Background: an optimization exercise with open tools, aiming at small area. Do not read the settings as production practice. In this exercise RTL edits were held to simulation tests only and were not proved equivalent to the original. Not every run is shown, and edits may drop behaviour that the tests do not exercise. The clock input has no modelled driver; a real chip could not lean on it and would need a root buffer or a full tree. No activity file was given, so power comes from the tool's default toggle rates.

--- design.v ---
module graphics(
	input             vgaclk,
	input      [63:0] grid_flat,
	input      [6:0]  x,
	input      [6:0]  y,
	output     [3:0]  red,
	output     [3:0]  green,
	output     [3:0]  blue
);
	wire [3:0] v = grid_flat[{y[5:4], x[5:4], 2'b00} +: 4];
	reg       gv;
	reg [2:0] gi;
	always @* begin
		gv = 1'b1;
		gi = 3'bxxx;
		case ({v, y[3], x[3]})
			6'd4: gi = 3'd0;
			6'd8: gi = 3'd1;
			6'd12: gi = 3'd2;
			6'd16: gi = 3'd3;
			6'd17: gi = 3'd4;
			6'd20: gi = 3'd5;
			6'd21: gi = 3'd0;
			6'd24: gi = 3'd4;
			6'd25: gi = 3'd1;
			6'd28: gi = 3'd3;
			6'd29: gi = 3'd0;
			6'd30: gi = 3'd2;
			6'd32: gi = 3'd0;
			6'd33: gi = 3'd6;
			6'd34: gi = 3'd4;
			6'd36: gi = 3'd6;
			6'd37: gi = 3'd3;
			6'd38: gi = 3'd0;
			6'd40: gi = 3'd3;
			6'd41: gi = 3'd7;
			6'd42: gi = 3'd0;
			6'd43: gi = 3'd1;
			6'd44: gi = 3'd0;
			6'd45: gi = 3'd7;
			6'd46: gi = 3'd1;
			6'd47: gi = 3'd2;
			default: gv = 1'b0;
		endcase
	end
	reg gb;
	always @* begin
		case ({gi, y[2:0], x[2:0]})
			9'd11: gb = 1'b1;
			9'd12: gb = 1'b1;
			9'd18: gb = 1'b1;
			9'd21: gb = 1'b1;
			9'd29: gb = 1'b1;
			9'd36: gb = 1'b1;
			9'd43: gb = 1'b1;
			9'd50: gb = 1'b1;
			9'd51: gb = 1'b1;
			9'd52: gb = 1'b1;
			9'd53: gb = 1'b1;
			9'd76: gb = 1'b1;
			9'd77: gb = 1'b1;
			9'd83: gb = 1'b1;
			9'd85: gb = 1'b1;
			9'd90: gb = 1'b1;
			9'd93: gb = 1'b1;
			9'd98: gb = 1'b1;
			9'd99: gb = 1'b1;
			9'd100: gb = 1'b1;
			9'd101: gb = 1'b1;
			9'd102: gb = 1'b1;
			9'd109: gb = 1'b1;
			9'd117: gb = 1'b1;
			9'd138: gb = 1'b1;
			9'd139: gb = 1'b1;
			9'd140: gb = 1'b1;
			9'd141: gb = 1'b1;
			9'd146: gb = 1'b1;
			9'd149: gb = 1'b1;
			9'd154: gb = 1'b1;
			9'd157: gb = 1'b1;
			9'd162: gb = 1'b1;
			9'd163: gb = 1'b1;
			9'd164: gb = 1'b1;
			9'd165: gb = 1'b1;
			9'd170: gb = 1'b1;
			9'd173: gb = 1'b1;
			9'd178: gb = 1'b1;
			9'd179: gb = 1'b1;
			9'd180: gb = 1'b1;
			9'd181: gb = 1'b1;
			9'd204: gb = 1'b1;
			9'd211: gb = 1'b1;
			9'd212: gb = 1'b1;
			9'd218: gb = 1'b1;
			9'd220: gb = 1'b1;
			9'd228: gb = 1'b1;
			9'd236: gb = 1'b1;
			9'd242: gb = 1'b1;
			9'd243: gb = 1'b1;
			9'd244: gb = 1'b1;
			9'd245: gb = 1'b1;
			9'd266: gb = 1'b1;
			9'd267: gb = 1'b1;
			9'd268: gb = 1'b1;
			9'd269: gb = 1'b1;
			9'd274: gb = 1'b1;
			9'd282: gb = 1'b1;
			9'd290: gb = 1'b1;
			9'd291: gb = 1'b1;
			9'd292: gb = 1'b1;
			9'd293: gb = 1'b1;
			9'd298: gb = 1'b1;
			9'd301: gb = 1'b1;
			9'd306: gb = 1'b1;
			9'd307: gb = 1'b1;
			9'd308: gb = 1'b1;
			9'd309: gb = 1'b1;
			9'd330: gb = 1'b1;
			9'd331: gb = 1'b1;
			9'd332: gb = 1'b1;
			9'd333: gb = 1'b1;
			9'd341: gb = 1'b1;
			9'd349: gb = 1'b1;
			9'd354: gb = 1'b1;
			9'd355: gb = 1'b1;
			9'd356: gb = 1'b1;
			9'd357: gb = 1'b1;
			9'd365: gb = 1'b1;
			9'd370: gb = 1'b1;
			9'd371: gb = 1'b1;
			9'd372: gb = 1'b1;
			9'd373: gb = 1'b1;
			9'd394: gb = 1'b1;
			9'd395: gb = 1'b1;
			9'd396: gb = 1'b1;
			9'd397: gb = 1'b1;
			9'd402: gb = 1'b1;
			9'd410: gb = 1'b1;
			9'd418: gb = 1'b1;
			9'd419: gb = 1'b1;
			9'd420: gb = 1'b1;
			9'd421: gb = 1'b1;
			9'd429: gb = 1'b1;
			9'd434: gb = 1'b1;
			9'd435: gb = 1'b1;
			9'd436: gb = 1'b1;
			9'd437: gb = 1'b1;
			9'd458: gb = 1'b1;
			9'd459: gb = 1'b1;
			9'd460: gb = 1'b1;
			9'd461: gb = 1'b1;
			9'd466: gb = 1'b1;
			9'd469: gb = 1'b1;
			9'd474: gb = 1'b1;
			9'd477: gb = 1'b1;
			9'd482: gb = 1'b1;
			9'd485: gb = 1'b1;
			9'd490: gb = 1'b1;
			9'd493: gb = 1'b1;
			9'd498: gb = 1'b1;
			9'd499: gb = 1'b1;
			9'd500: gb = 1'b1;
			9'd501: gb = 1'b1;
			default: gb = 1'b0;
		endcase
	end
	wire pix = gv & gb;
	wire black = x[6] | y[6] | pix;
	reg [3:0] code;
	always @(posedge vgaclk)
		code <= {v[3] | black, v[2] | black, v[1:0]};
	wire red_hi = (code == 4'd0) | (code == 4'd1) | (code == 4'd2) | (code == 4'd3) | (code == 4'd4) | (code == 4'd10) | (code == 4'd11);
	wire red_lo = (code == 4'd0) | (code == 4'd1) | (code == 4'd2) | (code == 4'd3) | (code == 4'd11);
	wire green_hi = (code == 4'd0) | (code == 4'd2) | (code == 4'd3) | (code == 4'd4) | (code == 4'd5) | (code == 4'd6) | (code == 4'd7) | (code == 4'd8);
	wire green_lo = (code == 4'd0) | (code == 4'd3) | (code == 4'd4) | (code == 4'd5) | (code == 4'd6) | (code == 4'd7);
	wire blue_hi = (code == 4'd0) | (code == 4'd6) | (code == 4'd7) | (code == 4'd8) | (code == 4'd9) | (code == 4'd10) | (code == 4'd11);
	wire blue_lo = (code == 4'd0) | (code == 4'd7) | (code == 4'd8) | (code == 4'd9) | (code == 4'd10) | (code == 4'd11);
	assign red = {red_hi, {3{red_lo}}};
	assign green = {green_hi, {3{green_lo}}};
	assign blue = {blue_hi, {3{blue_lo}}};
endmodule
module vga(
	input            vgaclk,
	input            rst,       
	output reg [6:0] hq,
	output reg [2:0] hr,
	output reg [6:0] vq,
	output reg [2:0] vr,
	output           hsync,
	output           vsync
);
	wire hr_wrap  = (hr == 3'd6);
	wire line_end = (hq == 7'd114) && (hr == 3'd1);
	wire vr_wrap  = (vr == 3'd6);
	wire frame_end = (vq == 7'd74) && vr_wrap;
	always @(posedge vgaclk) begin
		if (!rst || line_end) begin
			hq <= 7'd0;
			hr <= 3'd0;
		end else if (hr_wrap) begin
			hq <= hq + 7'd1;
			hr <= 3'd0;
		end else begin
			hr <= hr + 3'd1;
		end
		if (!rst || (line_end && frame_end)) begin
			vq <= 7'd0;
			vr <= 3'd0;
		end else if (line_end) begin
			if (vr_wrap) begin
				vq <= vq + 7'd1;
				vr <= 3'd0;
			end else begin
				vr <= vr + 3'd1;
			end
		end
	end
	assign hsync = !((hq > 7'd93 && hq < 7'd107) ||
	                 (hq == 7'd93 && hr >= 3'd5) ||
	                 (hq == 7'd107 && hr <= 3'd2));
	assign vsync = !(vq == 7'd70 && vr <= 3'd1);
endmodule
module display_top (
	input         clk,     
	input         rst_n,   
	input  [63:0] grid,
	output        hsync,
	output        vsync,
	output [3:0]  red,
	output [3:0]  green,
	output [3:0]  blue
);
	wire [6:0] hq, vq;
	wire [2:0] hr, vr;
	vga vga1(clk, rst_n, hq, hr, vq, vr, hsync, vsync);
	graphics graphics1(clk, grid, hq, vq, red, green, blue);
endmodule
--- flow/run.sh ---
#!/bin/bash
# Own layout flow: the standard synthesis, its combinational logic re-mapped
# for area (flip-flops untouched), then the standard ORFS layout with the
# port buffers made of the smallest buffer cell.
set -euo pipefail
WORK=$PWD
FLOWDIR=$WORK/flow
R=$WORK/orfs/results/$FLOW_PLATFORM/display_top/base

bash standard.sh synth > $WORK/std_synth.log 2>&1

cp $R/1_2_yosys.v $WORK/std_netlist.v
LIB=$FLOW_HOME/platforms/sky130hd/lib/sky130_fd_sc_hd__tt_025C_1v80.lib
DU=$(cat $FLOWDIR/dont_use.txt)
LIB_FILE=$LIB STD_NETLIST=$WORK/std_netlist.v OUT_NETLIST=$WORK/resynth_netlist.v \
  ABC_SCRIPT=$FLOWDIR/resynth.abc DONT_USE_ARGS="$DU" RESYNTH_STAT=$WORK/resynth_stat.txt \
  yosys -c $FLOWDIR/resynth.tcl > $WORK/resynth.log 2>&1
cp $WORK/resynth_netlist.v $R/1_2_yosys.v
rm -f $R/1_synth.odb $R/1_synth.sdc

bash standard.sh "BUFFER_PORTS_ARGS=-buffer_cell sky130_fd_sc_hd__buf_1" finish > $WORK/std_layout.log 2>&1
--- flow/dont_use.txt ---
-dont_use sky130_fd_sc_hd__lpflow_bleeder_1 -dont_use sky130_fd_sc_hd__lpflow_clkbufkapwr_1 -dont_use sky130_fd_sc_hd__lpflow_clkbufkapwr_16 -dont_use sky130_fd_sc_hd__lpflow_clkbufkapwr_2 -dont_use sky130_fd_sc_hd__lpflow_clkbufkapwr_4 -dont_use sky130_fd_sc_hd__lpflow_clkbufkapwr_8 -dont_use sky130_fd_sc_hd__lpflow_clkinvkapwr_1 -dont_use sky130_fd_sc_hd__lpflow_clkinvkapwr_16 -dont_use sky130_fd_sc_hd__lpflow_clkinvkapwr_2 -dont_use sky130_fd_sc_hd__lpflow_clkinvkapwr_4 -dont_use sky130_fd_sc_hd__lpflow_clkinvkapwr_8 -dont_use sky130_fd_sc_hd__lpflow_decapkapwr_12 -dont_use sky130_fd_sc_hd__lpflow_decapkapwr_3 -dont_use sky130_fd_sc_hd__lpflow_decapkapwr_4 -dont_use sky130_fd_sc_hd__lpflow_decapkapwr_6 -dont_use sky130_fd_sc_hd__lpflow_decapkapwr_8 -dont_use sky130_fd_sc_hd__lpflow_inputiso0n_1 -dont_use sky130_fd_sc_hd__lpflow_inputiso0p_1 -dont_use sky130_fd_sc_hd__lpflow_inputiso1n_1 -dont_use sky130_fd_sc_hd__lpflow_inputiso1p_1 -dont_use sky130_fd_sc_hd__lpflow_inputisolatch_1 -dont_use sky130_fd_sc_hd__lpflow_isobufsrc_1 -dont_use sky130_fd_sc_hd__lpflow_isobufsrc_16 -dont_use sky130_fd_sc_hd__lpflow_isobufsrc_2 -dont_use sky130_fd_sc_hd__lpflow_isobufsrc_4 -dont_use sky130_fd_sc_hd__lpflow_isobufsrc_8 -dont_use sky130_fd_sc_hd__lpflow_isobufsrckapwr_16 -dont_use sky130_fd_sc_hd__lpflow_lsbuf_lh_hl_isowell_tap_1 -dont_use sky130_fd_sc_hd__lpflow_lsbuf_lh_hl_isowell_tap_2 -dont_use sky130_fd_sc_hd__lpflow_lsbuf_lh_hl_isowell_tap_4 -dont_use sky130_fd_sc_hd__lpflow_lsbuf_lh_isowell_4 -dont_use sky130_fd_sc_hd__lpflow_lsbuf_lh_isowell_tap_1 -dont_use sky130_fd_sc_hd__lpflow_lsbuf_lh_isowell_tap_2 -dont_use sky130_fd_sc_hd__lpflow_lsbuf_lh_isowell_tap_4 -dont_use sky130_fd_sc_hd__probe_p_8 -dont_use sky130_fd_sc_hd__probec_p_8 
--- flow/resynth.abc ---
strash
&get -n
&deepsyn -T 90
&put
&get -n
&dch -f
&nf -R 1000
&put
--- flow/resynth.tcl ---
# Re-maps the combinational logic of the standard synthesis netlist for area.
# The flip-flops stay as they are (same instances, names and cells).
set lib $::env(LIB_FILE)
yosys read_liberty -ignore_miss_func $lib
yosys read_verilog $::env(STD_NETLIST)
yosys hierarchy -top $::env(FLOW_TOP)
foreach ff {dfxtp_1 dfxtp_2 dfxtp_4} {
  yosys setattr -mod -set keep_hierarchy 1 sky130_fd_sc_hd__$ff
}
yosys flatten
yosys opt_clean -purge
yosys select $::env(FLOW_TOP)
yosys abc -liberty $lib {*}$::env(DONT_USE_ARGS) -script $::env(ABC_SCRIPT)
yosys opt_clean -purge
yosys hilomap -singleton -hicell sky130_fd_sc_hd__conb_1 HI -locell sky130_fd_sc_hd__conb_1 LO
yosys insbuf -buf sky130_fd_sc_hd__buf_1 A X
yosys select -clear
yosys tee -o $::env(RESYNTH_STAT) stat -liberty $lib $::env(FLOW_TOP)
yosys select $::env(FLOW_TOP)
yosys write_verilog -noattr -selected $::env(OUT_NETLIST)
--- standard.sh ---
#!/bin/bash
# synth_recipe.tcl (not shown) runs the flow's synth.tcl, then flattens the netlist and writes it again
# the make line also repeats each setting of config.mk as NAME=value (left out here)
make -C /OpenROAD-flow-scripts/flow DESIGN_CONFIG=/design/flow/config.mk WORK_HOME=/design/flow/orfs CLKGATE_MAP_FILE= SYNTH_SCRIPT=/design/flow/synth_recipe.tcl "${@:-finish}"
--- config.mk ---
export PLATFORM = sky130hd
export DESIGN_NAME = display_top
export DESIGN_NICKNAME = display_top
export VERILOG_FILES = /design/flow/design.v
export SDC_FILE = /design/flow/constraint.sdc
export NUM_CORES = 4
export LEC_CHECK = 0
export CAP_MARGIN = 20
export CORE_MARGIN = 2
export CORE_UTILIZATION = 40
export SLEW_MARGIN = 20
--- constraint.sdc ---
create_clock -name core_clock -period 39.7 [get_ports {clk}]
set_input_delay 7.9400 -clock core_clock [delete_from_list [all_inputs] [get_ports {clk}]]
set_output_delay 7.9400 -clock core_clock [all_outputs]
set_load 0.01 [all_outputs]
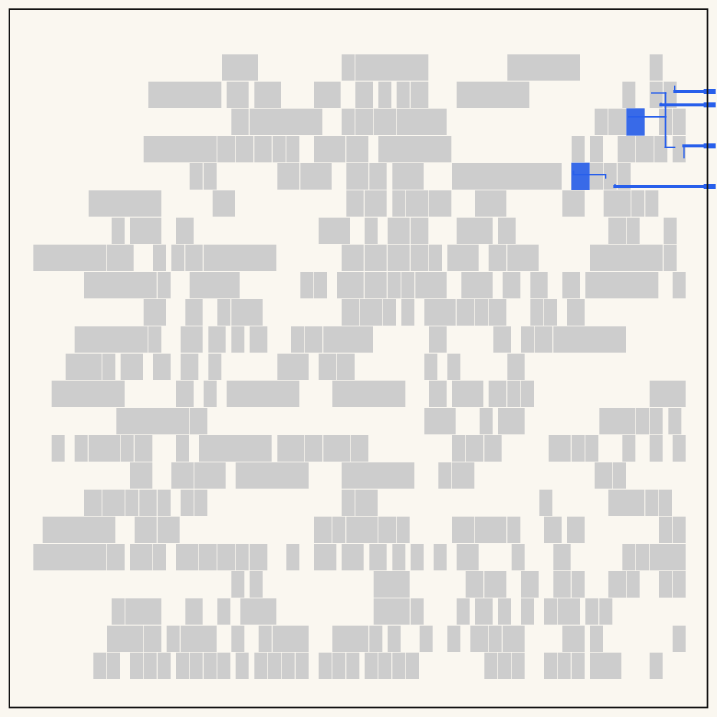
Run 1: I/O nets highlighted
(10 px per um)
[blue] `red` | bits: 4 | direction: output | end cells: 2 | wire: 35.8 um
IO buf count: 79
IO Count: 80

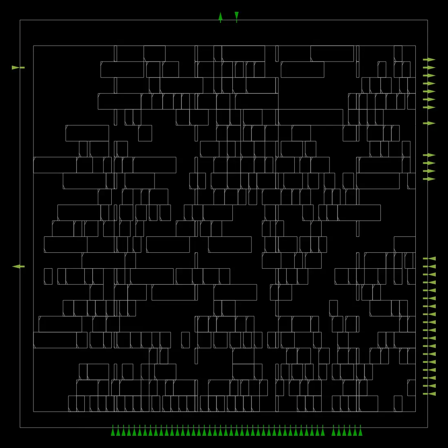
Run 1: cell outlines without signal wires
Core Area: 4090 um2
fraction of area in registers: 0.225
fillers: 419
Cell Count, Final, Fillers Out: 375
seq_cells: 24

==> metrics.cfg, run 1 <==
[run_status]
status = timing/DRC/antenna clean

[floorplanning]
rows = 23
dieArea_um2 = 4850
well_tap_count = 50
initial_core_util = 0.422

[cts]
cts_setup_buffers = 0
cts_tree = built
cts_hold_buf = 0
ctsLongestPathBuffers = 2
htreeDepth = 1
root_buffer = clkbuf_8
cts-resized-gates = 0

[placement]
gp_congestion = 0.869
dpl_cell_area_um2 = 2060
dp.final_hpwl_um = 3890
place_ws_ps = 29010
place_inst = 371

[finish]
final_core_utilization = 0.522
final_area_um2 = 2130
nets = 392
inverters = 4
dominant_cells = multi-input combinational cells
area_growth_pct = 23.6
antennaDiodeCount = 0
clk_share = 0.0334
drive_above_1_share = 0.0123
clkbuf_count = 3
layout.nonclk_buf_frac = 0.139
seq_area_um2 = 480
nNonClkBuffers = 79
layout_common_cells = 79 x buf_1, 33 x nand2_1, 31 x nor2_1, 24 x dfxtp_1, 23 x a21oi_1
final_common_cell = buf_1
multi_input_area_um2 = 1210
nMultiInputCombCells = 214

[route]
top_layer_used = met4
wl_met1_um = 2260
drtIter0Drc = 153
route.met3.wl_um = 332
wirelength_um = 4910
vias = 2123
first_pass_iters = 7
wire_per_inst_um = 13.1
met2_length_um = 2280
routed_via_density = 5.66
drc = 0

[pwr]
p_leak_uw = 0.000725
p_clk_uw = 21.9
power_density_nw_per_um2 = 26.3
combPwrFrac = 0.156
switching_share = 0.249
maxPowerGroup = registers
clkPwrFrac = 0.390
power.switching_uw = 13.9
irDropWorstVdd_mv = 0.0255
sequentialPowerShare = 0.454
finalPower_uw = 56.1
intPower_uw = 42.1
pg_seq_uw = 25.4
p_comb_uw = 8.74

[critical_path]
critPathSlowestCell = nor3_1
worst_path_largest_cell_delay_ps = 510
rrSetupSlack_ps = 36190
critPathArrivalTime_ps = 10540
cp.buffers_inverters = 1
cp_top_family = compound AO/OA/AOI/OAI gates
crit_path_start_kind = input pin
crit_required_ps = 39850
crit_chain = buf_1, o21ai_0, nor2_1, o21ai_0, o21ai_0, nor3_1, xor2_1, nor2_1, a21oi_1, nor2_1, o21ai_0, o21ai_0, a221oi_1, a31o_1, a21oi_1, o21ai_0, nand3_1
critPathCaptureType = flip-flop
r2r-start = vga1.vq[4]
rr_endpoint = graphics1.code[2]
worst_path_most_repeated_cell = o21ai_0
critPathKind = input pin to flip-flop
crit_cells = 17
crit_path_start = grid[8]

[min_path]
hold_end = vga1.vq[6]
hold_path.class = flip-flop to flip-flop

[logic_synthesis]
syn-num-nets = 314
yosysWarnings = 2
netlist_area_um2 = 1730
syn_avg_cell_area_um2 = 6.96
synthCells = 248

[sta]
hold_violations = 0
fin_worst_skew_ps = 4.15
holdWs_ps = 516
worst_pin_slew_ps = 1040
setup_tns_ps = 0
setup_viol = 0
post-route-period-util = 0.262
worst_slack_ps = 29310
rsz0062_at_grt = false

[global_routing]
gr-usage-met2 = 0.360
grt_max_degree = 18
use_met1 = 0.265
use_met3 = 0.0422
grt_pass1_vias = 1933
top_usage_layer = met2
gr-usage-all-layers = 0.208
overflow = 0
antenna_found_initial = 0
grt_pass1_wl_um = 8450

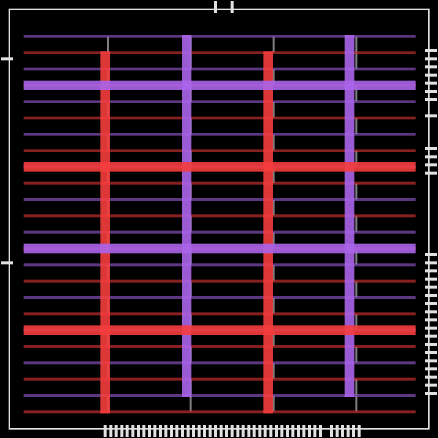
Run 1: PDN straps and rails
(6 px per um) Pins as bars on the die edge. Tap cells in gray.
[purple] VDD
[red] VSS
signal pins: 80
met4 straps: 4
rows: 23
met5 straps: 4
Die X: 69.7 um
Die H: 69.7 um

==> run 1 -> run 2 <==
--- a/flow/run.sh
+++ b/flow/run.sh
@@ -20,2 +20,4 @@
 
-bash standard.sh "BUFFER_PORTS_ARGS=-buffer_cell sky130_fd_sc_hd__buf_1" finish > $WORK/std_layout.log 2>&1
+bash standard.sh "BUFFER_PORTS_ARGS=-buffer_cell sky130_fd_sc_hd__buf_1" \
+  "CTS_ARGS=-repair_clock_nets -dont_use_dummy_load -buf_list sky130_fd_sc_hd__clkbuf_8 -root_buf sky130_fd_sc_hd__clkbuf_8" \
+  finish > $WORK/std_layout.log 2>&1
==> run 2 against run 1 <==
  * Global-route usage down 0.16 points
  * Still clean
  * Clock-buffer cell count unchanged
  * Worst setup slack worse by 110 ps
  * Die area up 0.34%
  * Sequential cell count unchanged
  * Non-clock buffer count unchanged
  * Critical endpoint unchanged
  * Utilization down 0.58 points
  * Sequential power about the same
  * Power down 14%
  * Sequential share of layout area up 0.25 points
  * Largest power group unchanged
==> metrics.cfg, run 2 <==
[run_status]
status = timing/DRC/antenna clean

[placement]
place_inst = 379
dpl_cell_area_um2 = 2070
place_ws_ps = 28950
dp.final_hpwl_um = 3960

[global_routing]
top_usage_layer = met2
use_met3 = 0.0465
grt_pass1_wl_um = 8530
grt_max_degree = 15
antenna_found_initial = 0
grt_pass1_vias = 1966

[route]
top_layer_used = met4
vias = 2133
routed_via_density = 5.58
route.met3.wl_um = 237
drtIter0Drc = 178
drc = 0
first_pass_iters = 4

[finish]
drive_above_1_share = 0.00904
final_common_cell = buf_1
nMultiInputCombCells = 223
area_growth_pct = 21.8
n_fill_cell = 436
dominant_cells = multi-input combinational cells
layout.nonclk_buf_frac = 0.141
nets = 400
layout_common_cells = 79 x buf_1, 42 x nor2_1, 40 x nand2_1, 24 x dfxtp_1, 17 x nor3_1
seq_area_um2 = 480
seq_cell_count = 24
multi_input_area_um2 = 1220
layout.cells.non_filler = 382
nNonClkBuffers = 79

[critical_path]
crit_chain = buf_1, o21ai_0, nor3_1, or4_1, or2_0, and2_0, nor2_1, xor2_1, nor2_1, nor2_1, a22oi_1, xnor2_1, a22oi_1, o22ai_1, nand2_1, o211ai_1
worst_path_largest_cell_delay_ps = 590
critPathSlowestCell = or4_1
rrSetupSlack_ps = 36120
critPathKind = input pin to flip-flop
critPathArrivalTime_ps = 10690
rr_endpoint = graphics1.code[2]
cp_top_family = simple AND/OR/NAND/NOR gates
r2r-start = vga1.vq[5]
critPathCaptureType = flip-flop

[pwr]
sequentialPowerShare = 0.523
power_density_nw_per_um2 = 22.9
power.switching_uw = 13.2
pg_seq_uw = 25.3
p_comb_uw = 8.33
combPwrFrac = 0.172
irDropWorstVdd_mv = 0.0178
clkPwrFrac = 0.305
finalPower_uw = 48.4
p_clk_uw = 14.8

[floorplanning]
dieArea_um2 = 4870
core_area_um2 = 4090
io_pins = 80
rows = 23

[logic_synthesis]
netlist_area_um2 = 1730
syn_avg_cell_area_um2 = 6.76
synthCells = 256
yosysWarnings = 2

[sta]
post-route-period-util = 0.264
setup_tns_ps = 0
worst_slack_ps = 29200
hold_violations = 0

[cts]
cts_tree = built
cts-resized-gates = 0
ctsLongestPathBuffers = 2
root_buffer = clkbuf_8

[min_path]
hold_path.class = flip-flop to flip-flop

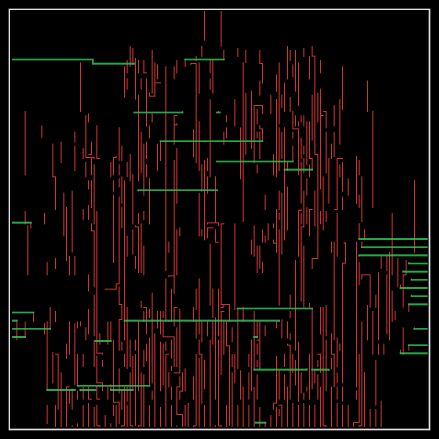
Run 2: signal wires by layer
(6 px per um) Two of the layers only.
[green] met3 | wire length: 237 um
[red] met2 | wire length: 2450 um
drt wl/cell: 13.1 um
gr usage total: 0.206
DRT Wirelength: 5010 um

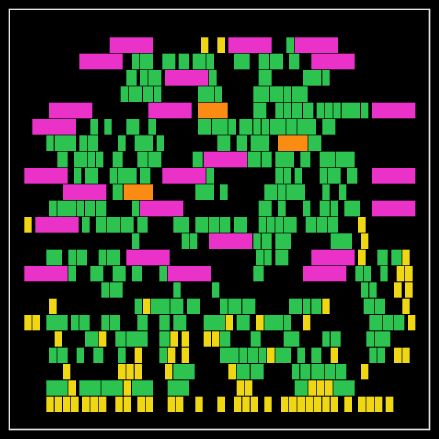
Run 2: cells colored by class
(6 px per um)
[orange] cells driving clock nets | cells: 3 | share of their area: 2.0%
[magenta] flip-flops | cells: 24 | share of their area: 23%
[yellow] other buffers and delay cells | cells: 79 | share of their area: 14%
[green] all other logic | cells: 226 | share of their area: 60%

==> run 2 -> run 3 <==
--- a/flow/run.sh
+++ b/flow/run.sh
@@ -21,3 +21,3 @@
 bash standard.sh "BUFFER_PORTS_ARGS=-buffer_cell sky130_fd_sc_hd__buf_1" \
-  "CTS_ARGS=-repair_clock_nets -dont_use_dummy_load -buf_list sky130_fd_sc_hd__clkbuf_8 -root_buf sky130_fd_sc_hd__clkbuf_8" \
+  "CTS_ARGS=-sink_clustering_enable -sink_clustering_size 30 -sink_clustering_max_diameter 300 -repair_clock_nets -dont_use_dummy_load -buf_list sky130_fd_sc_hd__clkbuf_8 -root_buf sky130_fd_sc_hd__clkbuf_8" \
   finish > $WORK/std_layout.log 2>&1
==> run 3 against run 2 <==
  * Worst setup slack did not move
  * Via count is the same
  * Wire length did not move
  * First-iteration DRC count stayed put
  * Clock-buffer cell count unchanged
  * Largest power group unchanged
  * Die area did not move
  * Still clean on timing, DRC and antenna
==> metrics.cfg, run 3 <==
[run_status]
status = timing/DRC/antenna clean

[logic_synthesis]
syn-num-nets = 322
synthCells = 256
yosysWarnings = 2
syn_avg_cell_area_um2 = 6.76
netlist_area_um2 = 1730

[min_path]
hp-start = vga1.vr[0]
hold_end = vga1.vr[0]
hold_path.class = flip-flop to flip-flop
holdPathStages = 2

[cts]
clk_pin_slew_worst_paths_ps = 90
cts-buffers-inserted = 3
cts_tree = built
cts_hold_buf = 0
insertion_delay_ps = 280
ctsLongestPathBuffers = 2
htreeDepth = 1
root_buffer = clkbuf_8
cts_setup_buffers = 0
clock-sinks = 24
cts-resized-gates = 0

[floorplanning]
initial_core_util = 0.424
io_pins = 80
core_area_um2 = 4090
die_x_um = 69.8
die_y_um = 69.8
dieArea_um2 = 4870
rows = 23

[finish]
inverters = 3
final_core_utilization = 0.516
final_common_cell = buf_1
multi_input_area_share = 0.577
seq_cell_count = 24
layout.nonclk_buf_frac = 0.141
layout_common_cells = 79 x buf_1, 42 x nor2_1, 40 x nand2_1, 24 x dfxtp_1, 17 x nor3_1
area_growth_pct = 21.8
seq_area_um2 = 480
layout.cells.non_filler = 382
reg_top3 = vga1.hq: 7 flops, vga1.vq: 7 flops, graphics1.code: 4 flops
n_fill_cell = 436
nets = 400
antennaDiodeCount = 0
multi_input_area_um2 = 1220
dominant_cells = multi-input combinational cells
nMultiInputCombCells = 223
clk_share = 0.0196
final_area_um2 = 2110
nNonClkBuffers = 79
drive_above_1_share = 0.00904
clkbuf_count = 3

[critical_path]
rrSetupSlack_ps = 36120
crit_fanout = 4
critPathKind = input pin to flip-flop
rr_endpoint = graphics1.code[2]
critPathCaptureType = flip-flop
cp.buffers_inverters = 1
r2r-start = vga1.vq[5]
crit_path_start_kind = input pin
critPathArrivalTime_ps = 10690
crit_cells = 16
critPathSlowestCell = or4_1
worst_path_most_repeated_cell = nor2_1
reg2regPathDepth = 16
cp_top_family = simple AND/OR/NAND/NOR gates
crit_path_start = grid[20]
worst_path_largest_cell_delay_ps = 590
crit_required_ps = 39890
crit_chain = buf_1, o21ai_0, nor3_1, or4_1, or2_0, and2_0, nor2_1, xor2_1, nor2_1, nor2_1, a22oi_1, xnor2_1, a22oi_1, o22ai_1, nand2_1, o211ai_1
critical_path.endpoint = graphics1.code[2]

[placement]
portBuffers = 79
dp.final_hpwl_um = 3960
gp_congestion = 0.880
place_ws_ps = 28950
place_inst = 379
dpl_cell_area_um2 = 2070

[route]
detail-route-antenna-nets = 0
first_pass_iters = 4
wl_met1_um = 2280
route.met3.wl_um = 237
wire_per_inst_um = 13.1
vias = 2133
wirelength_um = 5010
routed_via_density = 5.58
drc = 0
met2_length_um = 2450
drtIter0Drc = 178
top_layer_used = met4

[pwr]
intPower_uw = 35.2
p_comb_uw = 8.33
switching_share = 0.273
pg_seq_uw = 25.3
maxPowerGroup = registers
sequentialPowerShare = 0.523
power_density_nw_per_um2 = 22.9
finalPower_uw = 48.4
p_leak_uw = 0.000701
power.switching_uw = 13.2
clkPwrFrac = 0.305
irDropWorstVdd_mv = 0.0178
combPwrFrac = 0.172
p_clk_uw = 14.8

[global_routing]
antenna_found_initial = 0
grt_pass1_wl_um = 8530
top_usage_layer = met2
grt_pass1_vias = 1966
overflow = 0
gr-usage-met2 = 0.356
use_met1 = 0.268
use_met3 = 0.0465
grt_max_degree = 15
gr-usage-all-layers = 0.206

[sta]
finalMaxSlewViolations = 0
worst_pin_slew_ps = 810
max_freq_ghz = 0.0952
setup_tns_ps = 0
rsz0062_at_grt = false
fin_worst_skew_ps = 13.0
fin_crit_ps = 10500
holdWs_ps = 517
worst_slack_ps = 29200
hold_violations = 0
slew_headroom = 0.455
post-route-period-util = 0.264
setup_viol = 0

[job]
maxCapViolCount = 0

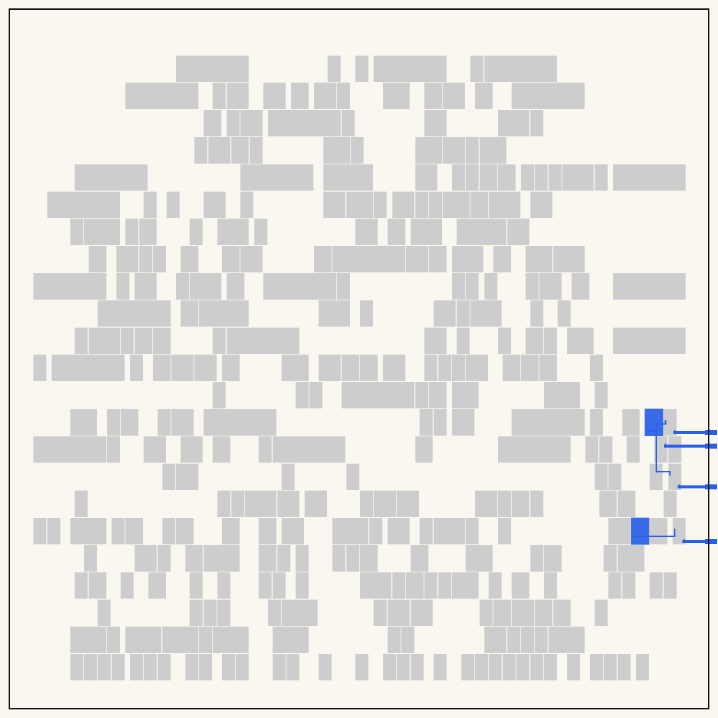
Run 3: I/O nets highlighted
(10 px per um)
[blue] `red` | bits: 4 | direction: output | end cells: 2 | wire: 25.7 um

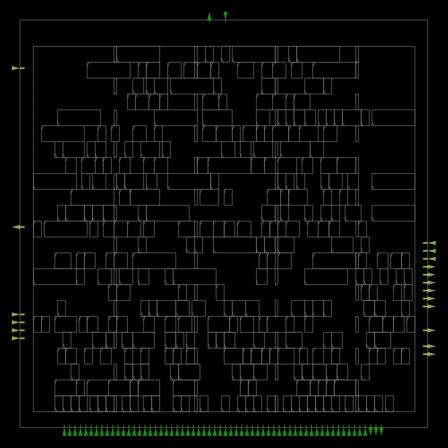
Run 3: cell outlines without signal wires
# Taps: 50
fraction of area in registers: 0.228

==> run 3 -> run 4 <==
==> run.sh (new file) <==
#!/bin/bash
# synth_recipe.tcl (not shown) runs the flow's synth.tcl, then flattens the netlist and writes it again
# the make line also repeats each setting of config.mk as NAME=value (left out here)
make -C /OpenROAD-flow-scripts/flow DESIGN_CONFIG=/design/flow/config.mk WORK_HOME=/design/flow/orfs CLKGATE_MAP_FILE= SYNTH_SCRIPT=/design/flow/synth_recipe.tcl finish
removed: flow/run.sh
removed: flow/dont_use.txt
removed: flow/resynth.abc
removed: flow/resynth.tcl
removed: standard.sh
==> run 4 against run 3 <==
  * Clock skew shrank 8.7 ps
  * Critical path depth shrank 5
  * Critical path type unchanged
  * Maximum frequency down 2.7%
  * Clock-buffer cell count unchanged
  * Non-clock buffer count up 1
  * Still clean
  * Sequential power is essentially flat
  * Sequential share of layout area fell by 8.9 points
  * First-iteration DRC count decreased by 38%
  * Final area is 64% higher
  * Critical endpoint is now graphics1.code[3]
==> metrics.cfg, run 4 <==
[run_status]
status = timing/DRC/antenna clean

[floorplanning]
dieArea_um2 = 7420
initial_core_util = 0.420
die_y_um = 86.2
rows = 29
core_area_um2 = 6420
well_tap_count = 77
die_x_um = 86.2
io_pins = 80

[logic_synthesis]
syn_avg_cell_area_um2 = 8.46
yosysWarnings = 2
syn-num-nets = 404
synthCells = 319
netlist_area_um2 = 2700

[min_path]
hold_end = vga1.hr[0]
hold_path.class = flip-flop to flip-flop
hp-start = vga1.hr[0]

[global_routing]
top_usage_layer = met2
gr-usage-all-layers = 0.200
antenna_found_initial = 0
grt_pass1_vias = 2406
gr-usage-met2 = 0.321
overflow = 0
grt_pass1_wl_um = 12000
use_met1 = 0.278
grt_max_degree = 22

[critical_path]
crit_required_ps = 39860
rr_endpoint = graphics1.code[3]
crit_path_start_kind = input pin
worst_path_largest_cell_delay_ps = 500
cp_top_family = compound AO/OA/AOI/OAI gates
reg2regPathDepth = 10
rrSetupSlack_ps = 36130
cp.buffers_inverters = 2
crit_chain = clkdlybuf4s50_1, mux4_1, a22oi_1, and3_1, inv_4, a211oi_1, o21ai_1, a21o_1, a21o_1, a311oi_1, o31ai_1
crit_cells = 11
critPathCaptureType = flip-flop
crit_fanout = 12
critPathArrivalTime_ps = 10950
critPathKind = input pin to flip-flop
crit_path_start = grid[1]
critPathSlowestCell = mux4_1

[finish]
drive_above_1_share = 0.0800
clk_share = 0.0206
dominant_cells = multi-input combinational cells
final_area_um2 = 3460
antennaDiodeCount = 0
reg_top3 = vga1.hq: 7 flops, vga1.vq: 7 flops, graphics1.code: 4 flops
nMultiInputCombCells = 249
layout.cells.non_filler = 452
seq_area_um2 = 480
final_core_utilization = 0.539
area_growth_pct = 28.3
inverters = 18
nets = 461
seq_cell_count = 24
multi_input_area_um2 = 1950
final_common_cell = clkdlybuf4s50_1
layout.nonclk_buf_frac = 0.230
seq_share = 0.139
layout_common_cells = 79 x clkdlybuf4s50_1, 34 x nor2_1, 27 x nand2_1, 24 x dfxtp_1, 19 x ha_1
clkbuf_count = 3
nNonClkBuffers = 80

[sta]
rsz0062_at_grt = false
finalMaxSlewViolations = 0
worst_pin_slew_ps = 891
fin_worst_skew_ps = 4.24
holdWs_ps = 515
hold_violations = 0
max_freq_ghz = 0.0927
fin_crit_ps = 10790
setup_tns_ps = 0
slew_headroom = 0.405
worst_slack_ps = 28910

[cts]
root_buffer = clkbuf_8
ctsLongestPathBuffers = 2
clk_pin_slew_worst_paths_ps = 100
cts_hold_buf = 0
cts-resized-gates = 0
htreeDepth = 1
cts-buffers-inserted = 3
cts_tree = built
insertion_delay_ps = 280

[route]
routed_via_density = 5.71
vias = 2582
met2_length_um = 3400
first_pass_iters = 5
detail-route-antenna-nets = 0
drc = 0
drtIter0Drc = 110
top_layer_used = met4
wl_met1_um = 3500

[placement]
dp.final_hpwl_um = 5810
dpl_cell_area_um2 = 3390
portBuffers = 79
place_inst = 448
place_ws_ps = 28640
gp_congestion = 0.861

[pwr]
finalPower_uw = 67.7
p_clk_uw = 22.7
intPower_uw = 50.5
power.switching_uw = 17.2
p_leak_uw = 0.00120
switching_share = 0.254
sequentialPowerShare = 0.378
combPwrFrac = 0.286
maxPowerGroup = registers
pg_seq_uw = 25.6
irDropWorstVdd_mv = 0.0149
clkPwrFrac = 0.336
power_density_nw_per_um2 = 19.5

[job]
maxCapViolCount = 0

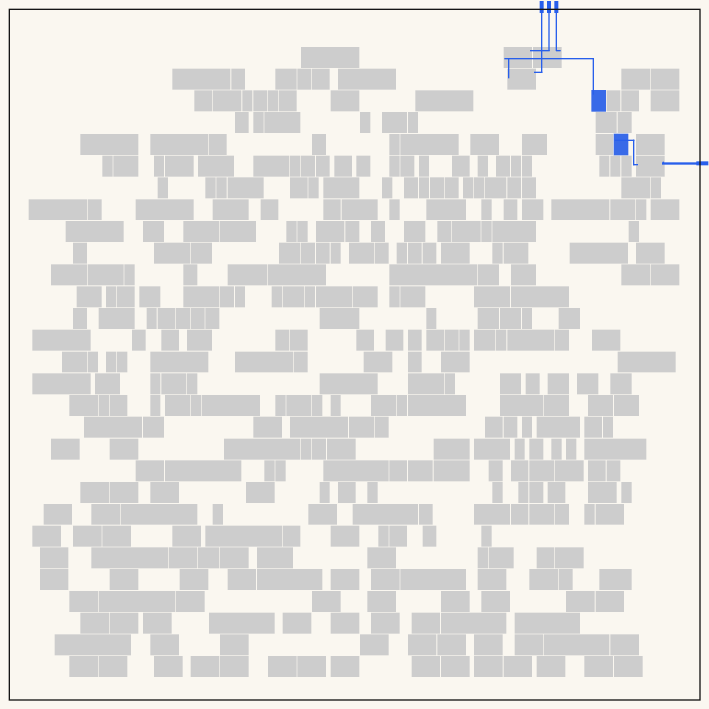
Run 4: I/O nets highlighted
(8 px per um)
[blue] `red` | bits: 4 | direction: output | end cells: 2 | wire: 48.8 um

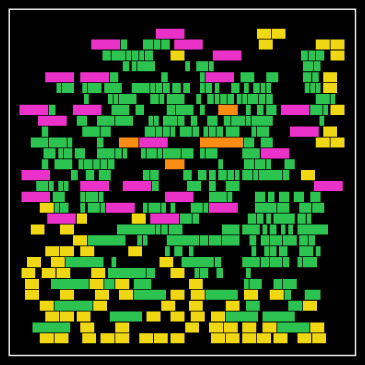
Run 4: cells colored by class
(4 px per um)
[orange] clock drivers and dummy loads | cells: 4 | share of their area: 2.1%
[green] all other logic | cells: 267 | share of their area: 60%
[yellow] other buffers and delay cells | cells: 80 | share of their area: 24%
[magenta] flip-flops | cells: 24 | share of their area: 14%

==> run 5: a larger rewrite; changed files in full <==
removed: run.sh
==> design.v <==
module graphics(
	input             vgaclk,
	input      [63:0] grid_flat,
	input      [6:0]  x,
	input      [6:0]  y,
	output     [3:0]  red,
	output     [3:0]  green,
	output     [3:0]  blue
);
	wire [3:0] v = grid_flat[{y[5:4], x[5:4], 2'b00} +: 4];
	reg       gv;
	reg [2:0] gi;
	always @* begin
		gv = 1'b1;
		gi = 3'd0;
		case ({v, y[3], x[3]})
			6'd4: gi = 3'd0;
			6'd8: gi = 3'd1;
			6'd12: gi = 3'd2;
			6'd16: gi = 3'd3;
			6'd17: gi = 3'd4;
			6'd20: gi = 3'd5;
			6'd21: gi = 3'd0;
			6'd24: gi = 3'd4;
			6'd25: gi = 3'd1;
			6'd28: gi = 3'd3;
			6'd29: gi = 3'd0;
			6'd30: gi = 3'd2;
			6'd32: gi = 3'd0;
			6'd33: gi = 3'd6;
			6'd34: gi = 3'd4;
			6'd36: gi = 3'd6;
			6'd37: gi = 3'd3;
			6'd38: gi = 3'd0;
			6'd40: gi = 3'd3;
			6'd41: gi = 3'd7;
			6'd42: gi = 3'd0;
			6'd43: gi = 3'd1;
			6'd44: gi = 3'd0;
			6'd45: gi = 3'd7;
			6'd46: gi = 3'd1;
			6'd47: gi = 3'd2;
			default: gv = 1'b0;
		endcase
	end
	reg [7:0] grow;
	always @* begin
		case ({gi, y[2:0]})
			6'd1: grow = 8'b00011000;
			6'd2: grow = 8'b00100100;
			6'd3: grow = 8'b00100000;
			6'd4: grow = 8'b00010000;
			6'd5: grow = 8'b00001000;
			6'd6: grow = 8'b00111100;
			6'd9: grow = 8'b00110000;
			6'd10: grow = 8'b00101000;
			6'd11: grow = 8'b00100100;
			6'd12: grow = 8'b01111100;
			6'd13: grow = 8'b00100000;
			6'd14: grow = 8'b00100000;
			6'd17: grow = 8'b00111100;
			6'd18: grow = 8'b00100100;
			6'd19: grow = 8'b00100100;
			6'd20: grow = 8'b00111100;
			6'd21: grow = 8'b00100100;
			6'd22: grow = 8'b00111100;
			6'd25: grow = 8'b00010000;
			6'd26: grow = 8'b00011000;
			6'd27: grow = 8'b00010100;
			6'd28: grow = 8'b00010000;
			6'd29: grow = 8'b00010000;
			6'd30: grow = 8'b00111100;
			6'd33: grow = 8'b00111100;
			6'd34: grow = 8'b00000100;
			6'd35: grow = 8'b00000100;
			6'd36: grow = 8'b00111100;
			6'd37: grow = 8'b00100100;
			6'd38: grow = 8'b00111100;
			6'd41: grow = 8'b00111100;
			6'd42: grow = 8'b00100000;
			6'd43: grow = 8'b00100000;
			6'd44: grow = 8'b00111100;
			6'd45: grow = 8'b00100000;
			6'd46: grow = 8'b00111100;
			6'd49: grow = 8'b00111100;
			6'd50: grow = 8'b00000100;
			6'd51: grow = 8'b00000100;
			6'd52: grow = 8'b00111100;
			6'd53: grow = 8'b00100000;
			6'd54: grow = 8'b00111100;
			6'd57: grow = 8'b00111100;
			6'd58: grow = 8'b00100100;
			6'd59: grow = 8'b00100100;
			6'd60: grow = 8'b00100100;
			6'd61: grow = 8'b00100100;
			6'd62: grow = 8'b00111100;
			default: grow = 8'd0;
		endcase
	end
	wire pix = gv & grow[x[2:0]];
	wire black = x[6] | y[6] | pix;
	reg [3:0] code;
	always @(posedge vgaclk)
		code <= {v[3] | black, v[2] | black, v[1:0]};
	wire red_hi = (code == 4'd0) | (code == 4'd1) | (code == 4'd2) | (code == 4'd3) | (code == 4'd4) | (code == 4'd10) | (code == 4'd11);
	wire red_lo = (code == 4'd0) | (code == 4'd1) | (code == 4'd2) | (code == 4'd3) | (code == 4'd11);
	wire green_hi = (code == 4'd0) | (code == 4'd2) | (code == 4'd3) | (code == 4'd4) | (code == 4'd5) | (code == 4'd6) | (code == 4'd7) | (code == 4'd8);
	wire green_lo = (code == 4'd0) | (code == 4'd3) | (code == 4'd4) | (code == 4'd5) | (code == 4'd6) | (code == 4'd7);
	wire blue_hi = (code == 4'd0) | (code == 4'd6) | (code == 4'd7) | (code == 4'd8) | (code == 4'd9) | (code == 4'd10) | (code == 4'd11);
	wire blue_lo = (code == 4'd0) | (code == 4'd7) | (code == 4'd8) | (code == 4'd9) | (code == 4'd10) | (code == 4'd11);
	assign red = {red_hi, {3{red_lo}}};
	assign green = {green_hi, {3{green_lo}}};
	assign blue = {blue_hi, {3{blue_lo}}};
endmodule
module vga(
	input            vgaclk,
	input            rst,       
	output reg [6:0] hq,
	output reg [2:0] hr,
	output reg [6:0] vq,
	output reg [2:0] vr,
	output           hsync,
	output           vsync
);
	wire hr_wrap   = hr[2] & hr[1];                           
	wire line_end  = hq[6] & hq[5] & hq[4] & hq[1] & (hr == 3'd1);  
	wire vr_wrap   = vr[2] & vr[1];                           
	wire frame_end = vq[6] & vq[3] & vq[1] & vr_wrap;         
	always @(posedge vgaclk) begin
		if (!rst || line_end) begin
			hq <= 7'd0;
			hr <= 3'd0;
		end else if (hr_wrap) begin
			hq <= hq + 7'd1;
			hr <= 3'd0;
		end else begin
			hr <= hr + 3'd1;
		end
		if (!rst || (line_end && frame_end)) begin
			vq <= 7'd0;
			vr <= 3'd0;
		end else if (line_end) begin
			if (vr_wrap) begin
				vq <= vq + 7'd1;
				vr <= 3'd0;
			end else begin
				vr <= vr + 3'd1;
			end
		end
	end
	assign hsync = !((hq > 7'd93 && hq < 7'd107) ||
	                 (hq == 7'd93 && hr >= 3'd5) ||
	                 (hq == 7'd107 && hr <= 3'd2));
	assign vsync = !(vq[6] & ~vq[3] & vq[2] & vq[1] & ~vq[0] & ~vr[2] & ~vr[1]);
endmodule
module display_top (
	input         clk,     
	input         rst_n,   
	input  [63:0] grid,
	output        hsync,
	output        vsync,
	output [3:0]  red,
	output [3:0]  green,
	output [3:0]  blue
);
	wire [6:0] hq, vq;
	wire [2:0] hr, vr;
	vga vga1(clk, rst_n, hq, hr, vq, vr, hsync, vsync);
	graphics graphics1(clk, grid, hq, vq, red, green, blue);
endmodule
==> flow/run.sh <==
#!/bin/bash
# Own layout flow: the standard synthesis, its combinational logic re-mapped
# for area (flip-flops untouched), then the standard ORFS layout with the
# port buffers made of the smallest buffer cell.
set -euo pipefail
WORK=$PWD
FLOWDIR=$WORK/flow
R=$WORK/orfs/results/$FLOW_PLATFORM/display_top/base

bash standard.sh synth > $WORK/std_synth.log 2>&1

cp $R/1_2_yosys.v $WORK/std_netlist.v
LIB=$FLOW_HOME/platforms/sky130hd/lib/sky130_fd_sc_hd__tt_025C_1v80.lib
DU=$(cat $FLOWDIR/dont_use.txt)
LIB_FILE=$LIB STD_NETLIST=$WORK/std_netlist.v OUT_NETLIST=$WORK/resynth_netlist.v \
  ABC_SCRIPT=$FLOWDIR/resynth.abc DONT_USE_ARGS="$DU" RESYNTH_STAT=$WORK/resynth_stat.txt \
  yosys -c $FLOWDIR/resynth.tcl > $WORK/resynth.log 2>&1
cp $WORK/resynth_netlist.v $R/1_2_yosys.v
rm -f $R/1_synth.odb $R/1_synth.sdc

bash standard.sh "BUFFER_PORTS_ARGS=-buffer_cell sky130_fd_sc_hd__buf_1" \
  "CTS_ARGS=-repair_clock_nets -dont_use_dummy_load -buf_list sky130_fd_sc_hd__clkbuf_8 -root_buf sky130_fd_sc_hd__clkbuf_8" \
  finish > $WORK/std_layout.log 2>&1
==> flow/dont_use.txt <==
-dont_use sky130_fd_sc_hd__lpflow_bleeder_1 -dont_use sky130_fd_sc_hd__lpflow_clkbufkapwr_1 -dont_use sky130_fd_sc_hd__lpflow_clkbufkapwr_16 -dont_use sky130_fd_sc_hd__lpflow_clkbufkapwr_2 -dont_use sky130_fd_sc_hd__lpflow_clkbufkapwr_4 -dont_use sky130_fd_sc_hd__lpflow_clkbufkapwr_8 -dont_use sky130_fd_sc_hd__lpflow_clkinvkapwr_1 -dont_use sky130_fd_sc_hd__lpflow_clkinvkapwr_16 -dont_use sky130_fd_sc_hd__lpflow_clkinvkapwr_2 -dont_use sky130_fd_sc_hd__lpflow_clkinvkapwr_4 -dont_use sky130_fd_sc_hd__lpflow_clkinvkapwr_8 -dont_use sky130_fd_sc_hd__lpflow_decapkapwr_12 -dont_use sky130_fd_sc_hd__lpflow_decapkapwr_3 -dont_use sky130_fd_sc_hd__lpflow_decapkapwr_4 -dont_use sky130_fd_sc_hd__lpflow_decapkapwr_6 -dont_use sky130_fd_sc_hd__lpflow_decapkapwr_8 -dont_use sky130_fd_sc_hd__lpflow_inputiso0n_1 -dont_use sky130_fd_sc_hd__lpflow_inputiso0p_1 -dont_use sky130_fd_sc_hd__lpflow_inputiso1n_1 -dont_use sky130_fd_sc_hd__lpflow_inputiso1p_1 -dont_use sky130_fd_sc_hd__lpflow_inputisolatch_1 -dont_use sky130_fd_sc_hd__lpflow_isobufsrc_1 -dont_use sky130_fd_sc_hd__lpflow_isobufsrc_16 -dont_use sky130_fd_sc_hd__lpflow_isobufsrc_2 -dont_use sky130_fd_sc_hd__lpflow_isobufsrc_4 -dont_use sky130_fd_sc_hd__lpflow_isobufsrc_8 -dont_use sky130_fd_sc_hd__lpflow_isobufsrckapwr_16 -dont_use sky130_fd_sc_hd__lpflow_lsbuf_lh_hl_isowell_tap_1 -dont_use sky130_fd_sc_hd__lpflow_lsbuf_lh_hl_isowell_tap_2 -dont_use sky130_fd_sc_hd__lpflow_lsbuf_lh_hl_isowell_tap_4 -dont_use sky130_fd_sc_hd__lpflow_lsbuf_lh_isowell_4 -dont_use sky130_fd_sc_hd__lpflow_lsbuf_lh_isowell_tap_1 -dont_use sky130_fd_sc_hd__lpflow_lsbuf_lh_isowell_tap_2 -dont_use sky130_fd_sc_hd__lpflow_lsbuf_lh_isowell_tap_4 -dont_use sky130_fd_sc_hd__probe_p_8 -dont_use sky130_fd_sc_hd__probec_p_8 
==> flow/resynth.abc <==
strash
&get -n
&deepsyn -T 90
&put
&get -n
&dch -f
&nf -R 1000
&put
==> flow/resynth.tcl <==
# Re-maps the combinational logic of the standard synthesis netlist for area.
# The flip-flops stay as they are (same instances, names and cells).
set lib $::env(LIB_FILE)
yosys read_liberty -ignore_miss_func $lib
yosys read_verilog $::env(STD_NETLIST)
yosys hierarchy -top $::env(FLOW_TOP)
foreach ff {dfxtp_1 dfxtp_2 dfxtp_4} {
  yosys setattr -mod -set keep_hierarchy 1 sky130_fd_sc_hd__$ff
}
yosys flatten
yosys opt_clean -purge
yosys select $::env(FLOW_TOP)
yosys abc -liberty $lib {*}$::env(DONT_USE_ARGS) -script $::env(ABC_SCRIPT)
yosys opt_clean -purge
yosys hilomap -singleton -hicell sky130_fd_sc_hd__conb_1 HI -locell sky130_fd_sc_hd__conb_1 LO
yosys insbuf -buf sky130_fd_sc_hd__buf_1 A X
yosys select -clear
yosys tee -o $::env(RESYNTH_STAT) stat -liberty $lib $::env(FLOW_TOP)
yosys select $::env(FLOW_TOP)
yosys write_verilog -noattr -selected $::env(OUT_NETLIST)
==> standard.sh <==
#!/bin/bash
# synth_recipe.tcl (not shown) runs the flow's synth.tcl, then flattens the netlist and writes it again
# the make line also repeats each setting of config.mk as NAME=value (left out here)
make -C /OpenROAD-flow-scripts/flow DESIGN_CONFIG=/design/flow/config.mk WORK_HOME=/design/flow/orfs CLKGATE_MAP_FILE= SYNTH_SCRIPT=/design/flow/synth_recipe.tcl "${@:-finish}"
==> run 5 against run 4 <==
  * Maximum frequency down 3.7%
  * Critical endpoint is now graphics1.code[2]
  * Worst setup slack lost 420 ps
  * Worst hold slack got worse by 24 ps
  * Critical path depth rose by 8
  * Utilization decreased by 2.8 points
  * Final cell count shrank 19%
==> metrics.cfg, run 5 <==
[cts]
cts_setup_buffers = 0
cts-resized-gates = 0
cts_tree = built
cts_hold_buf = 0
ctsLongestPathBuffers = 2
clock-sinks = 24
htreeDepth = 1
insertion_delay_ps = 260
root_buffer = clkbuf_8
cts-buffers-inserted = 3
clk_pin_slew_worst_paths_ps = 80

[pwr]
switching_share = 0.264
sequentialPowerShare = 0.527
irDropWorstVdd_mv = 0.0146
p_leak_uw = 0.000682
clkPwrFrac = 0.292
power_density_nw_per_um2 = 23.3
finalPower_uw = 47.7
combPwrFrac = 0.181
power.switching_uw = 12.6
pg_seq_uw = 25.2
p_clk_uw = 13.9
maxPowerGroup = registers
p_comb_uw = 8.62
intPower_uw = 35.1

[placement]
dp.final_hpwl_um = 3750
place_ws_ps = 28250
portBuffers = 79
dpl_cell_area_um2 = 2010
place_inst = 362
gp_congestion = 0.921

[critical_path]
crit_cells = 19
rrSetupSlack_ps = 34900
crit_path_start = grid[37]
cp.buffers_inverters = 3
crit_chain = buf_1, a222oi_1, and3_1, a21oi_1, and3_1, clkinv_1, xnor2_1, nor2_1, nor2_1, o32ai_1, clkinv_1, a21oi_1, o21ai_0, a21oi_1, o21ai_0, o21ai_0, nand2_1, a311oi_1, nand2_1
rr_endpoint = graphics1.code[2]
critPathKind = input pin to flip-flop
critPathSlowestCell = o32ai_1
critical_path.endpoint = graphics1.code[2]
crit_required_ps = 39840
reg2regPathDepth = 19
crit_fanout = 6
critPathCaptureType = flip-flop
cp_top_family = compound AO/OA/AOI/OAI gates
critPathArrivalTime_ps = 11360
r2r-start = vga1.hq[5]
crit_path_start_kind = input pin
worst_path_largest_cell_delay_ps = 580

[global_routing]
overflow = 0
grt_max_degree = 16
grt_pass1_vias = 1617
top_usage_layer = met1
use_met1 = 0.292
use_met3 = 0.0325
antenna_found_initial = 0
grt_pass1_wl_um = 7170
gr-usage-met2 = 0.291

[finish]
area_growth_pct = 22.6
clkbuf_count = 3
inverters = 4
final_common_cell = buf_1
clk_share = 0.0202
antennaDiodeCount = 0
n_fill_cell = 412
dominant_cells = multi-input combinational cells
drive_above_1_share = 0.00952
seq_cell_count = 24
seq_share = 0.235
multi_input_area_share = 0.562
reg_top3 = vga1.hq: 7 flops, vga1.vq: 7 flops, graphics1.code: 4 flops
layout.cells.non_filler = 365
nNonClkBuffers = 79
final_core_utilization = 0.512
nMultiInputCombCells = 205
layout.nonclk_buf_frac = 0.145
final_area_um2 = 2050
layout_common_cells = 79 x buf_1, 29 x nor2_1, 28 x nand2_1, 24 x a21oi_1, 24 x dfxtp_1
nets = 383
multi_input_area_um2 = 1150
seq_area_um2 = 480

[min_path]
hold_path.class = flip-flop to flip-flop
hp-start = vga1.vr[0]
holdPathStages = 2
hold_end = vga1.vr[0]

[sta]
finalMaxSlewViolations = 0
fin_worst_skew_ps = 9.64
holdWs_ps = 491
post-route-period-util = 0.282
max_freq_ghz = 0.0892
setup_viol = 0
hold_violations = 0
rsz0062_at_grt = false
worst_slack_ps = 28490
slew_headroom = 0.367
setup_tns_ps = 0
worst_pin_slew_ps = 948
fin_crit_ps = 11210

[logic_synthesis]
synthCells = 239
syn_avg_cell_area_um2 = 6.98
yosysWarnings = 2
syn-num-nets = 305
netlist_area_um2 = 1670

[floorplanning]
die_y_um = 68.6
well_tap_count = 50
io_pins = 80
rows = 23
die_x_um = 68.6
core_area_um2 = 4000
dieArea_um2 = 4710
initial_core_util = 0.417

[route]
routed_via_density = 5.70
first_pass_iters = 9
met2_length_um = 2210
route.met3.wl_um = 348
detail-route-antenna-nets = 0
top_layer_used = met4
drtIter0Drc = 233
wl_met1_um = 2160
drc = 0

[run_status]
status = timing/DRC/antenna clean

[job]
maxCapViolCount = 0

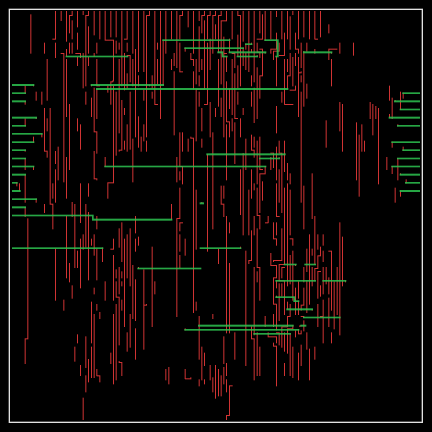
Run 5: signal wires by layer
(6 px per um) Two of the layers only.
[red] met2 | wire length: 2210 um
[green] met3 | wire length: 349 um
gr usage total: 0.194
DRT Wirelength: 4740 um
Vias: 2079
drt wl/cell: 13.0 um

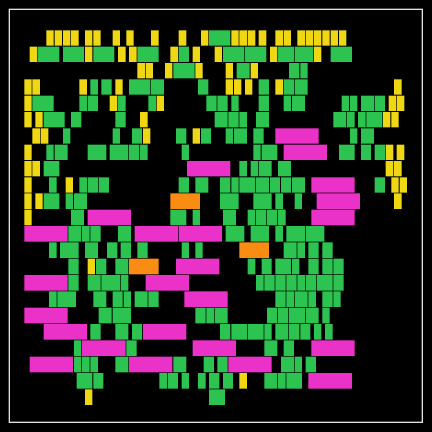
Run 5: cells colored by class
(6 px per um)
[yellow] other buffers and delay cells | cells: 79 | share of their area: 15%
[magenta] flip-flops | cells: 24 | share of their area: 24%
[orange] cells driving clock nets | cells: 3 | share of their area: 2.1%
[green] all other logic | cells: 209 | share of their area: 59%

==> run 5 -> run 6 <==
--- a/flow/run.sh
+++ b/flow/run.sh
@@ -14,5 +14,13 @@
 DU=$(cat $FLOWDIR/dont_use.txt)
-LIB_FILE=$LIB STD_NETLIST=$WORK/std_netlist.v OUT_NETLIST=$WORK/resynth_netlist.v \
-  ABC_SCRIPT=$FLOWDIR/resynth.abc DONT_USE_ARGS="$DU" RESYNTH_STAT=$WORK/resynth_stat.txt \
-  yosys -c $FLOWDIR/resynth.tcl > $WORK/resynth.log 2>&1
+# deepsyn is randomised: run it with a few seeds and keep the smallest netlist
+for S in 1 2 3 4; do
+  sed "s/@SEED@/$S/" $FLOWDIR/resynth.abc > $WORK/resynth_$S.abc
+  LIB_FILE=$LIB STD_NETLIST=$WORK/std_netlist.v OUT_NETLIST=$WORK/resynth_netlist_$S.v \
+    ABC_SCRIPT=$WORK/resynth_$S.abc DONT_USE_ARGS="$DU" RESYNTH_STAT=$WORK/resynth_stat_$S.txt \
+    yosys -c $FLOWDIR/resynth.tcl > $WORK/resynth_$S.log 2>&1 &
+done
+wait
+BEST=$(for S in 1 2 3 4; do echo "$(awk '/Chip area/{print $NF}' $WORK/resynth_stat_$S.txt) $S"; done | sort -g | head -1 | cut -d' ' -f2)
+echo "best seed $BEST" > $WORK/resynth_choice.txt
+cp $WORK/resynth_netlist_$BEST.v $WORK/resynth_netlist.v
 cp $WORK/resynth_netlist.v $R/1_2_yosys.v
==> flow/resynth.abc (replaced) <==
strash
&get -n
&deepsyn -T 60 -S @SEED@
&put
&get -n
&dch -f
&nf -R 1000
&put
==> run 6 against run 5 <==
  * Still clean
  * Non-clock buffer count is the same
  * Via count is 0.77% lower
  * Clock-buffer cell count did not move
  * Sequential cell count stayed put
  * Synthesized cell count is 2.9% higher
  * Critical path depth decreased by 1
  * Register-to-register slack better by 480 ps
  * Clock skew is 3.4 ps lower
  * Final cell count up 1.9%
  * Worst setup slack got worse by 120 ps
  * Clock power decreased by 4%
==> metrics.cfg, run 6 <==
[placement]
gp_congestion = 0.816
dp.final_hpwl_um = 3800
portBuffers = 79
place_inst = 369
dpl_cell_area_um2 = 2020

[sta]
fin_worst_skew_ps = 6.19
holdWs_ps = 471
max_freq_ghz = 0.0882
worst_slack_ps = 28370
slew_headroom = 0.296
hold_violations = 0
worst_pin_slew_ps = 1050
setup_tns_ps = 0
setup_viol = 0
post-route-period-util = 0.285

[critical_path]
crit_path_start_kind = input pin
rr_endpoint = graphics1.code[3]
crit_required_ps = 39840
critPathCaptureType = flip-flop
r2r-start = vga1.vq[4]
cp.buffers_inverters = 1
crit_chain = buf_1, o22ai_1, nor4_1, nor4_1, nor2_1, nor2_1, nand2b_1, o21ai_0, a22o_1, nand2_1, nor2_1, a21oi_1, o32ai_1, o21ai_0, nand2_1, o311ai_0, a311o_1, or2_0
reg2regPathDepth = 17
critPathKind = input pin to flip-flop
cp_top_family = simple AND/OR/NAND/NOR gates
worst_path_largest_cell_delay_ps = 910
rrSetupSlack_ps = 35380
crit_fanout = 7
critPathArrivalTime_ps = 11480
critPathSlowestCell = nor4_1

[finish]
nMultiInputCombCells = 210
final_common_cell = buf_1
layout_common_cells = 79 x buf_1, 41 x nor2_1, 28 x nand2_1, 24 x dfxtp_1, 23 x a21oi_1
antennaDiodeCount = 0
layout.cells.non_filler = 372
nNonClkBuffers = 79
drive_above_1_share = 0.00932
n_fill_cell = 419
layout.nonclk_buf_frac = 0.144
clkbuf_count = 3
final_area_um2 = 2060
multi_input_area_um2 = 1160

[floorplanning]
io_pins = 80
dieArea_um2 = 4750
die_y_um = 68.9
well_tap_count = 50
die_x_um = 68.9
initial_core_util = 0.418

[cts]
clock-sinks = 24
insertion_delay_ps = 260
cts_hold_buf = 0
cts-resized-gates = 0
clk_pin_slew_worst_paths_ps = 80
cts_setup_buffers = 0
htreeDepth = 1
ctsLongestPathBuffers = 2
root_buffer = clkbuf_8
cts-buffers-inserted = 3

[run_status]
status = timing/DRC/antenna clean

[min_path]
hp-start = vga1.vr[0]
hold_path.class = flip-flop to flip-flop
holdPathStages = 2

[route]
met2_length_um = 2290
wire_per_inst_um = 12.7
top_layer_used = met4
route.met3.wl_um = 255
routed_via_density = 5.55
drtIter0Drc = 83
vias = 2063

[pwr]
switching_share = 0.266
combPwrFrac = 0.184
irDropWorstVdd_mv = 0.0253
sequentialPowerShare = 0.540
intPower_uw = 35.7
clkPwrFrac = 0.276
maxPowerGroup = registers
power_density_nw_per_um2 = 23.6

[job]
maxCapViolCount = 0

[global_routing]
overflow = 0
grt_pass1_wl_um = 7760
use_met3 = 0.0357
gr-usage-all-layers = 0.213
use_met1 = 0.283

[logic_synthesis]
yosysWarnings = 2
netlist_area_um2 = 1680
synthCells = 246

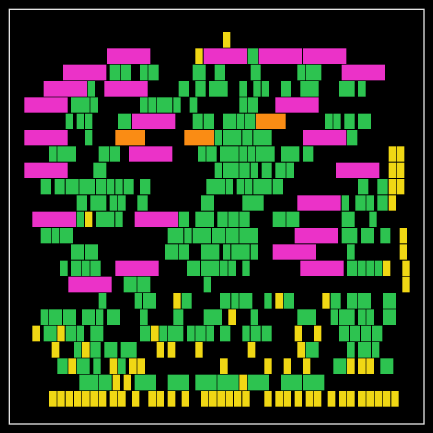
Run 6: cells colored by class
(6 px per um)
[green] all other logic | cells: 216 | share of their area: 59%
[yellow] other buffers and delay cells | cells: 79 | share of their area: 15%
[magenta] flip-flops | cells: 24 | share of their area: 24%
[orange] cells driving clock nets | cells: 3 | share of their area: 2.1%
fraction of area in registers: 0.233
Rows: 23

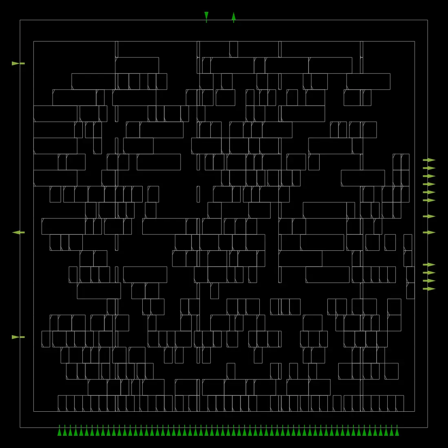
Run 6: cell outlines without signal wires
Core Util, Final: 0.512
Core Area: 4030 um2

==> run 6 -> run 7 <==
--- a/flow/run.sh
+++ b/flow/run.sh
@@ -22,3 +22,4 @@
 wait
-BEST=$(for S in 1 2 3 4; do echo "$(awk '/Chip area/{print $NF}' $WORK/resynth_stat_$S.txt) $S"; done | sort -g | head -1 | cut -d' ' -f2)
+BEST=$(for S in 1 2 3 4; do A=$(awk '/Chip area/{print $NF}' $WORK/resynth_stat_$S.txt 2>/dev/null || true); [ -n "$A" ] && [ -s $WORK/resynth_netlist_$S.v ] && echo "$A $S"; done | sort -g | head -1 | cut -d" " -f2 || true)
+if [ -z "$BEST" ]; then echo "resynthesis failed" >&2; exit 1; fi
 echo "best seed $BEST" > $WORK/resynth_choice.txt
==> flow/resynth.abc (replaced) <==
strash
&get -n
&deepsyn -T 150 -S @SEED@
&put
&get -n
&dch -f
&nf -R 1000
&put
==> run 7 against run 6 <==
  * Synthesized cell count unchanged
  * Worst setup slack unchanged
  * Synthesized area unchanged
  * Clock-buffer cell count unchanged
  * Via count unchanged
  * Clock skew unchanged
  * Sequential share of layout area unchanged
  * Die area unchanged
  * Clock power about the same
  * First-iteration DRC count unchanged
  * Maximum frequency unchanged
  * Critical endpoint unchanged
  * Highest routed layer unchanged
==> metrics.cfg, run 7 <==
[run_status]
status = timing/DRC/antenna clean

[route]
detail-route-antenna-nets = 0
wl_met1_um = 2160
routed_via_density = 5.55
drtIter0Drc = 83
met2_length_um = 2290
wire_per_inst_um = 12.7
first_pass_iters = 7
drc = 0
wirelength_um = 4720
top_layer_used = met4

[critical_path]
reg2regPathDepth = 17
crit_chain = buf_1, o22ai_1, nor4_1, nor4_1, nor2_1, nor2_1, nand2b_1, o21ai_0, a22o_1, nand2_1, nor2_1, a21oi_1, o32ai_1, o21ai_0, nand2_1, o311ai_0, a311o_1, or2_0
rr_endpoint = graphics1.code[3]
critical_path.endpoint = graphics1.code[3]
critPathArrivalTime_ps = 11480
rrSetupSlack_ps = 35380
cp.buffers_inverters = 1
worst_path_largest_cell_delay_ps = 910
cp_top_family = simple AND/OR/NAND/NOR gates
critPathSlowestCell = nor4_1
crit_path_start_kind = input pin
worst_path_most_repeated_cell = nor2_1

[sta]
setup_viol = 0
holdWs_ps = 471
fin_worst_skew_ps = 6.19
setup_tns_ps = 0
finalMaxSlewViolations = 0
worst_pin_slew_ps = 1050
slew_headroom = 0.296
max_freq_ghz = 0.0882
hold_violations = 0
worst_slack_ps = 28370

[pwr]
irDropWorstVdd_mv = 0.0253
combPwrFrac = 0.184
pg_seq_uw = 26.2
intPower_uw = 35.7
p_clk_uw = 13.4
switching_share = 0.266
sequentialPowerShare = 0.540
p_comb_uw = 8.94
power_density_nw_per_um2 = 23.6
clkPwrFrac = 0.276
p_leak_uw = 0.000685

[logic_synthesis]
netlist_area_um2 = 1680
yosysWarnings = 2
syn-num-nets = 312

[placement]
portBuffers = 79
gp_congestion = 0.816
place_inst = 369
place_ws_ps = 28130
dp.final_hpwl_um = 3800

[floorplanning]
io_pins = 80
initial_core_util = 0.418
rows = 23
well_tap_count = 50
core_area_um2 = 4030
die_x_um = 68.9

[global_routing]
grt_pass1_vias = 1783
antenna_found_initial = 0
grt_pass1_wl_um = 7760
top_usage_layer = met2
gr-usage-met2 = 0.370
use_met1 = 0.283
overflow = 0
use_met3 = 0.0357

[cts]
clk_pin_slew_worst_paths_ps = 80
ctsLongestPathBuffers = 2
cts_setup_buffers = 0
clock-sinks = 24
root_buffer = clkbuf_8
cts_hold_buf = 0
cts-resized-gates = 0
htreeDepth = 1
insertion_delay_ps = 260
cts_tree = built

[min_path]
hp-start = vga1.vr[0]
hold_path.class = flip-flop to flip-flop

[finish]
clk_share = 0.0200
nets = 390
final_common_cell = buf_1
seq_cell_count = 24
seq_area_um2 = 480
clkbuf_count = 3
dominant_cells = multi-input combinational cells
reg_top3 = vga1.hq: 7 flops, vga1.vq: 7 flops, graphics1.code: 4 flops
layout_common_cells = 79 x buf_1, 41 x nor2_1, 28 x nand2_1, 24 x dfxtp_1, 23 x a21oi_1
inverters = 6
final_core_utilization = 0.512
nMultiInputCombCells = 210
seq_share = 0.233
layout.cells.non_filler = 372
drive_above_1_share = 0.00932

[job]
maxCapViolCount = 0

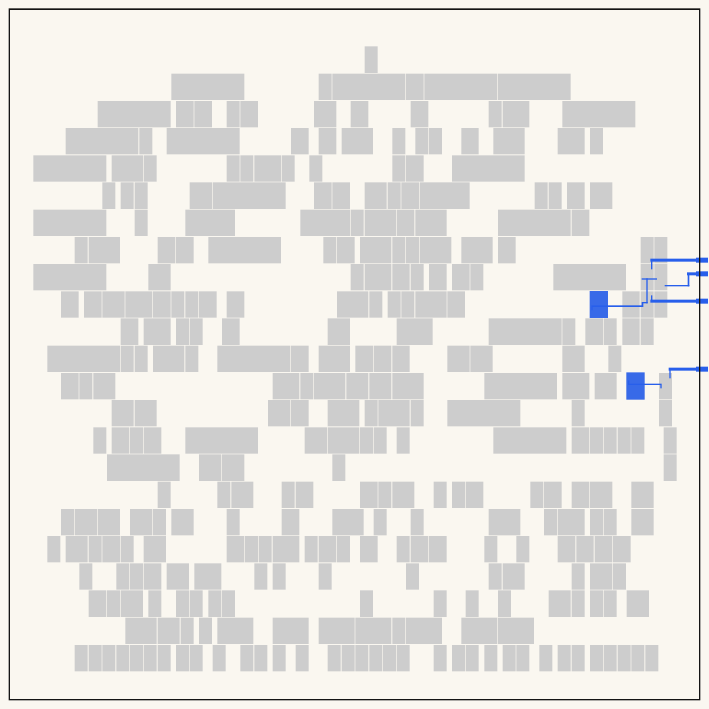
Run 7: I/O nets highlighted
(10 px per um)
[blue] `red` | bits: 4 | direction: output | end cells: 2 | wire: 31.5 um

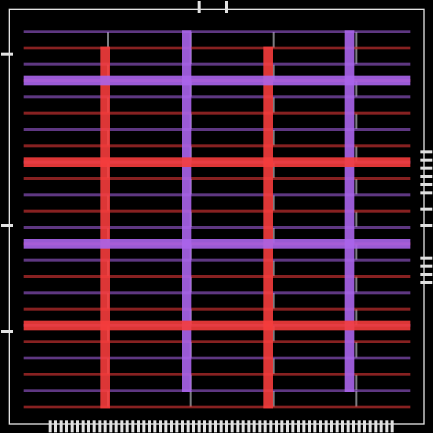
Run 7: PDN straps and rails
(6 px per um) Pins as bars on the die edge. Tap cells in gray.
[red] VSS
[purple] VDD
signal pins: 80
met5 straps: 4
tap cells: 50
met4 straps: 4
rows: 23

==> run 7 -> run 8 <==
--- a/flow/run.sh
+++ b/flow/run.sh
@@ -29,4 +29,6 @@
 
-bash standard.sh "BUFFER_PORTS_ARGS=-buffer_cell sky130_fd_sc_hd__buf_1" \
-  "CTS_ARGS=-repair_clock_nets -dont_use_dummy_load -buf_list sky130_fd_sc_hd__clkbuf_8 -root_buf sky130_fd_sc_hd__clkbuf_8" \
-  finish > $WORK/std_layout.log 2>&1
+ARGS=("BUFFER_PORTS_ARGS=-buffer_cell sky130_fd_sc_hd__buf_1"
+  "CTS_ARGS=-repair_clock_nets -dont_use_dummy_load -buf_list sky130_fd_sc_hd__clkbuf_8 -root_buf sky130_fd_sc_hd__clkbuf_8")
+bash standard.sh "${ARGS[@]}" cts > $WORK/std_place_cts.log 2>&1
+CTS_ODB=$R/4_cts.odb CLK_PORT=clk openroad -no_init -exit $FLOWDIR/cts_trim.tcl > $WORK/cts_trim.log 2>&1
+bash standard.sh "${ARGS[@]}" finish > $WORK/std_layout.log 2>&1
==> flow/cts_trim.tcl (new file) <==
read_db $::env(CTS_ODB)
set block [ord::get_db_block]
set clk [$block findNet $::env(CLK_PORT)]
set roots {}
foreach it [$clk getITerms] {
  if {[$it isInputSignal]} { lappend roots [$it getInst] }
}
if {[llength $roots] != 1} {
  puts "cts_trim: clock port drives [llength $roots] cells, nothing to do"
  exit 0
}
set root [lindex $roots 0]
set out ""
foreach it [$root getITerms] {
  if {[$it isOutputSignal]} { set out [$it getNet] }
}
set loads {}
foreach it [$out getITerms] {
  if {[$it isInputSignal]} { lappend loads $it }
}
set ok 1
foreach it $loads {
  set m [[$it getInst] getMaster]
  if {![string match "*clkbuf*" [$m getName]]} { set ok 0 }
}
if {!$ok || [llength $loads] > 4} {
  puts "cts_trim: root drives [llength $loads] pins, not only a few clock buffers; nothing to do"
  exit 0
}
puts "cts_trim: removing [$root getName] ([[$root getMaster] getName]), clock port now drives [llength $loads] buffers"
foreach it $loads {
  $it disconnect
  $it connect $clk
}
odb::dbInst_destroy $root
odb::dbNet_destroy $out
write_db $::env(CTS_ODB)
==> run 8 against run 7 <==
  * Maximum frequency shrank 1.2%
  * Power fell by 6.6%
  * Sequential power about the same
  * Clock power shrank 24%
  * Sequential cell count did not move
  * Wire length is 0.36% higher
  * Synthesized area is the same
  * Largest cell class unchanged
  * Synthesized cell count did not move
  * Final area is 0.67% lower
  * Critical path type unchanged
  * Worst hold slack gained 1.3 ps
  * Still clean
  * Clock skew about the same
==> metrics.cfg, run 8 <==
[pwr]
combPwrFrac = 0.197
p_leak_uw = 0.000678
maxPowerGroup = registers
power.switching_uw = 11.9
pg_seq_uw = 26.2
irDropWorstVdd_mv = 0.0211
p_comb_uw = 8.97
switching_share = 0.261
sequentialPowerShare = 0.578
p_clk_uw = 10.2
intPower_uw = 33.5
finalPower_uw = 45.4
clkPwrFrac = 0.225
power_density_nw_per_um2 = 22.2

[critical_path]
crit_chain = buf_1, o22ai_1, nor4_1, nor4_1, nor2_1, nor2_1, nand2b_1, o21ai_0, a22o_1, nand2_1, nor2_1, a21oi_1, o32ai_1, o21ai_0, nand2_1, o311ai_0, a311o_1, or2_0
crit_fanout = 7
crit_required_ps = 39730
critPathArrivalTime_ps = 11500
reg2regPathDepth = 17
cp_top_family = simple AND/OR/NAND/NOR gates
r2r-start = vga1.vq[4]
crit_cells = 18
worst_path_largest_cell_delay_ps = 930
critPathSlowestCell = nor4_1
crit_path_start = grid[13]
cp.buffers_inverters = 1
critical_path.endpoint = graphics1.code[3]
critPathKind = input pin to flip-flop
rrSetupSlack_ps = 35360
rr_endpoint = graphics1.code[3]
crit_path_start_kind = input pin
critPathCaptureType = flip-flop
worst_path_most_repeated_cell = nor2_1

[route]
met2_length_um = 2300
routed_via_density = 5.53
top_layer_used = met4
wirelength_um = 4740
drc = 0
drtIter0Drc = 106
first_pass_iters = 7
wl_met1_um = 2200
route.met3.wl_um = 220
detail-route-antenna-nets = 0

[sta]
fin_crit_ps = 11470
finalMaxSlewViolations = 0
rsz0062_at_grt = false
post-route-period-util = 0.289
max_freq_ghz = 0.0871
setup_tns_ps = 0
fin_worst_skew_ps = 5.96
worst_pin_slew_ps = 1070
worst_slack_ps = 28230
holdWs_ps = 472
setup_viol = 0
slew_headroom = 0.282
hold_violations = 0

[finish]
seq_share = 0.235
seq_cell_count = 24
dominant_cells = multi-input combinational cells
final_core_utilization = 0.508
multi_input_area_share = 0.566
inverters = 6
multi_input_area_um2 = 1160
nNonClkBuffers = 79
final_area_um2 = 2050
area_growth_pct = 21.6
nets = 389
drive_above_1_share = 0.00623
layout.cells.non_filler = 371
antennaDiodeCount = 0
n_fill_cell = 420
final_common_cell = buf_1
seq_area_um2 = 480
layout.nonclk_buf_frac = 0.145
clk_share = 0.0134
layout_common_cells = 79 x buf_1, 41 x nor2_1, 28 x nand2_1, 24 x dfxtp_1, 23 x a21oi_1
nMultiInputCombCells = 210
clkbuf_count = 2
reg_top3 = vga1.hq: 7 flops, vga1.vq: 7 flops, graphics1.code: 4 flops

[placement]
dp.final_hpwl_um = 3800
place_ws_ps = 28130
portBuffers = 79
gp_congestion = 0.816
dpl_cell_area_um2 = 2020
place_inst = 369

[cts]
cts_setup_buffers = 0
clk_pin_slew_worst_paths_ps = 80
cts_hold_buf = 0
clock-sinks = 24
insertion_delay_ps = 140
cts-resized-gates = 0

[min_path]
hold_end = vga1.vr[0]
holdPathStages = 2
hold_path.class = flip-flop to flip-flop
hp-start = vga1.vr[0]

[global_routing]
grt_pass1_wl_um = 7720
overflow = 0
grt_pass1_vias = 1777
use_met1 = 0.283
grt_max_degree = 17
top_usage_layer = met2
antenna_found_initial = 0
gr-usage-met2 = 0.370
use_met3 = 0.0260

[run_status]
status = timing/DRC/antenna clean

[floorplanning]
well_tap_count = 50
rows = 23
die_y_um = 68.9
io_pins = 80
die_x_um = 68.9
dieArea_um2 = 4750
initial_core_util = 0.418
core_area_um2 = 4030

[logic_synthesis]
netlist_area_um2 = 1680
syn_avg_cell_area_um2 = 6.85
syn-num-nets = 312
yosysWarnings = 2
synthCells = 246

[job]
maxCapViolCount = 0

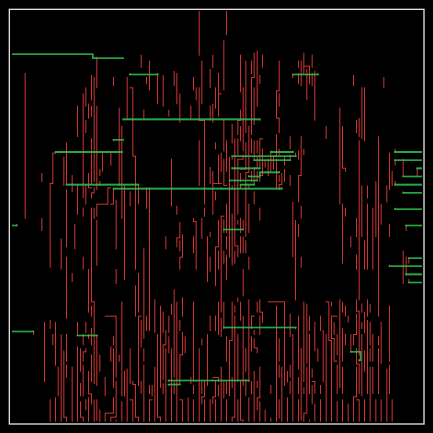
Run 8: signal wires by layer
(6 px per um) Two of the layers only.
[green] met3 | wire length: 220 um
[red] met2 | wire length: 2300 um
Vias: 2052
drt wl/cell: 12.8 um
gr usage total: 0.210

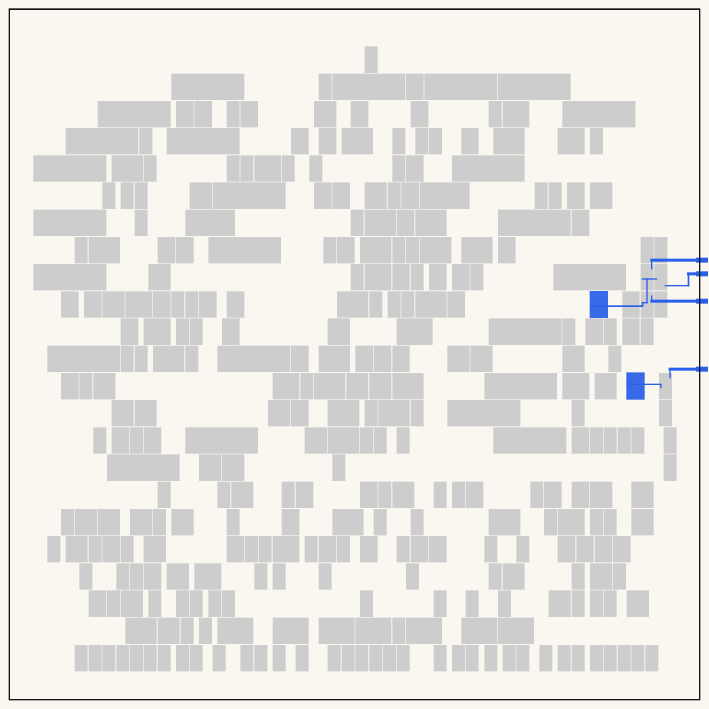
Run 8: I/O nets highlighted
(10 px per um)
[blue] `red` | bits: 4 | direction: output | end cells: 2 | wire: 31.5 um

==> run 8 -> run 9 <==
--- a/flow/run.sh
+++ b/flow/run.sh
@@ -14,5 +14,6 @@
 DU=$(cat $FLOWDIR/dont_use.txt)
-# deepsyn is randomised: run it with a few seeds and keep the smallest netlist
+# deepsyn is randomised: run a few rounds of it and mapping with a few seeds,
+# and keep the smallest netlist
 for S in 1 2 3 4; do
-  sed "s/@SEED@/$S/" $FLOWDIR/resynth.abc > $WORK/resynth_$S.abc
+  for K in 1 2 3 4 5 6 7; do sed "s/@SEED@/$((S * 10 + K))/" $FLOWDIR/resynth_round.abc; done > $WORK/resynth_$S.abc
   LIB_FILE=$LIB STD_NETLIST=$WORK/std_netlist.v OUT_NETLIST=$WORK/resynth_netlist_$S.v \
==> flow/resynth_round.abc (new file) <==
strash
&get -n
&deepsyn -T 20 -S @SEED@
&put
&get -n
&dch -f
&nf -R 1000
&put
removed: flow/resynth.abc
==> run 9 against run 8 <==
  * Sequential power shrank 4%
  * Power decreased by 1.9%
  * Combinational power fell by 6.7%
  * Sequential cell count did not move
  * Utilization is essentially flat
  * Non-clock buffer count rose by 1
  * Worst setup slack gained 550 ps
  * Final area is 1.5% lower
  * Via count decreased by 0.58%
  * Critical endpoint unchanged
==> metrics.cfg, run 9 <==
[critical_path]
r2r-start = vga1.hq[5]
crit_cells = 16
critPathKind = input pin to flip-flop
crit_required_ps = 39730
rrSetupSlack_ps = 35230
cp.buffers_inverters = 1
worst_path_largest_cell_delay_ps = 530
crit_path_start = grid[36]
rr_endpoint = graphics1.code[3]
cp_top_family = simple AND/OR/NAND/NOR gates
critPathArrivalTime_ps = 10950
critical_path.endpoint = graphics1.code[3]
crit_fanout = 6
reg2regPathDepth = 16
crit_chain = buf_1, a222oi_1, and3_1, nor4_1, nor2_1, or3_1, o211ai_1, nor2_1, nor2_1, nand2_1, nor2_1, a21oi_1, nor2_1, nor3_1, a311oi_1, nand2_1
worst_path_most_repeated_cell = nor2_1

[finish]
n_fill_cell = 428
final_core_utilization = 0.508
layout.cells.non_filler = 361
layout.nonclk_buf_frac = 0.151
nMultiInputCombCells = 199
multi_input_area_share = 0.555
multi_input_area_um2 = 1120
drive_above_1_share = 0.00965
nets = 379
clkbuf_count = 2
clk_share = 0.0136
seq_cell_count = 24
area_growth_pct = 22.6
reg_top3 = vga1.hq: 7 flops, vga1.vq: 7 flops, graphics1.code: 4 flops
antennaDiodeCount = 0
seq_area_um2 = 480
seq_share = 0.238
inverters = 6
final_area_um2 = 2020
layout_common_cells = 79 x buf_1, 37 x nor2_1, 34 x nand2_1, 24 x dfxtp_1, 16 x a222oi_1
dominant_cells = multi-input combinational cells

[min_path]
hold_end = vga1.hr[0]
holdPathStages = 1
hold_path.class = flip-flop to flip-flop
hp-start = vga1.hr[0]

[global_routing]
grt_max_degree = 16
gr-usage-all-layers = 0.193
use_met1 = 0.260
grt_pass1_wl_um = 7130
overflow = 0
top_usage_layer = met2
grt_pass1_vias = 1592
use_met3 = 0.0164

[pwr]
maxPowerGroup = registers
pg_seq_uw = 25.2
combPwrFrac = 0.188
p_clk_uw = 11.0
p_leak_uw = 0.000697
irDropWorstVdd_mv = 0.0160
intPower_uw = 32.9
switching_share = 0.261
power.switching_uw = 11.6
power_density_nw_per_um2 = 22.1
clkPwrFrac = 0.247
finalPower_uw = 44.5
p_comb_uw = 8.37

[sta]
worst_pin_slew_ps = 1060
slew_headroom = 0.295
worst_slack_ps = 28780
post-route-period-util = 0.275
setup_viol = 0
finalMaxSlewViolations = 0
setup_tns_ps = 0
hold_violations = 0
max_freq_ghz = 0.0916
fin_worst_skew_ps = 7.20
rsz0062_at_grt = false
fin_crit_ps = 10920

[floorplanning]
die_y_um = 68.2
die_x_um = 68.2
initial_core_util = 0.415
core_area_um2 = 3970

[placement]
portBuffers = 79
place_inst = 359
dp.final_hpwl_um = 3770
dpl_cell_area_um2 = 1990
place_ws_ps = 28610

[cts]
cts_hold_buf = 0
clock-sinks = 24
clk_pin_slew_worst_paths_ps = 80
cts-resized-gates = 0

[job]
maxCapViolCount = 0

[logic_synthesis]
yosysWarnings = 2
syn_avg_cell_area_um2 = 7.01
syn-num-nets = 301
synthCells = 235

[route]
wirelength_um = 4840
wire_per_inst_um = 13.4
routed_via_density = 5.65
route.met3.wl_um = 300
first_pass_iters = 7
drc = 0
met2_length_um = 2300
drtIter0Drc = 125
top_layer_used = met4
wl_met1_um = 2210

[run_status]
status = timing/DRC/antenna clean

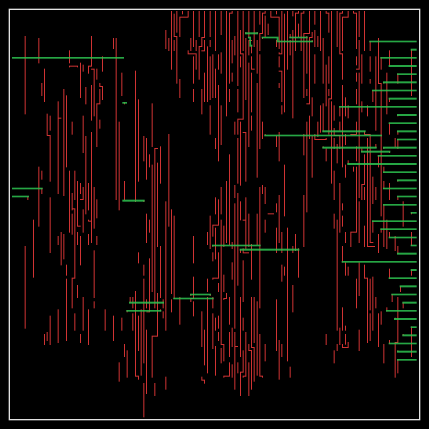
Run 9: signal wires by layer
(6 px per um) Two of the layers only.
[green] met3 | wire length: 300 um
[red] met2 | wire length: 2300 um

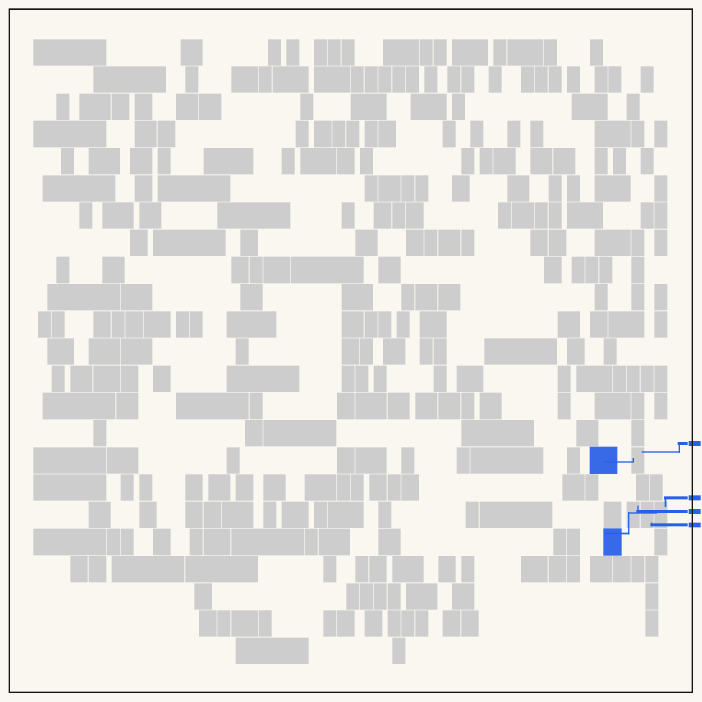
Run 9: I/O nets highlighted
(10 px per um)
[blue] `red` | bits: 4 | direction: output | end cells: 2 | wire: 27.3 um

==> run 9 -> run 10 <==
==> flow/run.sh (replaced) <==
#!/bin/bash
# Own layout flow: the standard synthesis, its combinational logic re-mapped
# for area (flip-flops untouched), then the standard ORFS layout with the
# port buffers made of the smallest buffer cell.
set -euo pipefail
WORK=$PWD
FLOWDIR=$WORK/flow
R=$WORK/orfs/results/$FLOW_PLATFORM/display_top/base

bash standard.sh synth > $WORK/std_synth.log 2>&1

cp $R/1_2_yosys.v $WORK/std_netlist.v
LIB=$FLOW_HOME/platforms/sky130hd/lib/sky130_fd_sc_hd__tt_025C_1v80.lib
DU=$(cat $FLOWDIR/dont_use.txt)
# deepsyn is randomised: in each of a few stages, run rounds of it and
# mapping with four seeds from the best netlist so far, and keep the smallest
cp $WORK/std_netlist.v $WORK/resynth_in_0.v
for T in 1 2 3; do
  for S in 1 2 3 4; do
    for K in 1 2 3 4; do sed "s/@SEED@/$((T * 100 + S * 10 + K))/" $FLOWDIR/resynth_round.abc; done > $WORK/resynth_${T}_$S.abc
    LIB_FILE=$LIB STD_NETLIST=$WORK/resynth_in_$((T - 1)).v OUT_NETLIST=$WORK/resynth_netlist_${T}_$S.v \
      ABC_SCRIPT=$WORK/resynth_${T}_$S.abc DONT_USE_ARGS="$DU" RESYNTH_STAT=$WORK/resynth_stat_${T}_$S.txt \
      yosys -c $FLOWDIR/resynth.tcl > $WORK/resynth_${T}_$S.log 2>&1 &
  done
  wait
  BEST=$(for S in 1 2 3 4; do A=$(awk '/Chip area/{print $NF}' $WORK/resynth_stat_${T}_$S.txt 2>/dev/null || true); [ -n "$A" ] && [ -s $WORK/resynth_netlist_${T}_$S.v ] && echo "$A $S"; done | sort -g | head -1 | cut -d" " -f2 || true)
  if [ -z "$BEST" ]; then echo "resynthesis failed" >&2; exit 1; fi
  echo "stage $T: best seed $BEST" >> $WORK/resynth_choice.txt
  cp $WORK/resynth_netlist_${T}_$BEST.v $WORK/resynth_in_$T.v
done
cp $WORK/resynth_in_3.v $WORK/resynth_netlist.v
cp $WORK/resynth_netlist.v $R/1_2_yosys.v
rm -f $R/1_synth.odb $R/1_synth.sdc

ARGS=("BUFFER_PORTS_ARGS=-buffer_cell sky130_fd_sc_hd__buf_1"
  "CTS_ARGS=-repair_clock_nets -dont_use_dummy_load -buf_list sky130_fd_sc_hd__clkbuf_8 -root_buf sky130_fd_sc_hd__clkbuf_8")
bash standard.sh "${ARGS[@]}" cts > $WORK/std_place_cts.log 2>&1
CTS_ODB=$R/4_cts.odb CLK_PORT=clk openroad -no_init -exit $FLOWDIR/cts_trim.tcl > $WORK/cts_trim.log 2>&1
bash standard.sh "${ARGS[@]}" finish > $WORK/std_layout.log 2>&1
==> flow/resynth_round.abc (replaced) <==
strash
&get -n
&deepsyn -T 15 -S @SEED@
&put
&get -n
&dch -f
&nf -R 1000
&put
==> run 10 against run 9 <==
  * Power is 0.36% lower
  * Combinational power is 3.5% higher
  * Die area is 0.15% lower
  * Worst setup slack worse by 500 ps
  * Sequential share of layout area is 0.12 points higher
  * Register-to-register slack worse by 290 ps
  * Critical path type unchanged
==> metrics.cfg, run 10 <==
[finish]
multi_input_area_share = 0.561
layout_common_cells = 79 x buf_1, 31 x nand2_1, 24 x nor2_1, 24 x dfxtp_1, 20 x nand3_1
nNonClkBuffers = 79
inverters = 4
nets = 373
n_fill_cell = 416
layout.nonclk_buf_frac = 0.148
seq_cell_count = 24
clk_share = 0.0137
area_growth_pct = 22.1
nMultiInputCombCells = 196
final_common_cell = buf_1
seq_area_um2 = 480
drive_above_1_share = 0.00656
multi_input_area_um2 = 1130
reg_top3 = vga1.hq: 7 flops, vga1.vq: 7 flops, graphics1.code: 4 flops
dominant_cells = multi-input combinational cells
clkbuf_count = 2
final_area_um2 = 2010

[critical_path]
critPathKind = input pin to flip-flop
critPathArrivalTime_ps = 11450
r2r-start = vga1.hq[4]
crit_chain = buf_1, a222oi_1, nand3_1, and4_1, nand2b_1, nor3_1, nor2_1, a32oi_1, xor2_1, or2_0, nor2b_1, o21ai_0, o311ai_0, a211oi_1, or3_1, nand2b_1
cp_top_family = simple AND/OR/NAND/NOR gates
crit_path_start = grid[44]
cp.buffers_inverters = 1
crit_path_start_kind = input pin
crit_fanout = 7
rr_endpoint = graphics1.code[2]
reg2regPathDepth = 16
worst_path_largest_cell_delay_ps = 440
critPathCaptureType = flip-flop
worst_path_most_repeated_cell = nand2b_1
rrSetupSlack_ps = 34940
crit_required_ps = 39730
critPathSlowestCell = a32oi_1

[pwr]
combPwrFrac = 0.195
p_leak_uw = 0.000701
p_clk_uw = 10.6
clkPwrFrac = 0.239
irDropWorstVdd_mv = 0.0134
p_comb_uw = 8.66
power.switching_uw = 11.4
maxPowerGroup = registers
intPower_uw = 33.0
power_density_nw_per_um2 = 22.1
finalPower_uw = 44.4
switching_share = 0.256
pg_seq_uw = 25.1

[sta]
fin_worst_skew_ps = 6.25
max_freq_ghz = 0.0876
fin_crit_ps = 11420
worst_slack_ps = 28280
setup_tns_ps = 0
rsz0062_at_grt = false
finalMaxSlewViolations = 0
setup_viol = 0
worst_pin_slew_ps = 980
slew_headroom = 0.345
post-route-period-util = 0.288

[route]
route.met3.wl_um = 345
drc = 0
drtIter0Drc = 106
first_pass_iters = 4
routed_via_density = 5.62
met2_length_um = 2210
top_layer_used = met4
detail-route-antenna-nets = 0
wl_met1_um = 2150
wirelength_um = 4740
wire_per_inst_um = 13.3
vias = 1995

[logic_synthesis]
synthCells = 230
netlist_area_um2 = 1640
syn-num-nets = 296
yosysWarnings = 2
syn_avg_cell_area_um2 = 7.15

[min_path]
hold_end = vga1.hr[0]
hold_path.class = flip-flop to flip-flop
holdPathStages = 1

[global_routing]
grt_max_degree = 16
grt_pass1_wl_um = 7470
top_usage_layer = met2
use_met1 = 0.242
grt_pass1_vias = 1778
gr-usage-met2 = 0.388
overflow = 0
antenna_found_initial = 0
use_met3 = 0.0263

[cts]
clock-sinks = 24
cts-resized-gates = 0
insertion_delay_ps = 140
clk_pin_slew_worst_paths_ps = 80
cts_setup_buffers = 0

[floorplanning]
initial_core_util = 0.414
dieArea_um2 = 4640
well_tap_count = 50
io_pins = 80
die_x_um = 68.1
die_y_um = 68.1
core_area_um2 = 3970

[run_status]
status = timing/DRC/antenna clean

[placement]
dpl_cell_area_um2 = 1980
portBuffers = 79
dp.final_hpwl_um = 3690
place_inst = 353
place_ws_ps = 28120
gp_congestion = 0.830

[job]
maxCapViolCount = 0

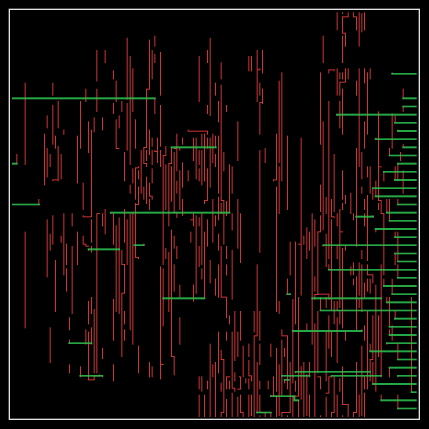
Run 10: signal wires by layer
(6 px per um) Two of the layers only.
[green] met3 | wire length: 346 um
[red] met2 | wire length: 2210 um

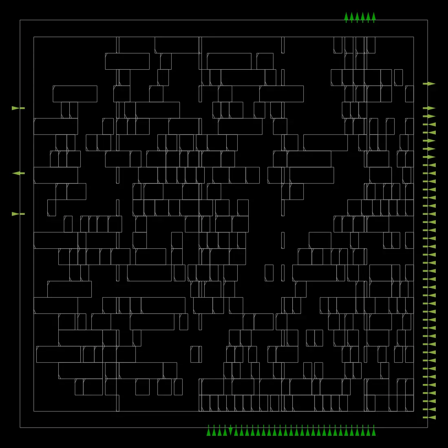
Run 10: cell outlines without signal wires
Core Util, Final: 0.506
fraction of area in registers: 0.239
Cell Count, Final, Fillers Out: 355

==> run 10 -> run 11 <==
--- a/flow/run.sh
+++ b/flow/run.sh
@@ -15,6 +15,11 @@
 # deepsyn is randomised: in each of a few stages, run rounds of it and
-# mapping with four seeds from the best netlist so far, and keep the smallest
+# mapping with eight seeds (four at a time) from the best netlist so far,
+# and keep the smallest netlist found
+NSTAGE=4
+NSEED=8
 cp $WORK/std_netlist.v $WORK/resynth_in_0.v
-for T in 1 2 3; do
-  for S in 1 2 3 4; do
+BESTA=1e12
+for T in $(seq 1 $NSTAGE); do
+  for S in $(seq 1 $NSEED); do
+    while [ $(jobs -rp | wc -l) -ge 4 ]; do sleep 1; done
     for K in 1 2 3 4; do sed "s/@SEED@/$((T * 100 + S * 10 + K))/" $FLOWDIR/resynth_round.abc; done > $WORK/resynth_${T}_$S.abc
@@ -25,8 +30,14 @@
   wait
-  BEST=$(for S in 1 2 3 4; do A=$(awk '/Chip area/{print $NF}' $WORK/resynth_stat_${T}_$S.txt 2>/dev/null || true); [ -n "$A" ] && [ -s $WORK/resynth_netlist_${T}_$S.v ] && echo "$A $S"; done | sort -g | head -1 | cut -d" " -f2 || true)
-  if [ -z "$BEST" ]; then echo "resynthesis failed" >&2; exit 1; fi
-  echo "stage $T: best seed $BEST" >> $WORK/resynth_choice.txt
-  cp $WORK/resynth_netlist_${T}_$BEST.v $WORK/resynth_in_$T.v
+  cp $WORK/resynth_in_$((T - 1)).v $WORK/resynth_in_$T.v
+  for S in $(seq 1 $NSEED); do
+    A=$(awk '/Chip area/{print $NF}' $WORK/resynth_stat_${T}_$S.txt 2>/dev/null || true)
+    if [ -n "$A" ] && [ -s $WORK/resynth_netlist_${T}_$S.v ] && awk -v a="$A" -v b="$BESTA" 'BEGIN{exit !(a < b)}'; then
+      BESTA=$A
+      cp $WORK/resynth_netlist_${T}_$S.v $WORK/resynth_in_$T.v
+      echo "stage $T: seed $S, area $A" >> $WORK/resynth_choice.txt
+    fi
+  done
 done
-cp $WORK/resynth_in_3.v $WORK/resynth_netlist.v
+if [ "$BESTA" = 1e12 ]; then echo "resynthesis failed" >&2; exit 1; fi
+cp $WORK/resynth_in_$NSTAGE.v $WORK/resynth_netlist.v
 cp $WORK/resynth_netlist.v $R/1_2_yosys.v
==> run 11 against run 10 <==
  * Final cell count increased by 2.0%
  * Critical endpoint is now graphics1.code[3]
  * Power barely moved
  * Clock power barely moved
  * Die area about the same
  * Largest power group unchanged
  * Synthesized area about the same
  * Utilization barely moved
  * Combinational power decreased by 2.4%
  * Synthesized cell count rose by 3.0%
  * Clock-buffer cell count stayed put
  * Still clean
==> metrics.cfg, run 11 <==
[logic_synthesis]
syn-num-nets = 303
syn_avg_cell_area_um2 = 6.93
netlist_area_um2 = 1640
synthCells = 237
yosysWarnings = 2

[finish]
clk_share = 0.0137
seq_cell_count = 24
final_area_um2 = 2010
inverters = 7
clkbuf_count = 2
multi_input_area_um2 = 1110
dominant_cells = multi-input combinational cells
final_common_cell = buf_1
nMultiInputCombCells = 200
drive_above_1_share = 0.00641
seq_share = 0.239
layout_common_cells = 79 x buf_1, 41 x nand2_1, 27 x nor2_1, 24 x dfxtp_1, 21 x nand3_1
layout.nonclk_buf_frac = 0.148
reg_top3 = vga1.hq: 7 flops, vga1.vq: 7 flops, graphics1.code: 4 flops
nNonClkBuffers = 79
area_growth_pct = 22.2
seq_area_um2 = 480
nets = 380
antennaDiodeCount = 0
n_fill_cell = 438
layout.cells.non_filler = 362
multi_input_area_share = 0.555

[route]
routed_via_density = 5.75
wl_met1_um = 2410
top_layer_used = met4
vias = 2083
wire_per_inst_um = 13.4
first_pass_iters = 7
drc = 0
detail-route-antenna-nets = 0
drtIter0Drc = 205
met2_length_um = 2200
wirelength_um = 4860
route.met3.wl_um = 234

[floorplanning]
rows = 23
well_tap_count = 50
die_x_um = 68.1
die_y_um = 68.1
dieArea_um2 = 4640
io_pins = 80
initial_core_util = 0.414

[cts]
clk_pin_slew_worst_paths_ps = 80
clock-sinks = 24
cts-resized-gates = 0
cts_setup_buffers = 0
insertion_delay_ps = 140
cts_hold_buf = 0

[global_routing]
use_met1 = 0.304
top_usage_layer = met2
gr-usage-met2 = 0.346
gr-usage-all-layers = 0.213
antenna_found_initial = 0
use_met3 = 0.0378
grt_pass1_vias = 1780
grt_pass1_wl_um = 7820
grt_max_degree = 14
overflow = 0

[pwr]
p_leak_uw = 0.000658
p_comb_uw = 8.45
pg_seq_uw = 25.2
combPwrFrac = 0.190
power_density_nw_per_um2 = 22.1
irDropWorstVdd_mv = 0.0177
switching_share = 0.259
intPower_uw = 32.9
sequentialPowerShare = 0.567
clkPwrFrac = 0.243
finalPower_uw = 44.4
p_clk_uw = 10.8
power.switching_uw = 11.5
maxPowerGroup = registers

[critical_path]
crit_fanout = 5
worst_path_largest_cell_delay_ps = 370
cp_top_family = simple AND/OR/NAND/NOR gates
critPathArrivalTime_ps = 10440
r2r-start = vga1.hq[4]
critical_path.endpoint = graphics1.code[3]
cp.buffers_inverters = 1
rrSetupSlack_ps = 36150
critPathKind = input pin to flip-flop
crit_chain = buf_1, a222oi_1, nand3_1, and4_1, xnor2_1, o21ai_0, xnor2_1, nand2_1, xor2_1, nor2_1, nor3_1, a21oi_1, o221ai_1, nand3_1
critPathCaptureType = flip-flop
crit_path_start = grid[24]
reg2regPathDepth = 14
critPathSlowestCell = a222oi_1
crit_path_start_kind = input pin
crit_cells = 14
rr_endpoint = graphics1.code[3]
crit_required_ps = 39730

[sta]
worst_pin_slew_ps = 865
fin_worst_skew_ps = 8.29
rsz0062_at_grt = false
max_freq_ghz = 0.0961
setup_viol = 0
worst_slack_ps = 29290
hold_violations = 0
slew_headroom = 0.417
finalMaxSlewViolations = 0
holdWs_ps = 479
fin_crit_ps = 10410
setup_tns_ps = 0
post-route-period-util = 0.262

[placement]
portBuffers = 79
place_ws_ps = 29150
dp.final_hpwl_um = 3810
place_inst = 360
dpl_cell_area_um2 = 1980
gp_congestion = 0.866

[min_path]
holdPathStages = 1
hold_end = vga1.hr[0]
hp-start = vga1.hr[0]
hold_path.class = flip-flop to flip-flop

[job]
maxCapViolCount = 0

[run_status]
status = timing/DRC/antenna clean

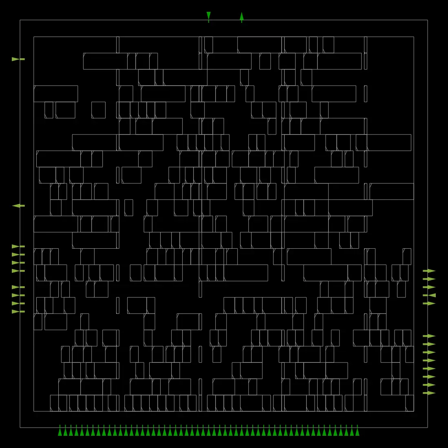
Run 11: cell outlines without signal wires
Core Util, Final: 0.505
Core Area: 3970 um2

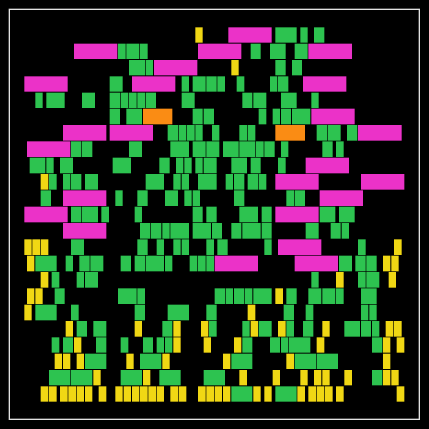
Run 11: cells colored by class
(6 px per um)
[orange] cells driving clock nets | cells: 2 | share of their area: 1.4%
[magenta] flip-flops | cells: 24 | share of their area: 25%
[green] all other logic | cells: 207 | share of their area: 59%
[yellow] other buffers and delay cells | cells: 79 | share of their area: 15%

==> run 11 -> run 12 <==
--- a/flow/run.sh
+++ b/flow/run.sh
@@ -17,3 +17,3 @@
 # and keep the smallest netlist found
-NSTAGE=4
+NSTAGE=6
 NSEED=8
==> run 12 against run 11 <==
  * Utilization down 0.61 points
  * Worst hold slack better by 11 ps
  * Non-clock buffer count stayed put
  * Critical path type unchanged
==> metrics.cfg, run 12 <==
[run_status]
status = timing/DRC/antenna clean

[pwr]
p_clk_uw = 10.3
p_leak_uw = 0.000674
clkPwrFrac = 0.232
combPwrFrac = 0.201
intPower_uw = 33.3
irDropWorstVdd_mv = 0.0222
finalPower_uw = 44.3
sequentialPowerShare = 0.567
power_density_nw_per_um2 = 22.5
pg_seq_uw = 25.2
switching_share = 0.249
p_comb_uw = 8.92
maxPowerGroup = registers
power.switching_uw = 11.1

[critical_path]
cp.buffers_inverters = 2
r2r-start = vga1.hq[4]
cp_top_family = compound AO/OA/AOI/OAI gates
rr_endpoint = graphics1.code[2]
crit_chain = buf_1, a222oi_1, nand3_1, nand4_1, clkinv_1, nand2_1, o21ai_0, a222oi_1, xnor2_1, a211oi_1, o21ai_0, nand2b_1, a22o_1, a2111oi_0, nor3_1, nand2b_1
crit_required_ps = 39780
reg2regPathDepth = 18
worst_path_largest_cell_delay_ps = 720
crit_path_start = grid[45]
critPathKind = input pin to flip-flop
critPathArrivalTime_ps = 11660
critPathSlowestCell = a222oi_1
crit_cells = 16
crit_path_start_kind = input pin
crit_fanout = 8
rrSetupSlack_ps = 34670
critPathCaptureType = flip-flop
critical_path.endpoint = graphics1.code[2]

[logic_synthesis]
synthCells = 225
syn_avg_cell_area_um2 = 7.13
syn-num-nets = 291
yosysWarnings = 2
netlist_area_um2 = 1600

[global_routing]
grt_max_degree = 16
top_usage_layer = met2
grt_pass1_wl_um = 7120
grt_pass1_vias = 1652
gr-usage-met2 = 0.344
antenna_found_initial = 0
use_met3 = 0.0250
overflow = 0
use_met1 = 0.267

[finish]
inverters = 3
clkbuf_count = 2
drive_above_1_share = 0.00667
multi_input_area_um2 = 1090
seq_share = 0.244
nMultiInputCombCells = 192
multi_input_area_share = 0.554
nets = 368
layout.cells.non_filler = 350
seq_area_um2 = 480
final_common_cell = buf_1
clk_share = 0.0140
antennaDiodeCount = 0
layout.nonclk_buf_frac = 0.151
final_core_utilization = 0.499
area_growth_pct = 22.7
n_fill_cell = 420
final_area_um2 = 1970
layout_common_cells = 79 x buf_1, 35 x nand2_1, 26 x nor2_1, 24 x dfxtp_1, 18 x nand3_1
reg_top3 = vga1.hq: 7 flops, vga1.vq: 7 flops, graphics1.code: 4 flops
seq_cell_count = 24
dominant_cells = multi-input combinational cells
nNonClkBuffers = 79

[job]
maxCapViolCount = 0

[placement]
dp.final_hpwl_um = 3520
place_inst = 348
portBuffers = 79
dpl_cell_area_um2 = 1940
gp_congestion = 0.958
place_ws_ps = 28030

[sta]
worst_slack_ps = 28120
slew_headroom = 0.261
holdWs_ps = 491
setup_tns_ps = 0
rsz0062_at_grt = false
max_freq_ghz = 0.0864
post-route-period-util = 0.292
fin_worst_skew_ps = 9.33
finalMaxSlewViolations = 0
worst_pin_slew_ps = 1110
fin_crit_ps = 11580
hold_violations = 0
setup_viol = 0

[cts]
cts-resized-gates = 0
clk_pin_slew_worst_paths_ps = 80
clock-sinks = 24
cts_hold_buf = 0
cts_setup_buffers = 0
insertion_delay_ps = 140

[route]
route.met3.wl_um = 287
wl_met1_um = 2010
drtIter0Drc = 129
top_layer_used = met4
met2_length_um = 2160
wire_per_inst_um = 12.8
detail-route-antenna-nets = 0
first_pass_iters = 9
routed_via_density = 5.67
drc = 0

[floorplanning]
rows = 23
core_area_um2 = 3940
dieArea_um2 = 4530
die_x_um = 67.3
initial_core_util = 0.407
well_tap_count = 50
die_y_um = 67.3
io_pins = 80

[min_path]
hold_path.class = flip-flop to flip-flop
holdPathStages = 1
hp-start = vga1.hr[0]
hold_end = vga1.hr[0]

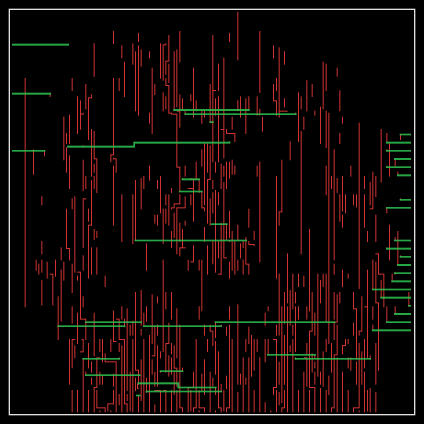
Run 12: signal wires by layer
(6 px per um) Two of the layers only.
[red] met2 | wire length: 2160 um
[green] met3 | wire length: 288 um
DRT Wirelength: 4490 um
Vias: 1983
gr usage total: 0.199

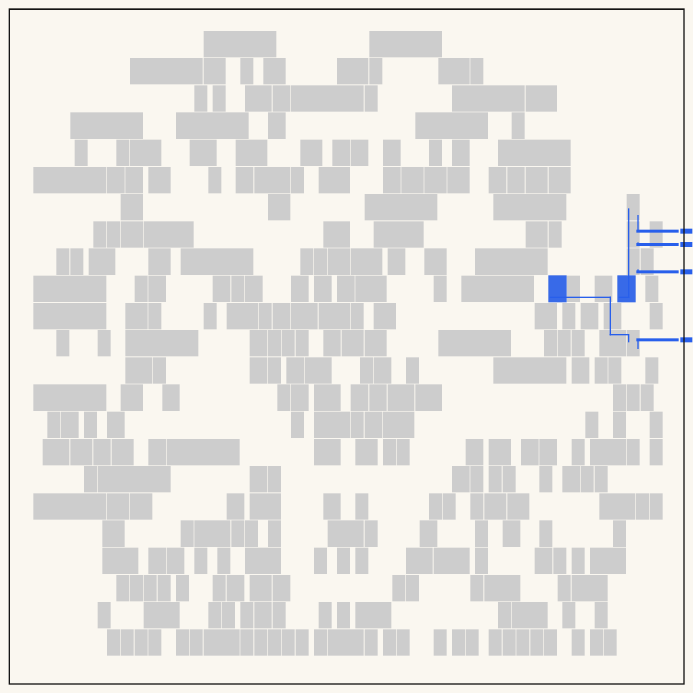
Run 12: I/O nets highlighted
(10 px per um)
[blue] `red` | bits: 4 | direction: output | end cells: 2 | wire: 40.4 um

==> run 12 -> run 13 <==
--- a/flow/run.sh
+++ b/flow/run.sh
@@ -17,3 +17,3 @@
 # and keep the smallest netlist found
-NSTAGE=6
+NSTAGE=10
 NSEED=8
==> run 13 against run 12 <==
  * Still clean on timing, DRC and antenna
  * Synthesized cell count is 5.3% higher
  * Power fell by 0.87%
  * Sequential power about the same
  * Clock power hardly changed
  * Critical path type unchanged
  * Largest cell class unchanged
==> metrics.cfg, run 13 <==
[run_status]
status = timing/DRC/antenna clean

[pwr]
p_clk_uw = 10.3
sequentialPowerShare = 0.574
pg_seq_uw = 25.2
combPwrFrac = 0.191
p_comb_uw = 8.38
maxPowerGroup = registers
intPower_uw = 33.0
switching_share = 0.248
finalPower_uw = 44.0
clkPwrFrac = 0.235
irDropWorstVdd_mv = 0.0160

[cts]
cts-resized-gates = 0
cts_hold_buf = 0
cts_setup_buffers = 0
clk_pin_slew_worst_paths_ps = 80
clock-sinks = 24
insertion_delay_ps = 140

[finish]
seq_area_um2 = 480
multi_input_area_share = 0.556
seq_cell_count = 24
reg_top3 = vga1.hq: 7 flops, vga1.vq: 7 flops, graphics1.code: 4 flops
clkbuf_count = 2
nNonClkBuffers = 79
multi_input_area_um2 = 1100
dominant_cells = multi-input combinational cells
area_growth_pct = 22.4
layout.nonclk_buf_frac = 0.149
nMultiInputCombCells = 203
final_common_cell = buf_1
drive_above_1_share = 0.00641
clk_share = 0.0139
nets = 380
n_fill_cell = 410
layout.cells.non_filler = 362
layout_common_cells = 79 x buf_1, 36 x nor2_1, 24 x dfxtp_1, 23 x nand2_1
antennaDiodeCount = 0

[route]
drc = 0
first_pass_iters = 4
detail-route-antenna-nets = 0
route.met3.wl_um = 374
wirelength_um = 4730
drtIter0Drc = 72
vias = 2010
wl_met1_um = 2140
met2_length_um = 2160
wire_per_inst_um = 13.1
top_layer_used = met4

[floorplanning]
well_tap_count = 50
io_pins = 80
initial_core_util = 0.412
die_x_um = 67.7
die_y_um = 67.7
dieArea_um2 = 4580
rows = 23

[critical_path]
critPathKind = input pin to flip-flop
critical_path.endpoint = graphics1.code[3]
crit_path_start = grid[0]
rrSetupSlack_ps = 35120
cp.buffers_inverters = 1
crit_fanout = 5
critPathSlowestCell = a211oi_1
worst_path_most_repeated_cell = a211oi_1
worst_path_largest_cell_delay_ps = 530
crit_required_ps = 39720
crit_path_start_kind = input pin
crit_cells = 17
rr_endpoint = graphics1.code[3]
crit_chain = buf_1, o22ai_1, nor3_1, nor4_1, a211oi_1, nand2_1, a21oi_1, a211oi_1, a21o_1, a211oi_1, a21oi_1, a211oi_1, o21ai_0, a221oi_1, nor4_1, nor3_1, nand2_1
reg2regPathDepth = 17
critPathCaptureType = flip-flop
critPathArrivalTime_ps = 11320
r2r-start = vga1.vq[4]

[logic_synthesis]
syn-num-nets = 303
yosysWarnings = 2
netlist_area_um2 = 1620
synthCells = 237
syn_avg_cell_area_um2 = 6.85

[min_path]
hp-start = vga1.hr[0]
holdPathStages = 1
hold_end = vga1.hr[0]
hold_path.class = flip-flop to flip-flop

[placement]
dp.final_hpwl_um = 3690
place_inst = 360
dpl_cell_area_um2 = 1960
gp_congestion = 0.868
portBuffers = 79

[sta]
hold_violations = 0
max_freq_ghz = 0.0885
setup_tns_ps = 0
rsz0062_at_grt = false
finalMaxSlewViolations = 0
holdWs_ps = 494
post-route-period-util = 0.284
worst_slack_ps = 28410
slew_headroom = 0.452
fin_worst_skew_ps = 13.6

[global_routing]
grt_pass1_wl_um = 7620
overflow = 0
gr-usage-all-layers = 0.210
gr-usage-met2 = 0.391
antenna_found_initial = 0
grt_pass1_vias = 1764
top_usage_layer = met2
use_met1 = 0.257
use_met3 = 0.0217
grt_max_degree = 15

[job]
maxCapViolCount = 0

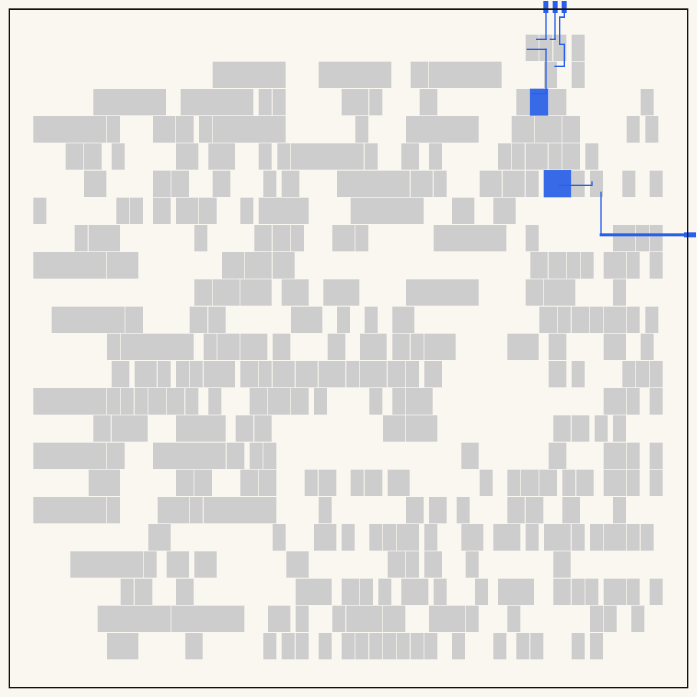
Run 13: I/O nets highlighted
(10 px per um)
[blue] `red` | bits: 4 | direction: output | end cells: 2 | wire: 37.6 um

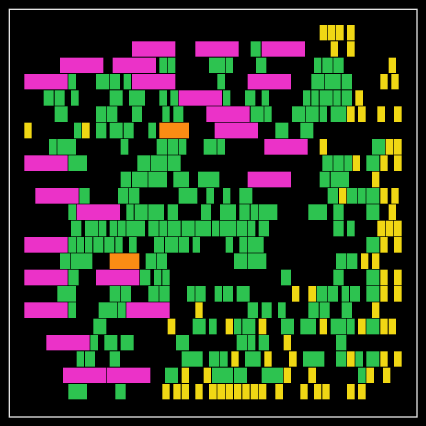
Run 13: cells colored by class
(6 px per um)
[magenta] flip-flops | cells: 24 | share of their area: 25%
[green] all other logic | cells: 207 | share of their area: 58%
[yellow] other buffers and delay cells | cells: 79 | share of their area: 15%
[orange] cells driving clock nets | cells: 2 | share of their area: 1.4%
Core Area: 3940 um2
Finished Cell Area: 1990 um2
Core Util, Final: 0.504
fraction of area in registers: 0.242

==> run 13 -> run 14 <==
--- a/flow/run.sh
+++ b/flow/run.sh
@@ -15,6 +15,5 @@
 # deepsyn is randomised: in each of a few stages, run rounds of it and
-# mapping with eight seeds (four at a time) from the best netlist so far,
-# and keep the smallest netlist found
-NSTAGE=10
-NSEED=8
+# mapping with four seeds from the best netlist so far, and keep the
+# smallest netlist found
+NSTAGE=6
 cp $WORK/std_netlist.v $WORK/resynth_in_0.v
@@ -22,4 +21,3 @@
 for T in $(seq 1 $NSTAGE); do
-  for S in $(seq 1 $NSEED); do
-    while [ $(jobs -rp | wc -l) -ge 4 ]; do sleep 1; done
+  for S in 1 2 3 4; do
     for K in 1 2 3 4; do sed "s/@SEED@/$((T * 100 + S * 10 + K))/" $FLOWDIR/resynth_round.abc; done > $WORK/resynth_${T}_$S.abc
@@ -31,3 +29,3 @@
   cp $WORK/resynth_in_$((T - 1)).v $WORK/resynth_in_$T.v
-  for S in $(seq 1 $NSEED); do
+  for S in 1 2 3 4; do
     A=$(awk '/Chip area/{print $NF}' $WORK/resynth_stat_${T}_$S.txt 2>/dev/null || true)
==> run 14 against run 13 <==
  * Still clean
  * Wire length is 0.19% higher
  * Die area grew 1.6%
  * Power about the same
  * Sequential cell count unchanged
  * Maximum frequency is 4.0% higher
  * Worst hold slack worse by 14 ps
  * First-iteration DRC count up 110%
  * Synthesized area rose by 1.7%
  * Final cell count increased by 0.55%
  * Clock power rose by 6%
  * Critical path type unchanged
  * Critical endpoint unchanged
==> metrics.cfg, run 14 <==
[pwr]
finalPower_uw = 44.0
p_clk_uw = 10.9
p_comb_uw = 7.98
pg_seq_uw = 25.1
intPower_uw = 32.7
p_leak_uw = 0.000677
power_density_nw_per_um2 = 21.8
combPwrFrac = 0.181
irDropWorstVdd_mv = 0.0161
maxPowerGroup = registers
power.switching_uw = 11.3
clkPwrFrac = 0.247
sequentialPowerShare = 0.572

[cts]
insertion_delay_ps = 140
clk_pin_slew_worst_paths_ps = 80
cts-resized-gates = 0
clock-sinks = 24
cts_setup_buffers = 0

[critical_path]
crit_path_start_kind = input pin
critPathKind = input pin to flip-flop
rrSetupSlack_ps = 35510
critPathCaptureType = flip-flop
crit_cells = 17
rr_endpoint = graphics1.code[3]
r2r-start = vga1.hq[5]
critPathArrivalTime_ps = 10880
critical_path.endpoint = graphics1.code[3]
crit_path_start = grid[40]
cp_top_family = simple AND/OR/NAND/NOR gates
crit_chain = buf_1, a222oi_1, nand3_1, and4_1, clkinv_1, nand2_1, and3_1, or3_1, nand2_1, or2_0, nor2_1, o21ai_0, a21oi_1, o311ai_0, a211oi_1, nor3_1, nand2_1
reg2regPathDepth = 17
worst_path_most_repeated_cell = nand2_1
critPathSlowestCell = o311ai_0
crit_required_ps = 39730
cp.buffers_inverters = 2
crit_fanout = 5

[min_path]
hp-start = vga1.hr[0]
hold_path.class = flip-flop to flip-flop
hold_end = vga1.hr[0]

[finish]
nets = 382
layout_common_cells = 79 x buf_1, 41 x nand2_1, 26 x nor2_1, 24 x dfxtp_1, 22 x a21oi_1
reg_top3 = vga1.hq: 7 flops, vga1.vq: 7 flops, graphics1.code: 4 flops
nNonClkBuffers = 79
nMultiInputCombCells = 202
clkbuf_count = 2
drive_above_1_share = 0.00637
final_core_utilization = 0.507
layout.cells.non_filler = 364
seq_area_um2 = 480
area_growth_pct = 22.1
final_common_cell = buf_1
multi_input_area_share = 0.557
multi_input_area_um2 = 1120
inverters = 7
antennaDiodeCount = 0
layout.nonclk_buf_frac = 0.147
seq_cell_count = 24
seq_share = 0.239
final_area_um2 = 2010
clk_share = 0.0137

[global_routing]
use_met3 = 0.0329
grt_max_degree = 18
top_usage_layer = met2
overflow = 0
use_met1 = 0.285
grt_pass1_wl_um = 7790
gr-usage-all-layers = 0.213
gr-usage-met2 = 0.362
grt_pass1_vias = 1840
antenna_found_initial = 0

[route]
wire_per_inst_um = 13.0
detail-route-antenna-nets = 0
drtIter0Drc = 149
top_layer_used = met4
vias = 2050
first_pass_iters = 7
met2_length_um = 2220
route.met3.wl_um = 193
wirelength_um = 4740
routed_via_density = 5.63

[floorplanning]
die_y_um = 68.2
io_pins = 80
rows = 23
die_x_um = 68.2
well_tap_count = 50
core_area_um2 = 3970
dieArea_um2 = 4660
initial_core_util = 0.416

[sta]
rsz0062_at_grt = false
finalMaxSlewViolations = 0
max_freq_ghz = 0.0921
fin_worst_skew_ps = 4.07
holdWs_ps = 480
slew_headroom = 0.332
post-route-period-util = 0.273
worst_pin_slew_ps = 999
setup_viol = 0
hold_violations = 0
fin_crit_ps = 10860
worst_slack_ps = 28840
setup_tns_ps = 0

[run_status]
status = timing/DRC/antenna clean

[placement]
place_ws_ps = 28800
dp.final_hpwl_um = 3710
portBuffers = 79
dpl_cell_area_um2 = 1990
gp_congestion = 0.882
place_inst = 362

[logic_synthesis]
netlist_area_um2 = 1650
synthCells = 239
yosysWarnings = 2
syn_avg_cell_area_um2 = 6.91
syn-num-nets = 305

[job]
maxCapViolCount = 0

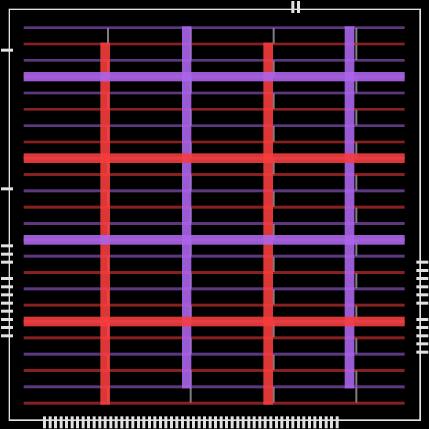
Run 14: PDN straps and rails
(6 px per um) Pins as bars on the die edge. Tap cells in gray.
[red] VSS
[purple] VDD
tap cells: 50
met1 rails: 24

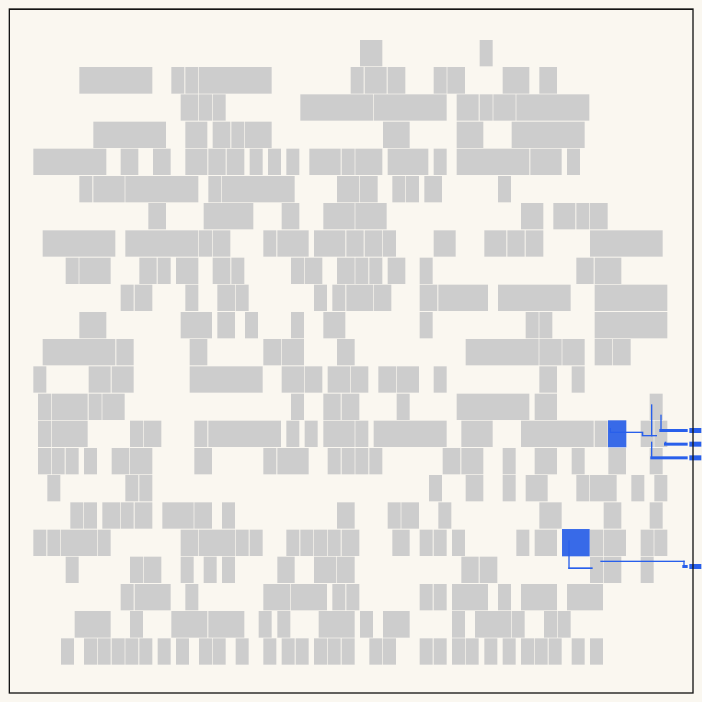
Run 14: I/O nets highlighted
(10 px per um)
[blue] `red` | bits: 4 | direction: output | end cells: 2 | wire: 33.7 um

==> run 14 -> run 15 <==
--- a/design.v
+++ b/design.v
@@ -124,5 +124,5 @@
 );
-	wire hr_wrap   = hr[2] & hr[1];                           
-	wire line_end  = hq[6] & hq[5] & hq[4] & hq[1] & (hr == 3'd1);  
-	wire vr_wrap   = vr[2] & vr[1];                           
+	wire hr_wrap   = hr[2] & ~hr[1] & ~hr[0];                 
+	wire line_end  = hq[6] & hq[5] & hq[4] & hq[1] & (hr == 3'b001);  
+	wire vr_wrap   = vr[2] & ~vr[1] & ~vr[0];                 
 	wire frame_end = vq[6] & vq[3] & vq[1] & vr_wrap;         
@@ -132,7 +132,6 @@
 			hr <= 3'd0;
-		end else if (hr_wrap) begin
-			hq <= hq + 7'd1;
-			hr <= 3'd0;
 		end else begin
-			hr <= hr + 3'd1;
+			if (hr_wrap)
+				hq <= hq + 7'd1;
+			hr <= {hr[1:0], ~(hr[2] ^ hr[1])};
 		end
@@ -142,8 +141,5 @@
 		end else if (line_end) begin
-			if (vr_wrap) begin
+			if (vr_wrap)
 				vq <= vq + 7'd1;
-				vr <= 3'd0;
-			end else begin
-				vr <= vr + 3'd1;
-			end
+			vr <= {vr[1:0], ~(vr[2] ^ vr[1])};
 		end
@@ -151,4 +147,4 @@
 	assign hsync = !((hq > 7'd93 && hq < 7'd107) ||
-	                 (hq == 7'd93 && hr >= 3'd5) ||
-	                 (hq == 7'd107 && hr <= 3'd2));
+	                 (hq == 7'd93 && (hr == 3'b010 || hr == 3'b100)) ||
+	                 (hq == 7'd107 && (hr == 3'b000 || hr == 3'b001 || hr == 3'b011)));
 	assign vsync = !(vq[6] & ~vq[3] & vq[2] & vq[1] & ~vq[0] & ~vr[2] & ~vr[1]);
--- a/flow/run.sh
+++ b/flow/run.sh
@@ -15,5 +15,6 @@
 # deepsyn is randomised: in each of a few stages, run rounds of it and
-# mapping with four seeds from the best netlist so far, and keep the
-# smallest netlist found
+# mapping with eight seeds (four at a time) from the best netlist so far,
+# and keep the smallest netlist found
 NSTAGE=6
+NSEED=8
 cp $WORK/std_netlist.v $WORK/resynth_in_0.v
@@ -21,3 +22,4 @@
 for T in $(seq 1 $NSTAGE); do
-  for S in 1 2 3 4; do
+  for S in $(seq 1 $NSEED); do
+    while [ $(jobs -rp | wc -l) -ge 4 ]; do sleep 1; done
     for K in 1 2 3 4; do sed "s/@SEED@/$((T * 100 + S * 10 + K))/" $FLOWDIR/resynth_round.abc; done > $WORK/resynth_${T}_$S.abc
@@ -29,3 +31,3 @@
   cp $WORK/resynth_in_$((T - 1)).v $WORK/resynth_in_$T.v
-  for S in 1 2 3 4; do
+  for S in $(seq 1 $NSEED); do
     A=$(awk '/Chip area/{print $NF}' $WORK/resynth_stat_${T}_$S.txt 2>/dev/null || true)
==> run 15 against run 14 <==
  * Combinational power grew about 10%
  * Sequential power is essentially flat
  * Die area shrank 0.35%
  * Worst setup slack lost 1.8 ps
  * Sequential cell count is the same
  * Clock-buffer cell count is the same
  * Largest power group unchanged
  * Critical path type unchanged
==> metrics.cfg, run 15 <==
[finish]
seq_share = 0.239
final_core_utilization = 0.507
final_common_cell = buf_1
layout.nonclk_buf_frac = 0.147
inverters = 5
multi_input_area_share = 0.560
nMultiInputCombCells = 196
nNonClkBuffers = 79
area_growth_pct = 22.5
drive_above_1_share = 0.0131
layout_common_cells = 79 x buf_1, 38 x nand2_1, 27 x a21oi_1, 24 x dfxtp_1, 23 x nor2_1
clk_share = 0.0137
multi_input_area_um2 = 1130
dominant_cells = multi-input combinational cells
antennaDiodeCount = 0
seq_area_um2 = 480
clkbuf_count = 2
nets = 374
layout.cells.non_filler = 356
seq_cell_count = 24
n_fill_cell = 435
final_area_um2 = 2010

[pwr]
finalPower_uw = 44.6
p_leak_uw = 0.000653
pg_seq_uw = 25.1
sequentialPowerShare = 0.563
p_clk_uw = 10.7
clkPwrFrac = 0.239
power.switching_uw = 11.4
combPwrFrac = 0.197
power_density_nw_per_um2 = 22.1
p_comb_uw = 8.79
irDropWorstVdd_mv = 0.0171
maxPowerGroup = registers

[route]
route.met3.wl_um = 351
met2_length_um = 2180
routed_via_density = 5.65
drtIter0Drc = 138
vias = 2010
detail-route-antenna-nets = 0
wl_met1_um = 2060
top_layer_used = met4
wirelength_um = 4610
wire_per_inst_um = 13.0
first_pass_iters = 9
drc = 0

[placement]
dp.final_hpwl_um = 3590
place_ws_ps = 28720
dpl_cell_area_um2 = 1980
portBuffers = 79
place_inst = 354
gp_congestion = 0.872

[sta]
setup_tns_ps = 0
fin_worst_skew_ps = 2.16
finalMaxSlewViolations = 0
holdWs_ps = 455
worst_slack_ps = 28840
rsz0062_at_grt = false
slew_headroom = 0.322
fin_crit_ps = 10860
max_freq_ghz = 0.0921
worst_pin_slew_ps = 1010
post-route-period-util = 0.274
setup_viol = 0
hold_violations = 0

[global_routing]
use_met3 = 0.0230
gr-usage-met2 = 0.376
overflow = 0
grt_pass1_wl_um = 7250
use_met1 = 0.232
grt_pass1_vias = 1728
antenna_found_initial = 0
grt_max_degree = 19
gr-usage-all-layers = 0.198

[cts]
clk_pin_slew_worst_paths_ps = 80
cts-resized-gates = 0
insertion_delay_ps = 140
cts_hold_buf = 0
cts_setup_buffers = 0
clock-sinks = 24

[critical_path]
critPathSlowestCell = xor2_1
cp_top_family = compound AO/OA/AOI/OAI gates
critPathArrivalTime_ps = 10870
rr_endpoint = graphics1.code[3]
cp.buffers_inverters = 1
worst_path_most_repeated_cell = nor3_1
crit_required_ps = 39720
critPathKind = input pin to flip-flop
crit_path_start_kind = input pin
crit_chain = buf_1, a222oi_1, nand3_1, a32o_1, xnor2_1, nor2b_1, a21oi_1, xor2_1, nor2b_1, o21a_1, o221a_1, nor3_1, nor3_1, nor3_1, nor3_1, nand2_1
crit_fanout = 7
reg2regPathDepth = 16
worst_path_largest_cell_delay_ps = 400
r2r-start = vga1.hq[4]
rrSetupSlack_ps = 35580
critPathCaptureType = flip-flop
crit_cells = 16
critical_path.endpoint = graphics1.code[3]
crit_path_start = grid[57]

[min_path]
hold_path.class = flip-flop to flip-flop
holdPathStages = 2
hold_end = vga1.vr[1]
hp-start = vga1.vr[0]

[floorplanning]
dieArea_um2 = 4640
die_y_um = 68.1
rows = 23
initial_core_util = 0.414
well_tap_count = 50
core_area_um2 = 3970
die_x_um = 68.1

[logic_synthesis]
netlist_area_um2 = 1640
syn_avg_cell_area_um2 = 7.12
yosysWarnings = 2
syn-num-nets = 297
synthCells = 231

[job]
maxCapViolCount = 0

[run_status]
status = timing/DRC/antenna clean

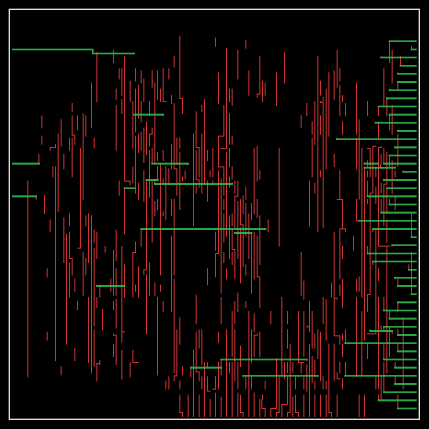
Run 15: signal wires by layer
(6 px per um) Two of the layers only.
[red] met2 | wire length: 2180 um
[green] met3 | wire length: 351 um

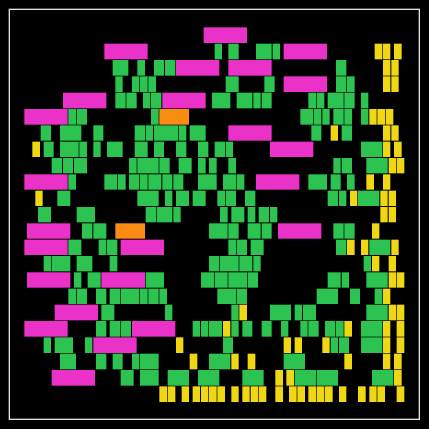
Run 15: cells colored by class
(6 px per um)
[magenta] flip-flops | cells: 24 | share of their area: 25%
[green] all other logic | cells: 201 | share of their area: 59%
[orange] cells driving clock nets | cells: 2 | share of their area: 1.4%
[yellow] other buffers and delay cells | cells: 79 | share of their area: 15%

-- separate check: timing with driven ports --
The flow's constraints put no driver on any port. The routed layouts listed below were extracted and timed again, unchanged, in two steps. Step 1: set_driving_cell puts a clkbuf_16 on clk and a buf_2 on each other input, an assumption about the parent block. Step 2 times the ports against the registers' clock, not the clock port: input delays grow and output delays shrink by t, the midpoint of the rising clock arrivals with the driver on. Slacks: no drivers / after step 1 / after step 2; pairs: no drivers / after step 1.
| run | shift t [ns] | slack for setup (ns) | clock arrival spread, ns |
|---|---|---|---|
| run 1 | 0.298 | 29.314 / 29.318 / 29.020 | 0.004 / 0.004 |
| run 2 | 0.292 | 29.200 / 29.202 / 28.909 | 0.013 / 0.013 |
| run 3 | 0.292 | 29.200 / 29.202 / 28.909 | 0.013 / 0.013 |
| run 4 | 0.306 | 28.908 / 28.913 / 28.607 | 0.004 / 0.004 |
| run 5 | 0.280 | 28.489 / 28.486 / 28.206 | 0.010 / 0.010 |
| run 6 | 0.278 | 28.367 / 28.367 / 28.090 | 0.007 / 0.007 |
| run 7 | 0.278 | 28.367 / 28.367 / 28.090 | 0.007 / 0.007 |
| run 8 | 0.167 | 28.225 / 28.234 / 28.067 | 0.006 / 0.006 |
| run 9 | 0.171 | 28.780 / 28.788 / 28.616 | 0.007 / 0.007 |
| run 10 | 0.170 | 28.281 / 28.292 / 28.122 | 0.007 / 0.006 |
| run 11 | 0.172 | 29.289 / 29.299 / 29.127 | 0.008 / 0.008 |
| run 12 | 0.167 | 28.122 / 28.131 / 27.965 | 0.009 / 0.009 |
| run 13 | 0.170 | 28.405 / 28.416 / 28.246 | 0.014 / 0.014 |
| run 14 | 0.175 | 28.844 / 28.858 / 28.683 | 0.004 / 0.004 |
| run 15 | 0.171 | 28.842 / 28.852 / 28.681 | 0.003 / 0.002 |
After both steps every run listed still meets setup and hold. The setup slack of run 4, which loses most, moves by +0.005 ns with the drivers and by -0.301 ns with both steps.
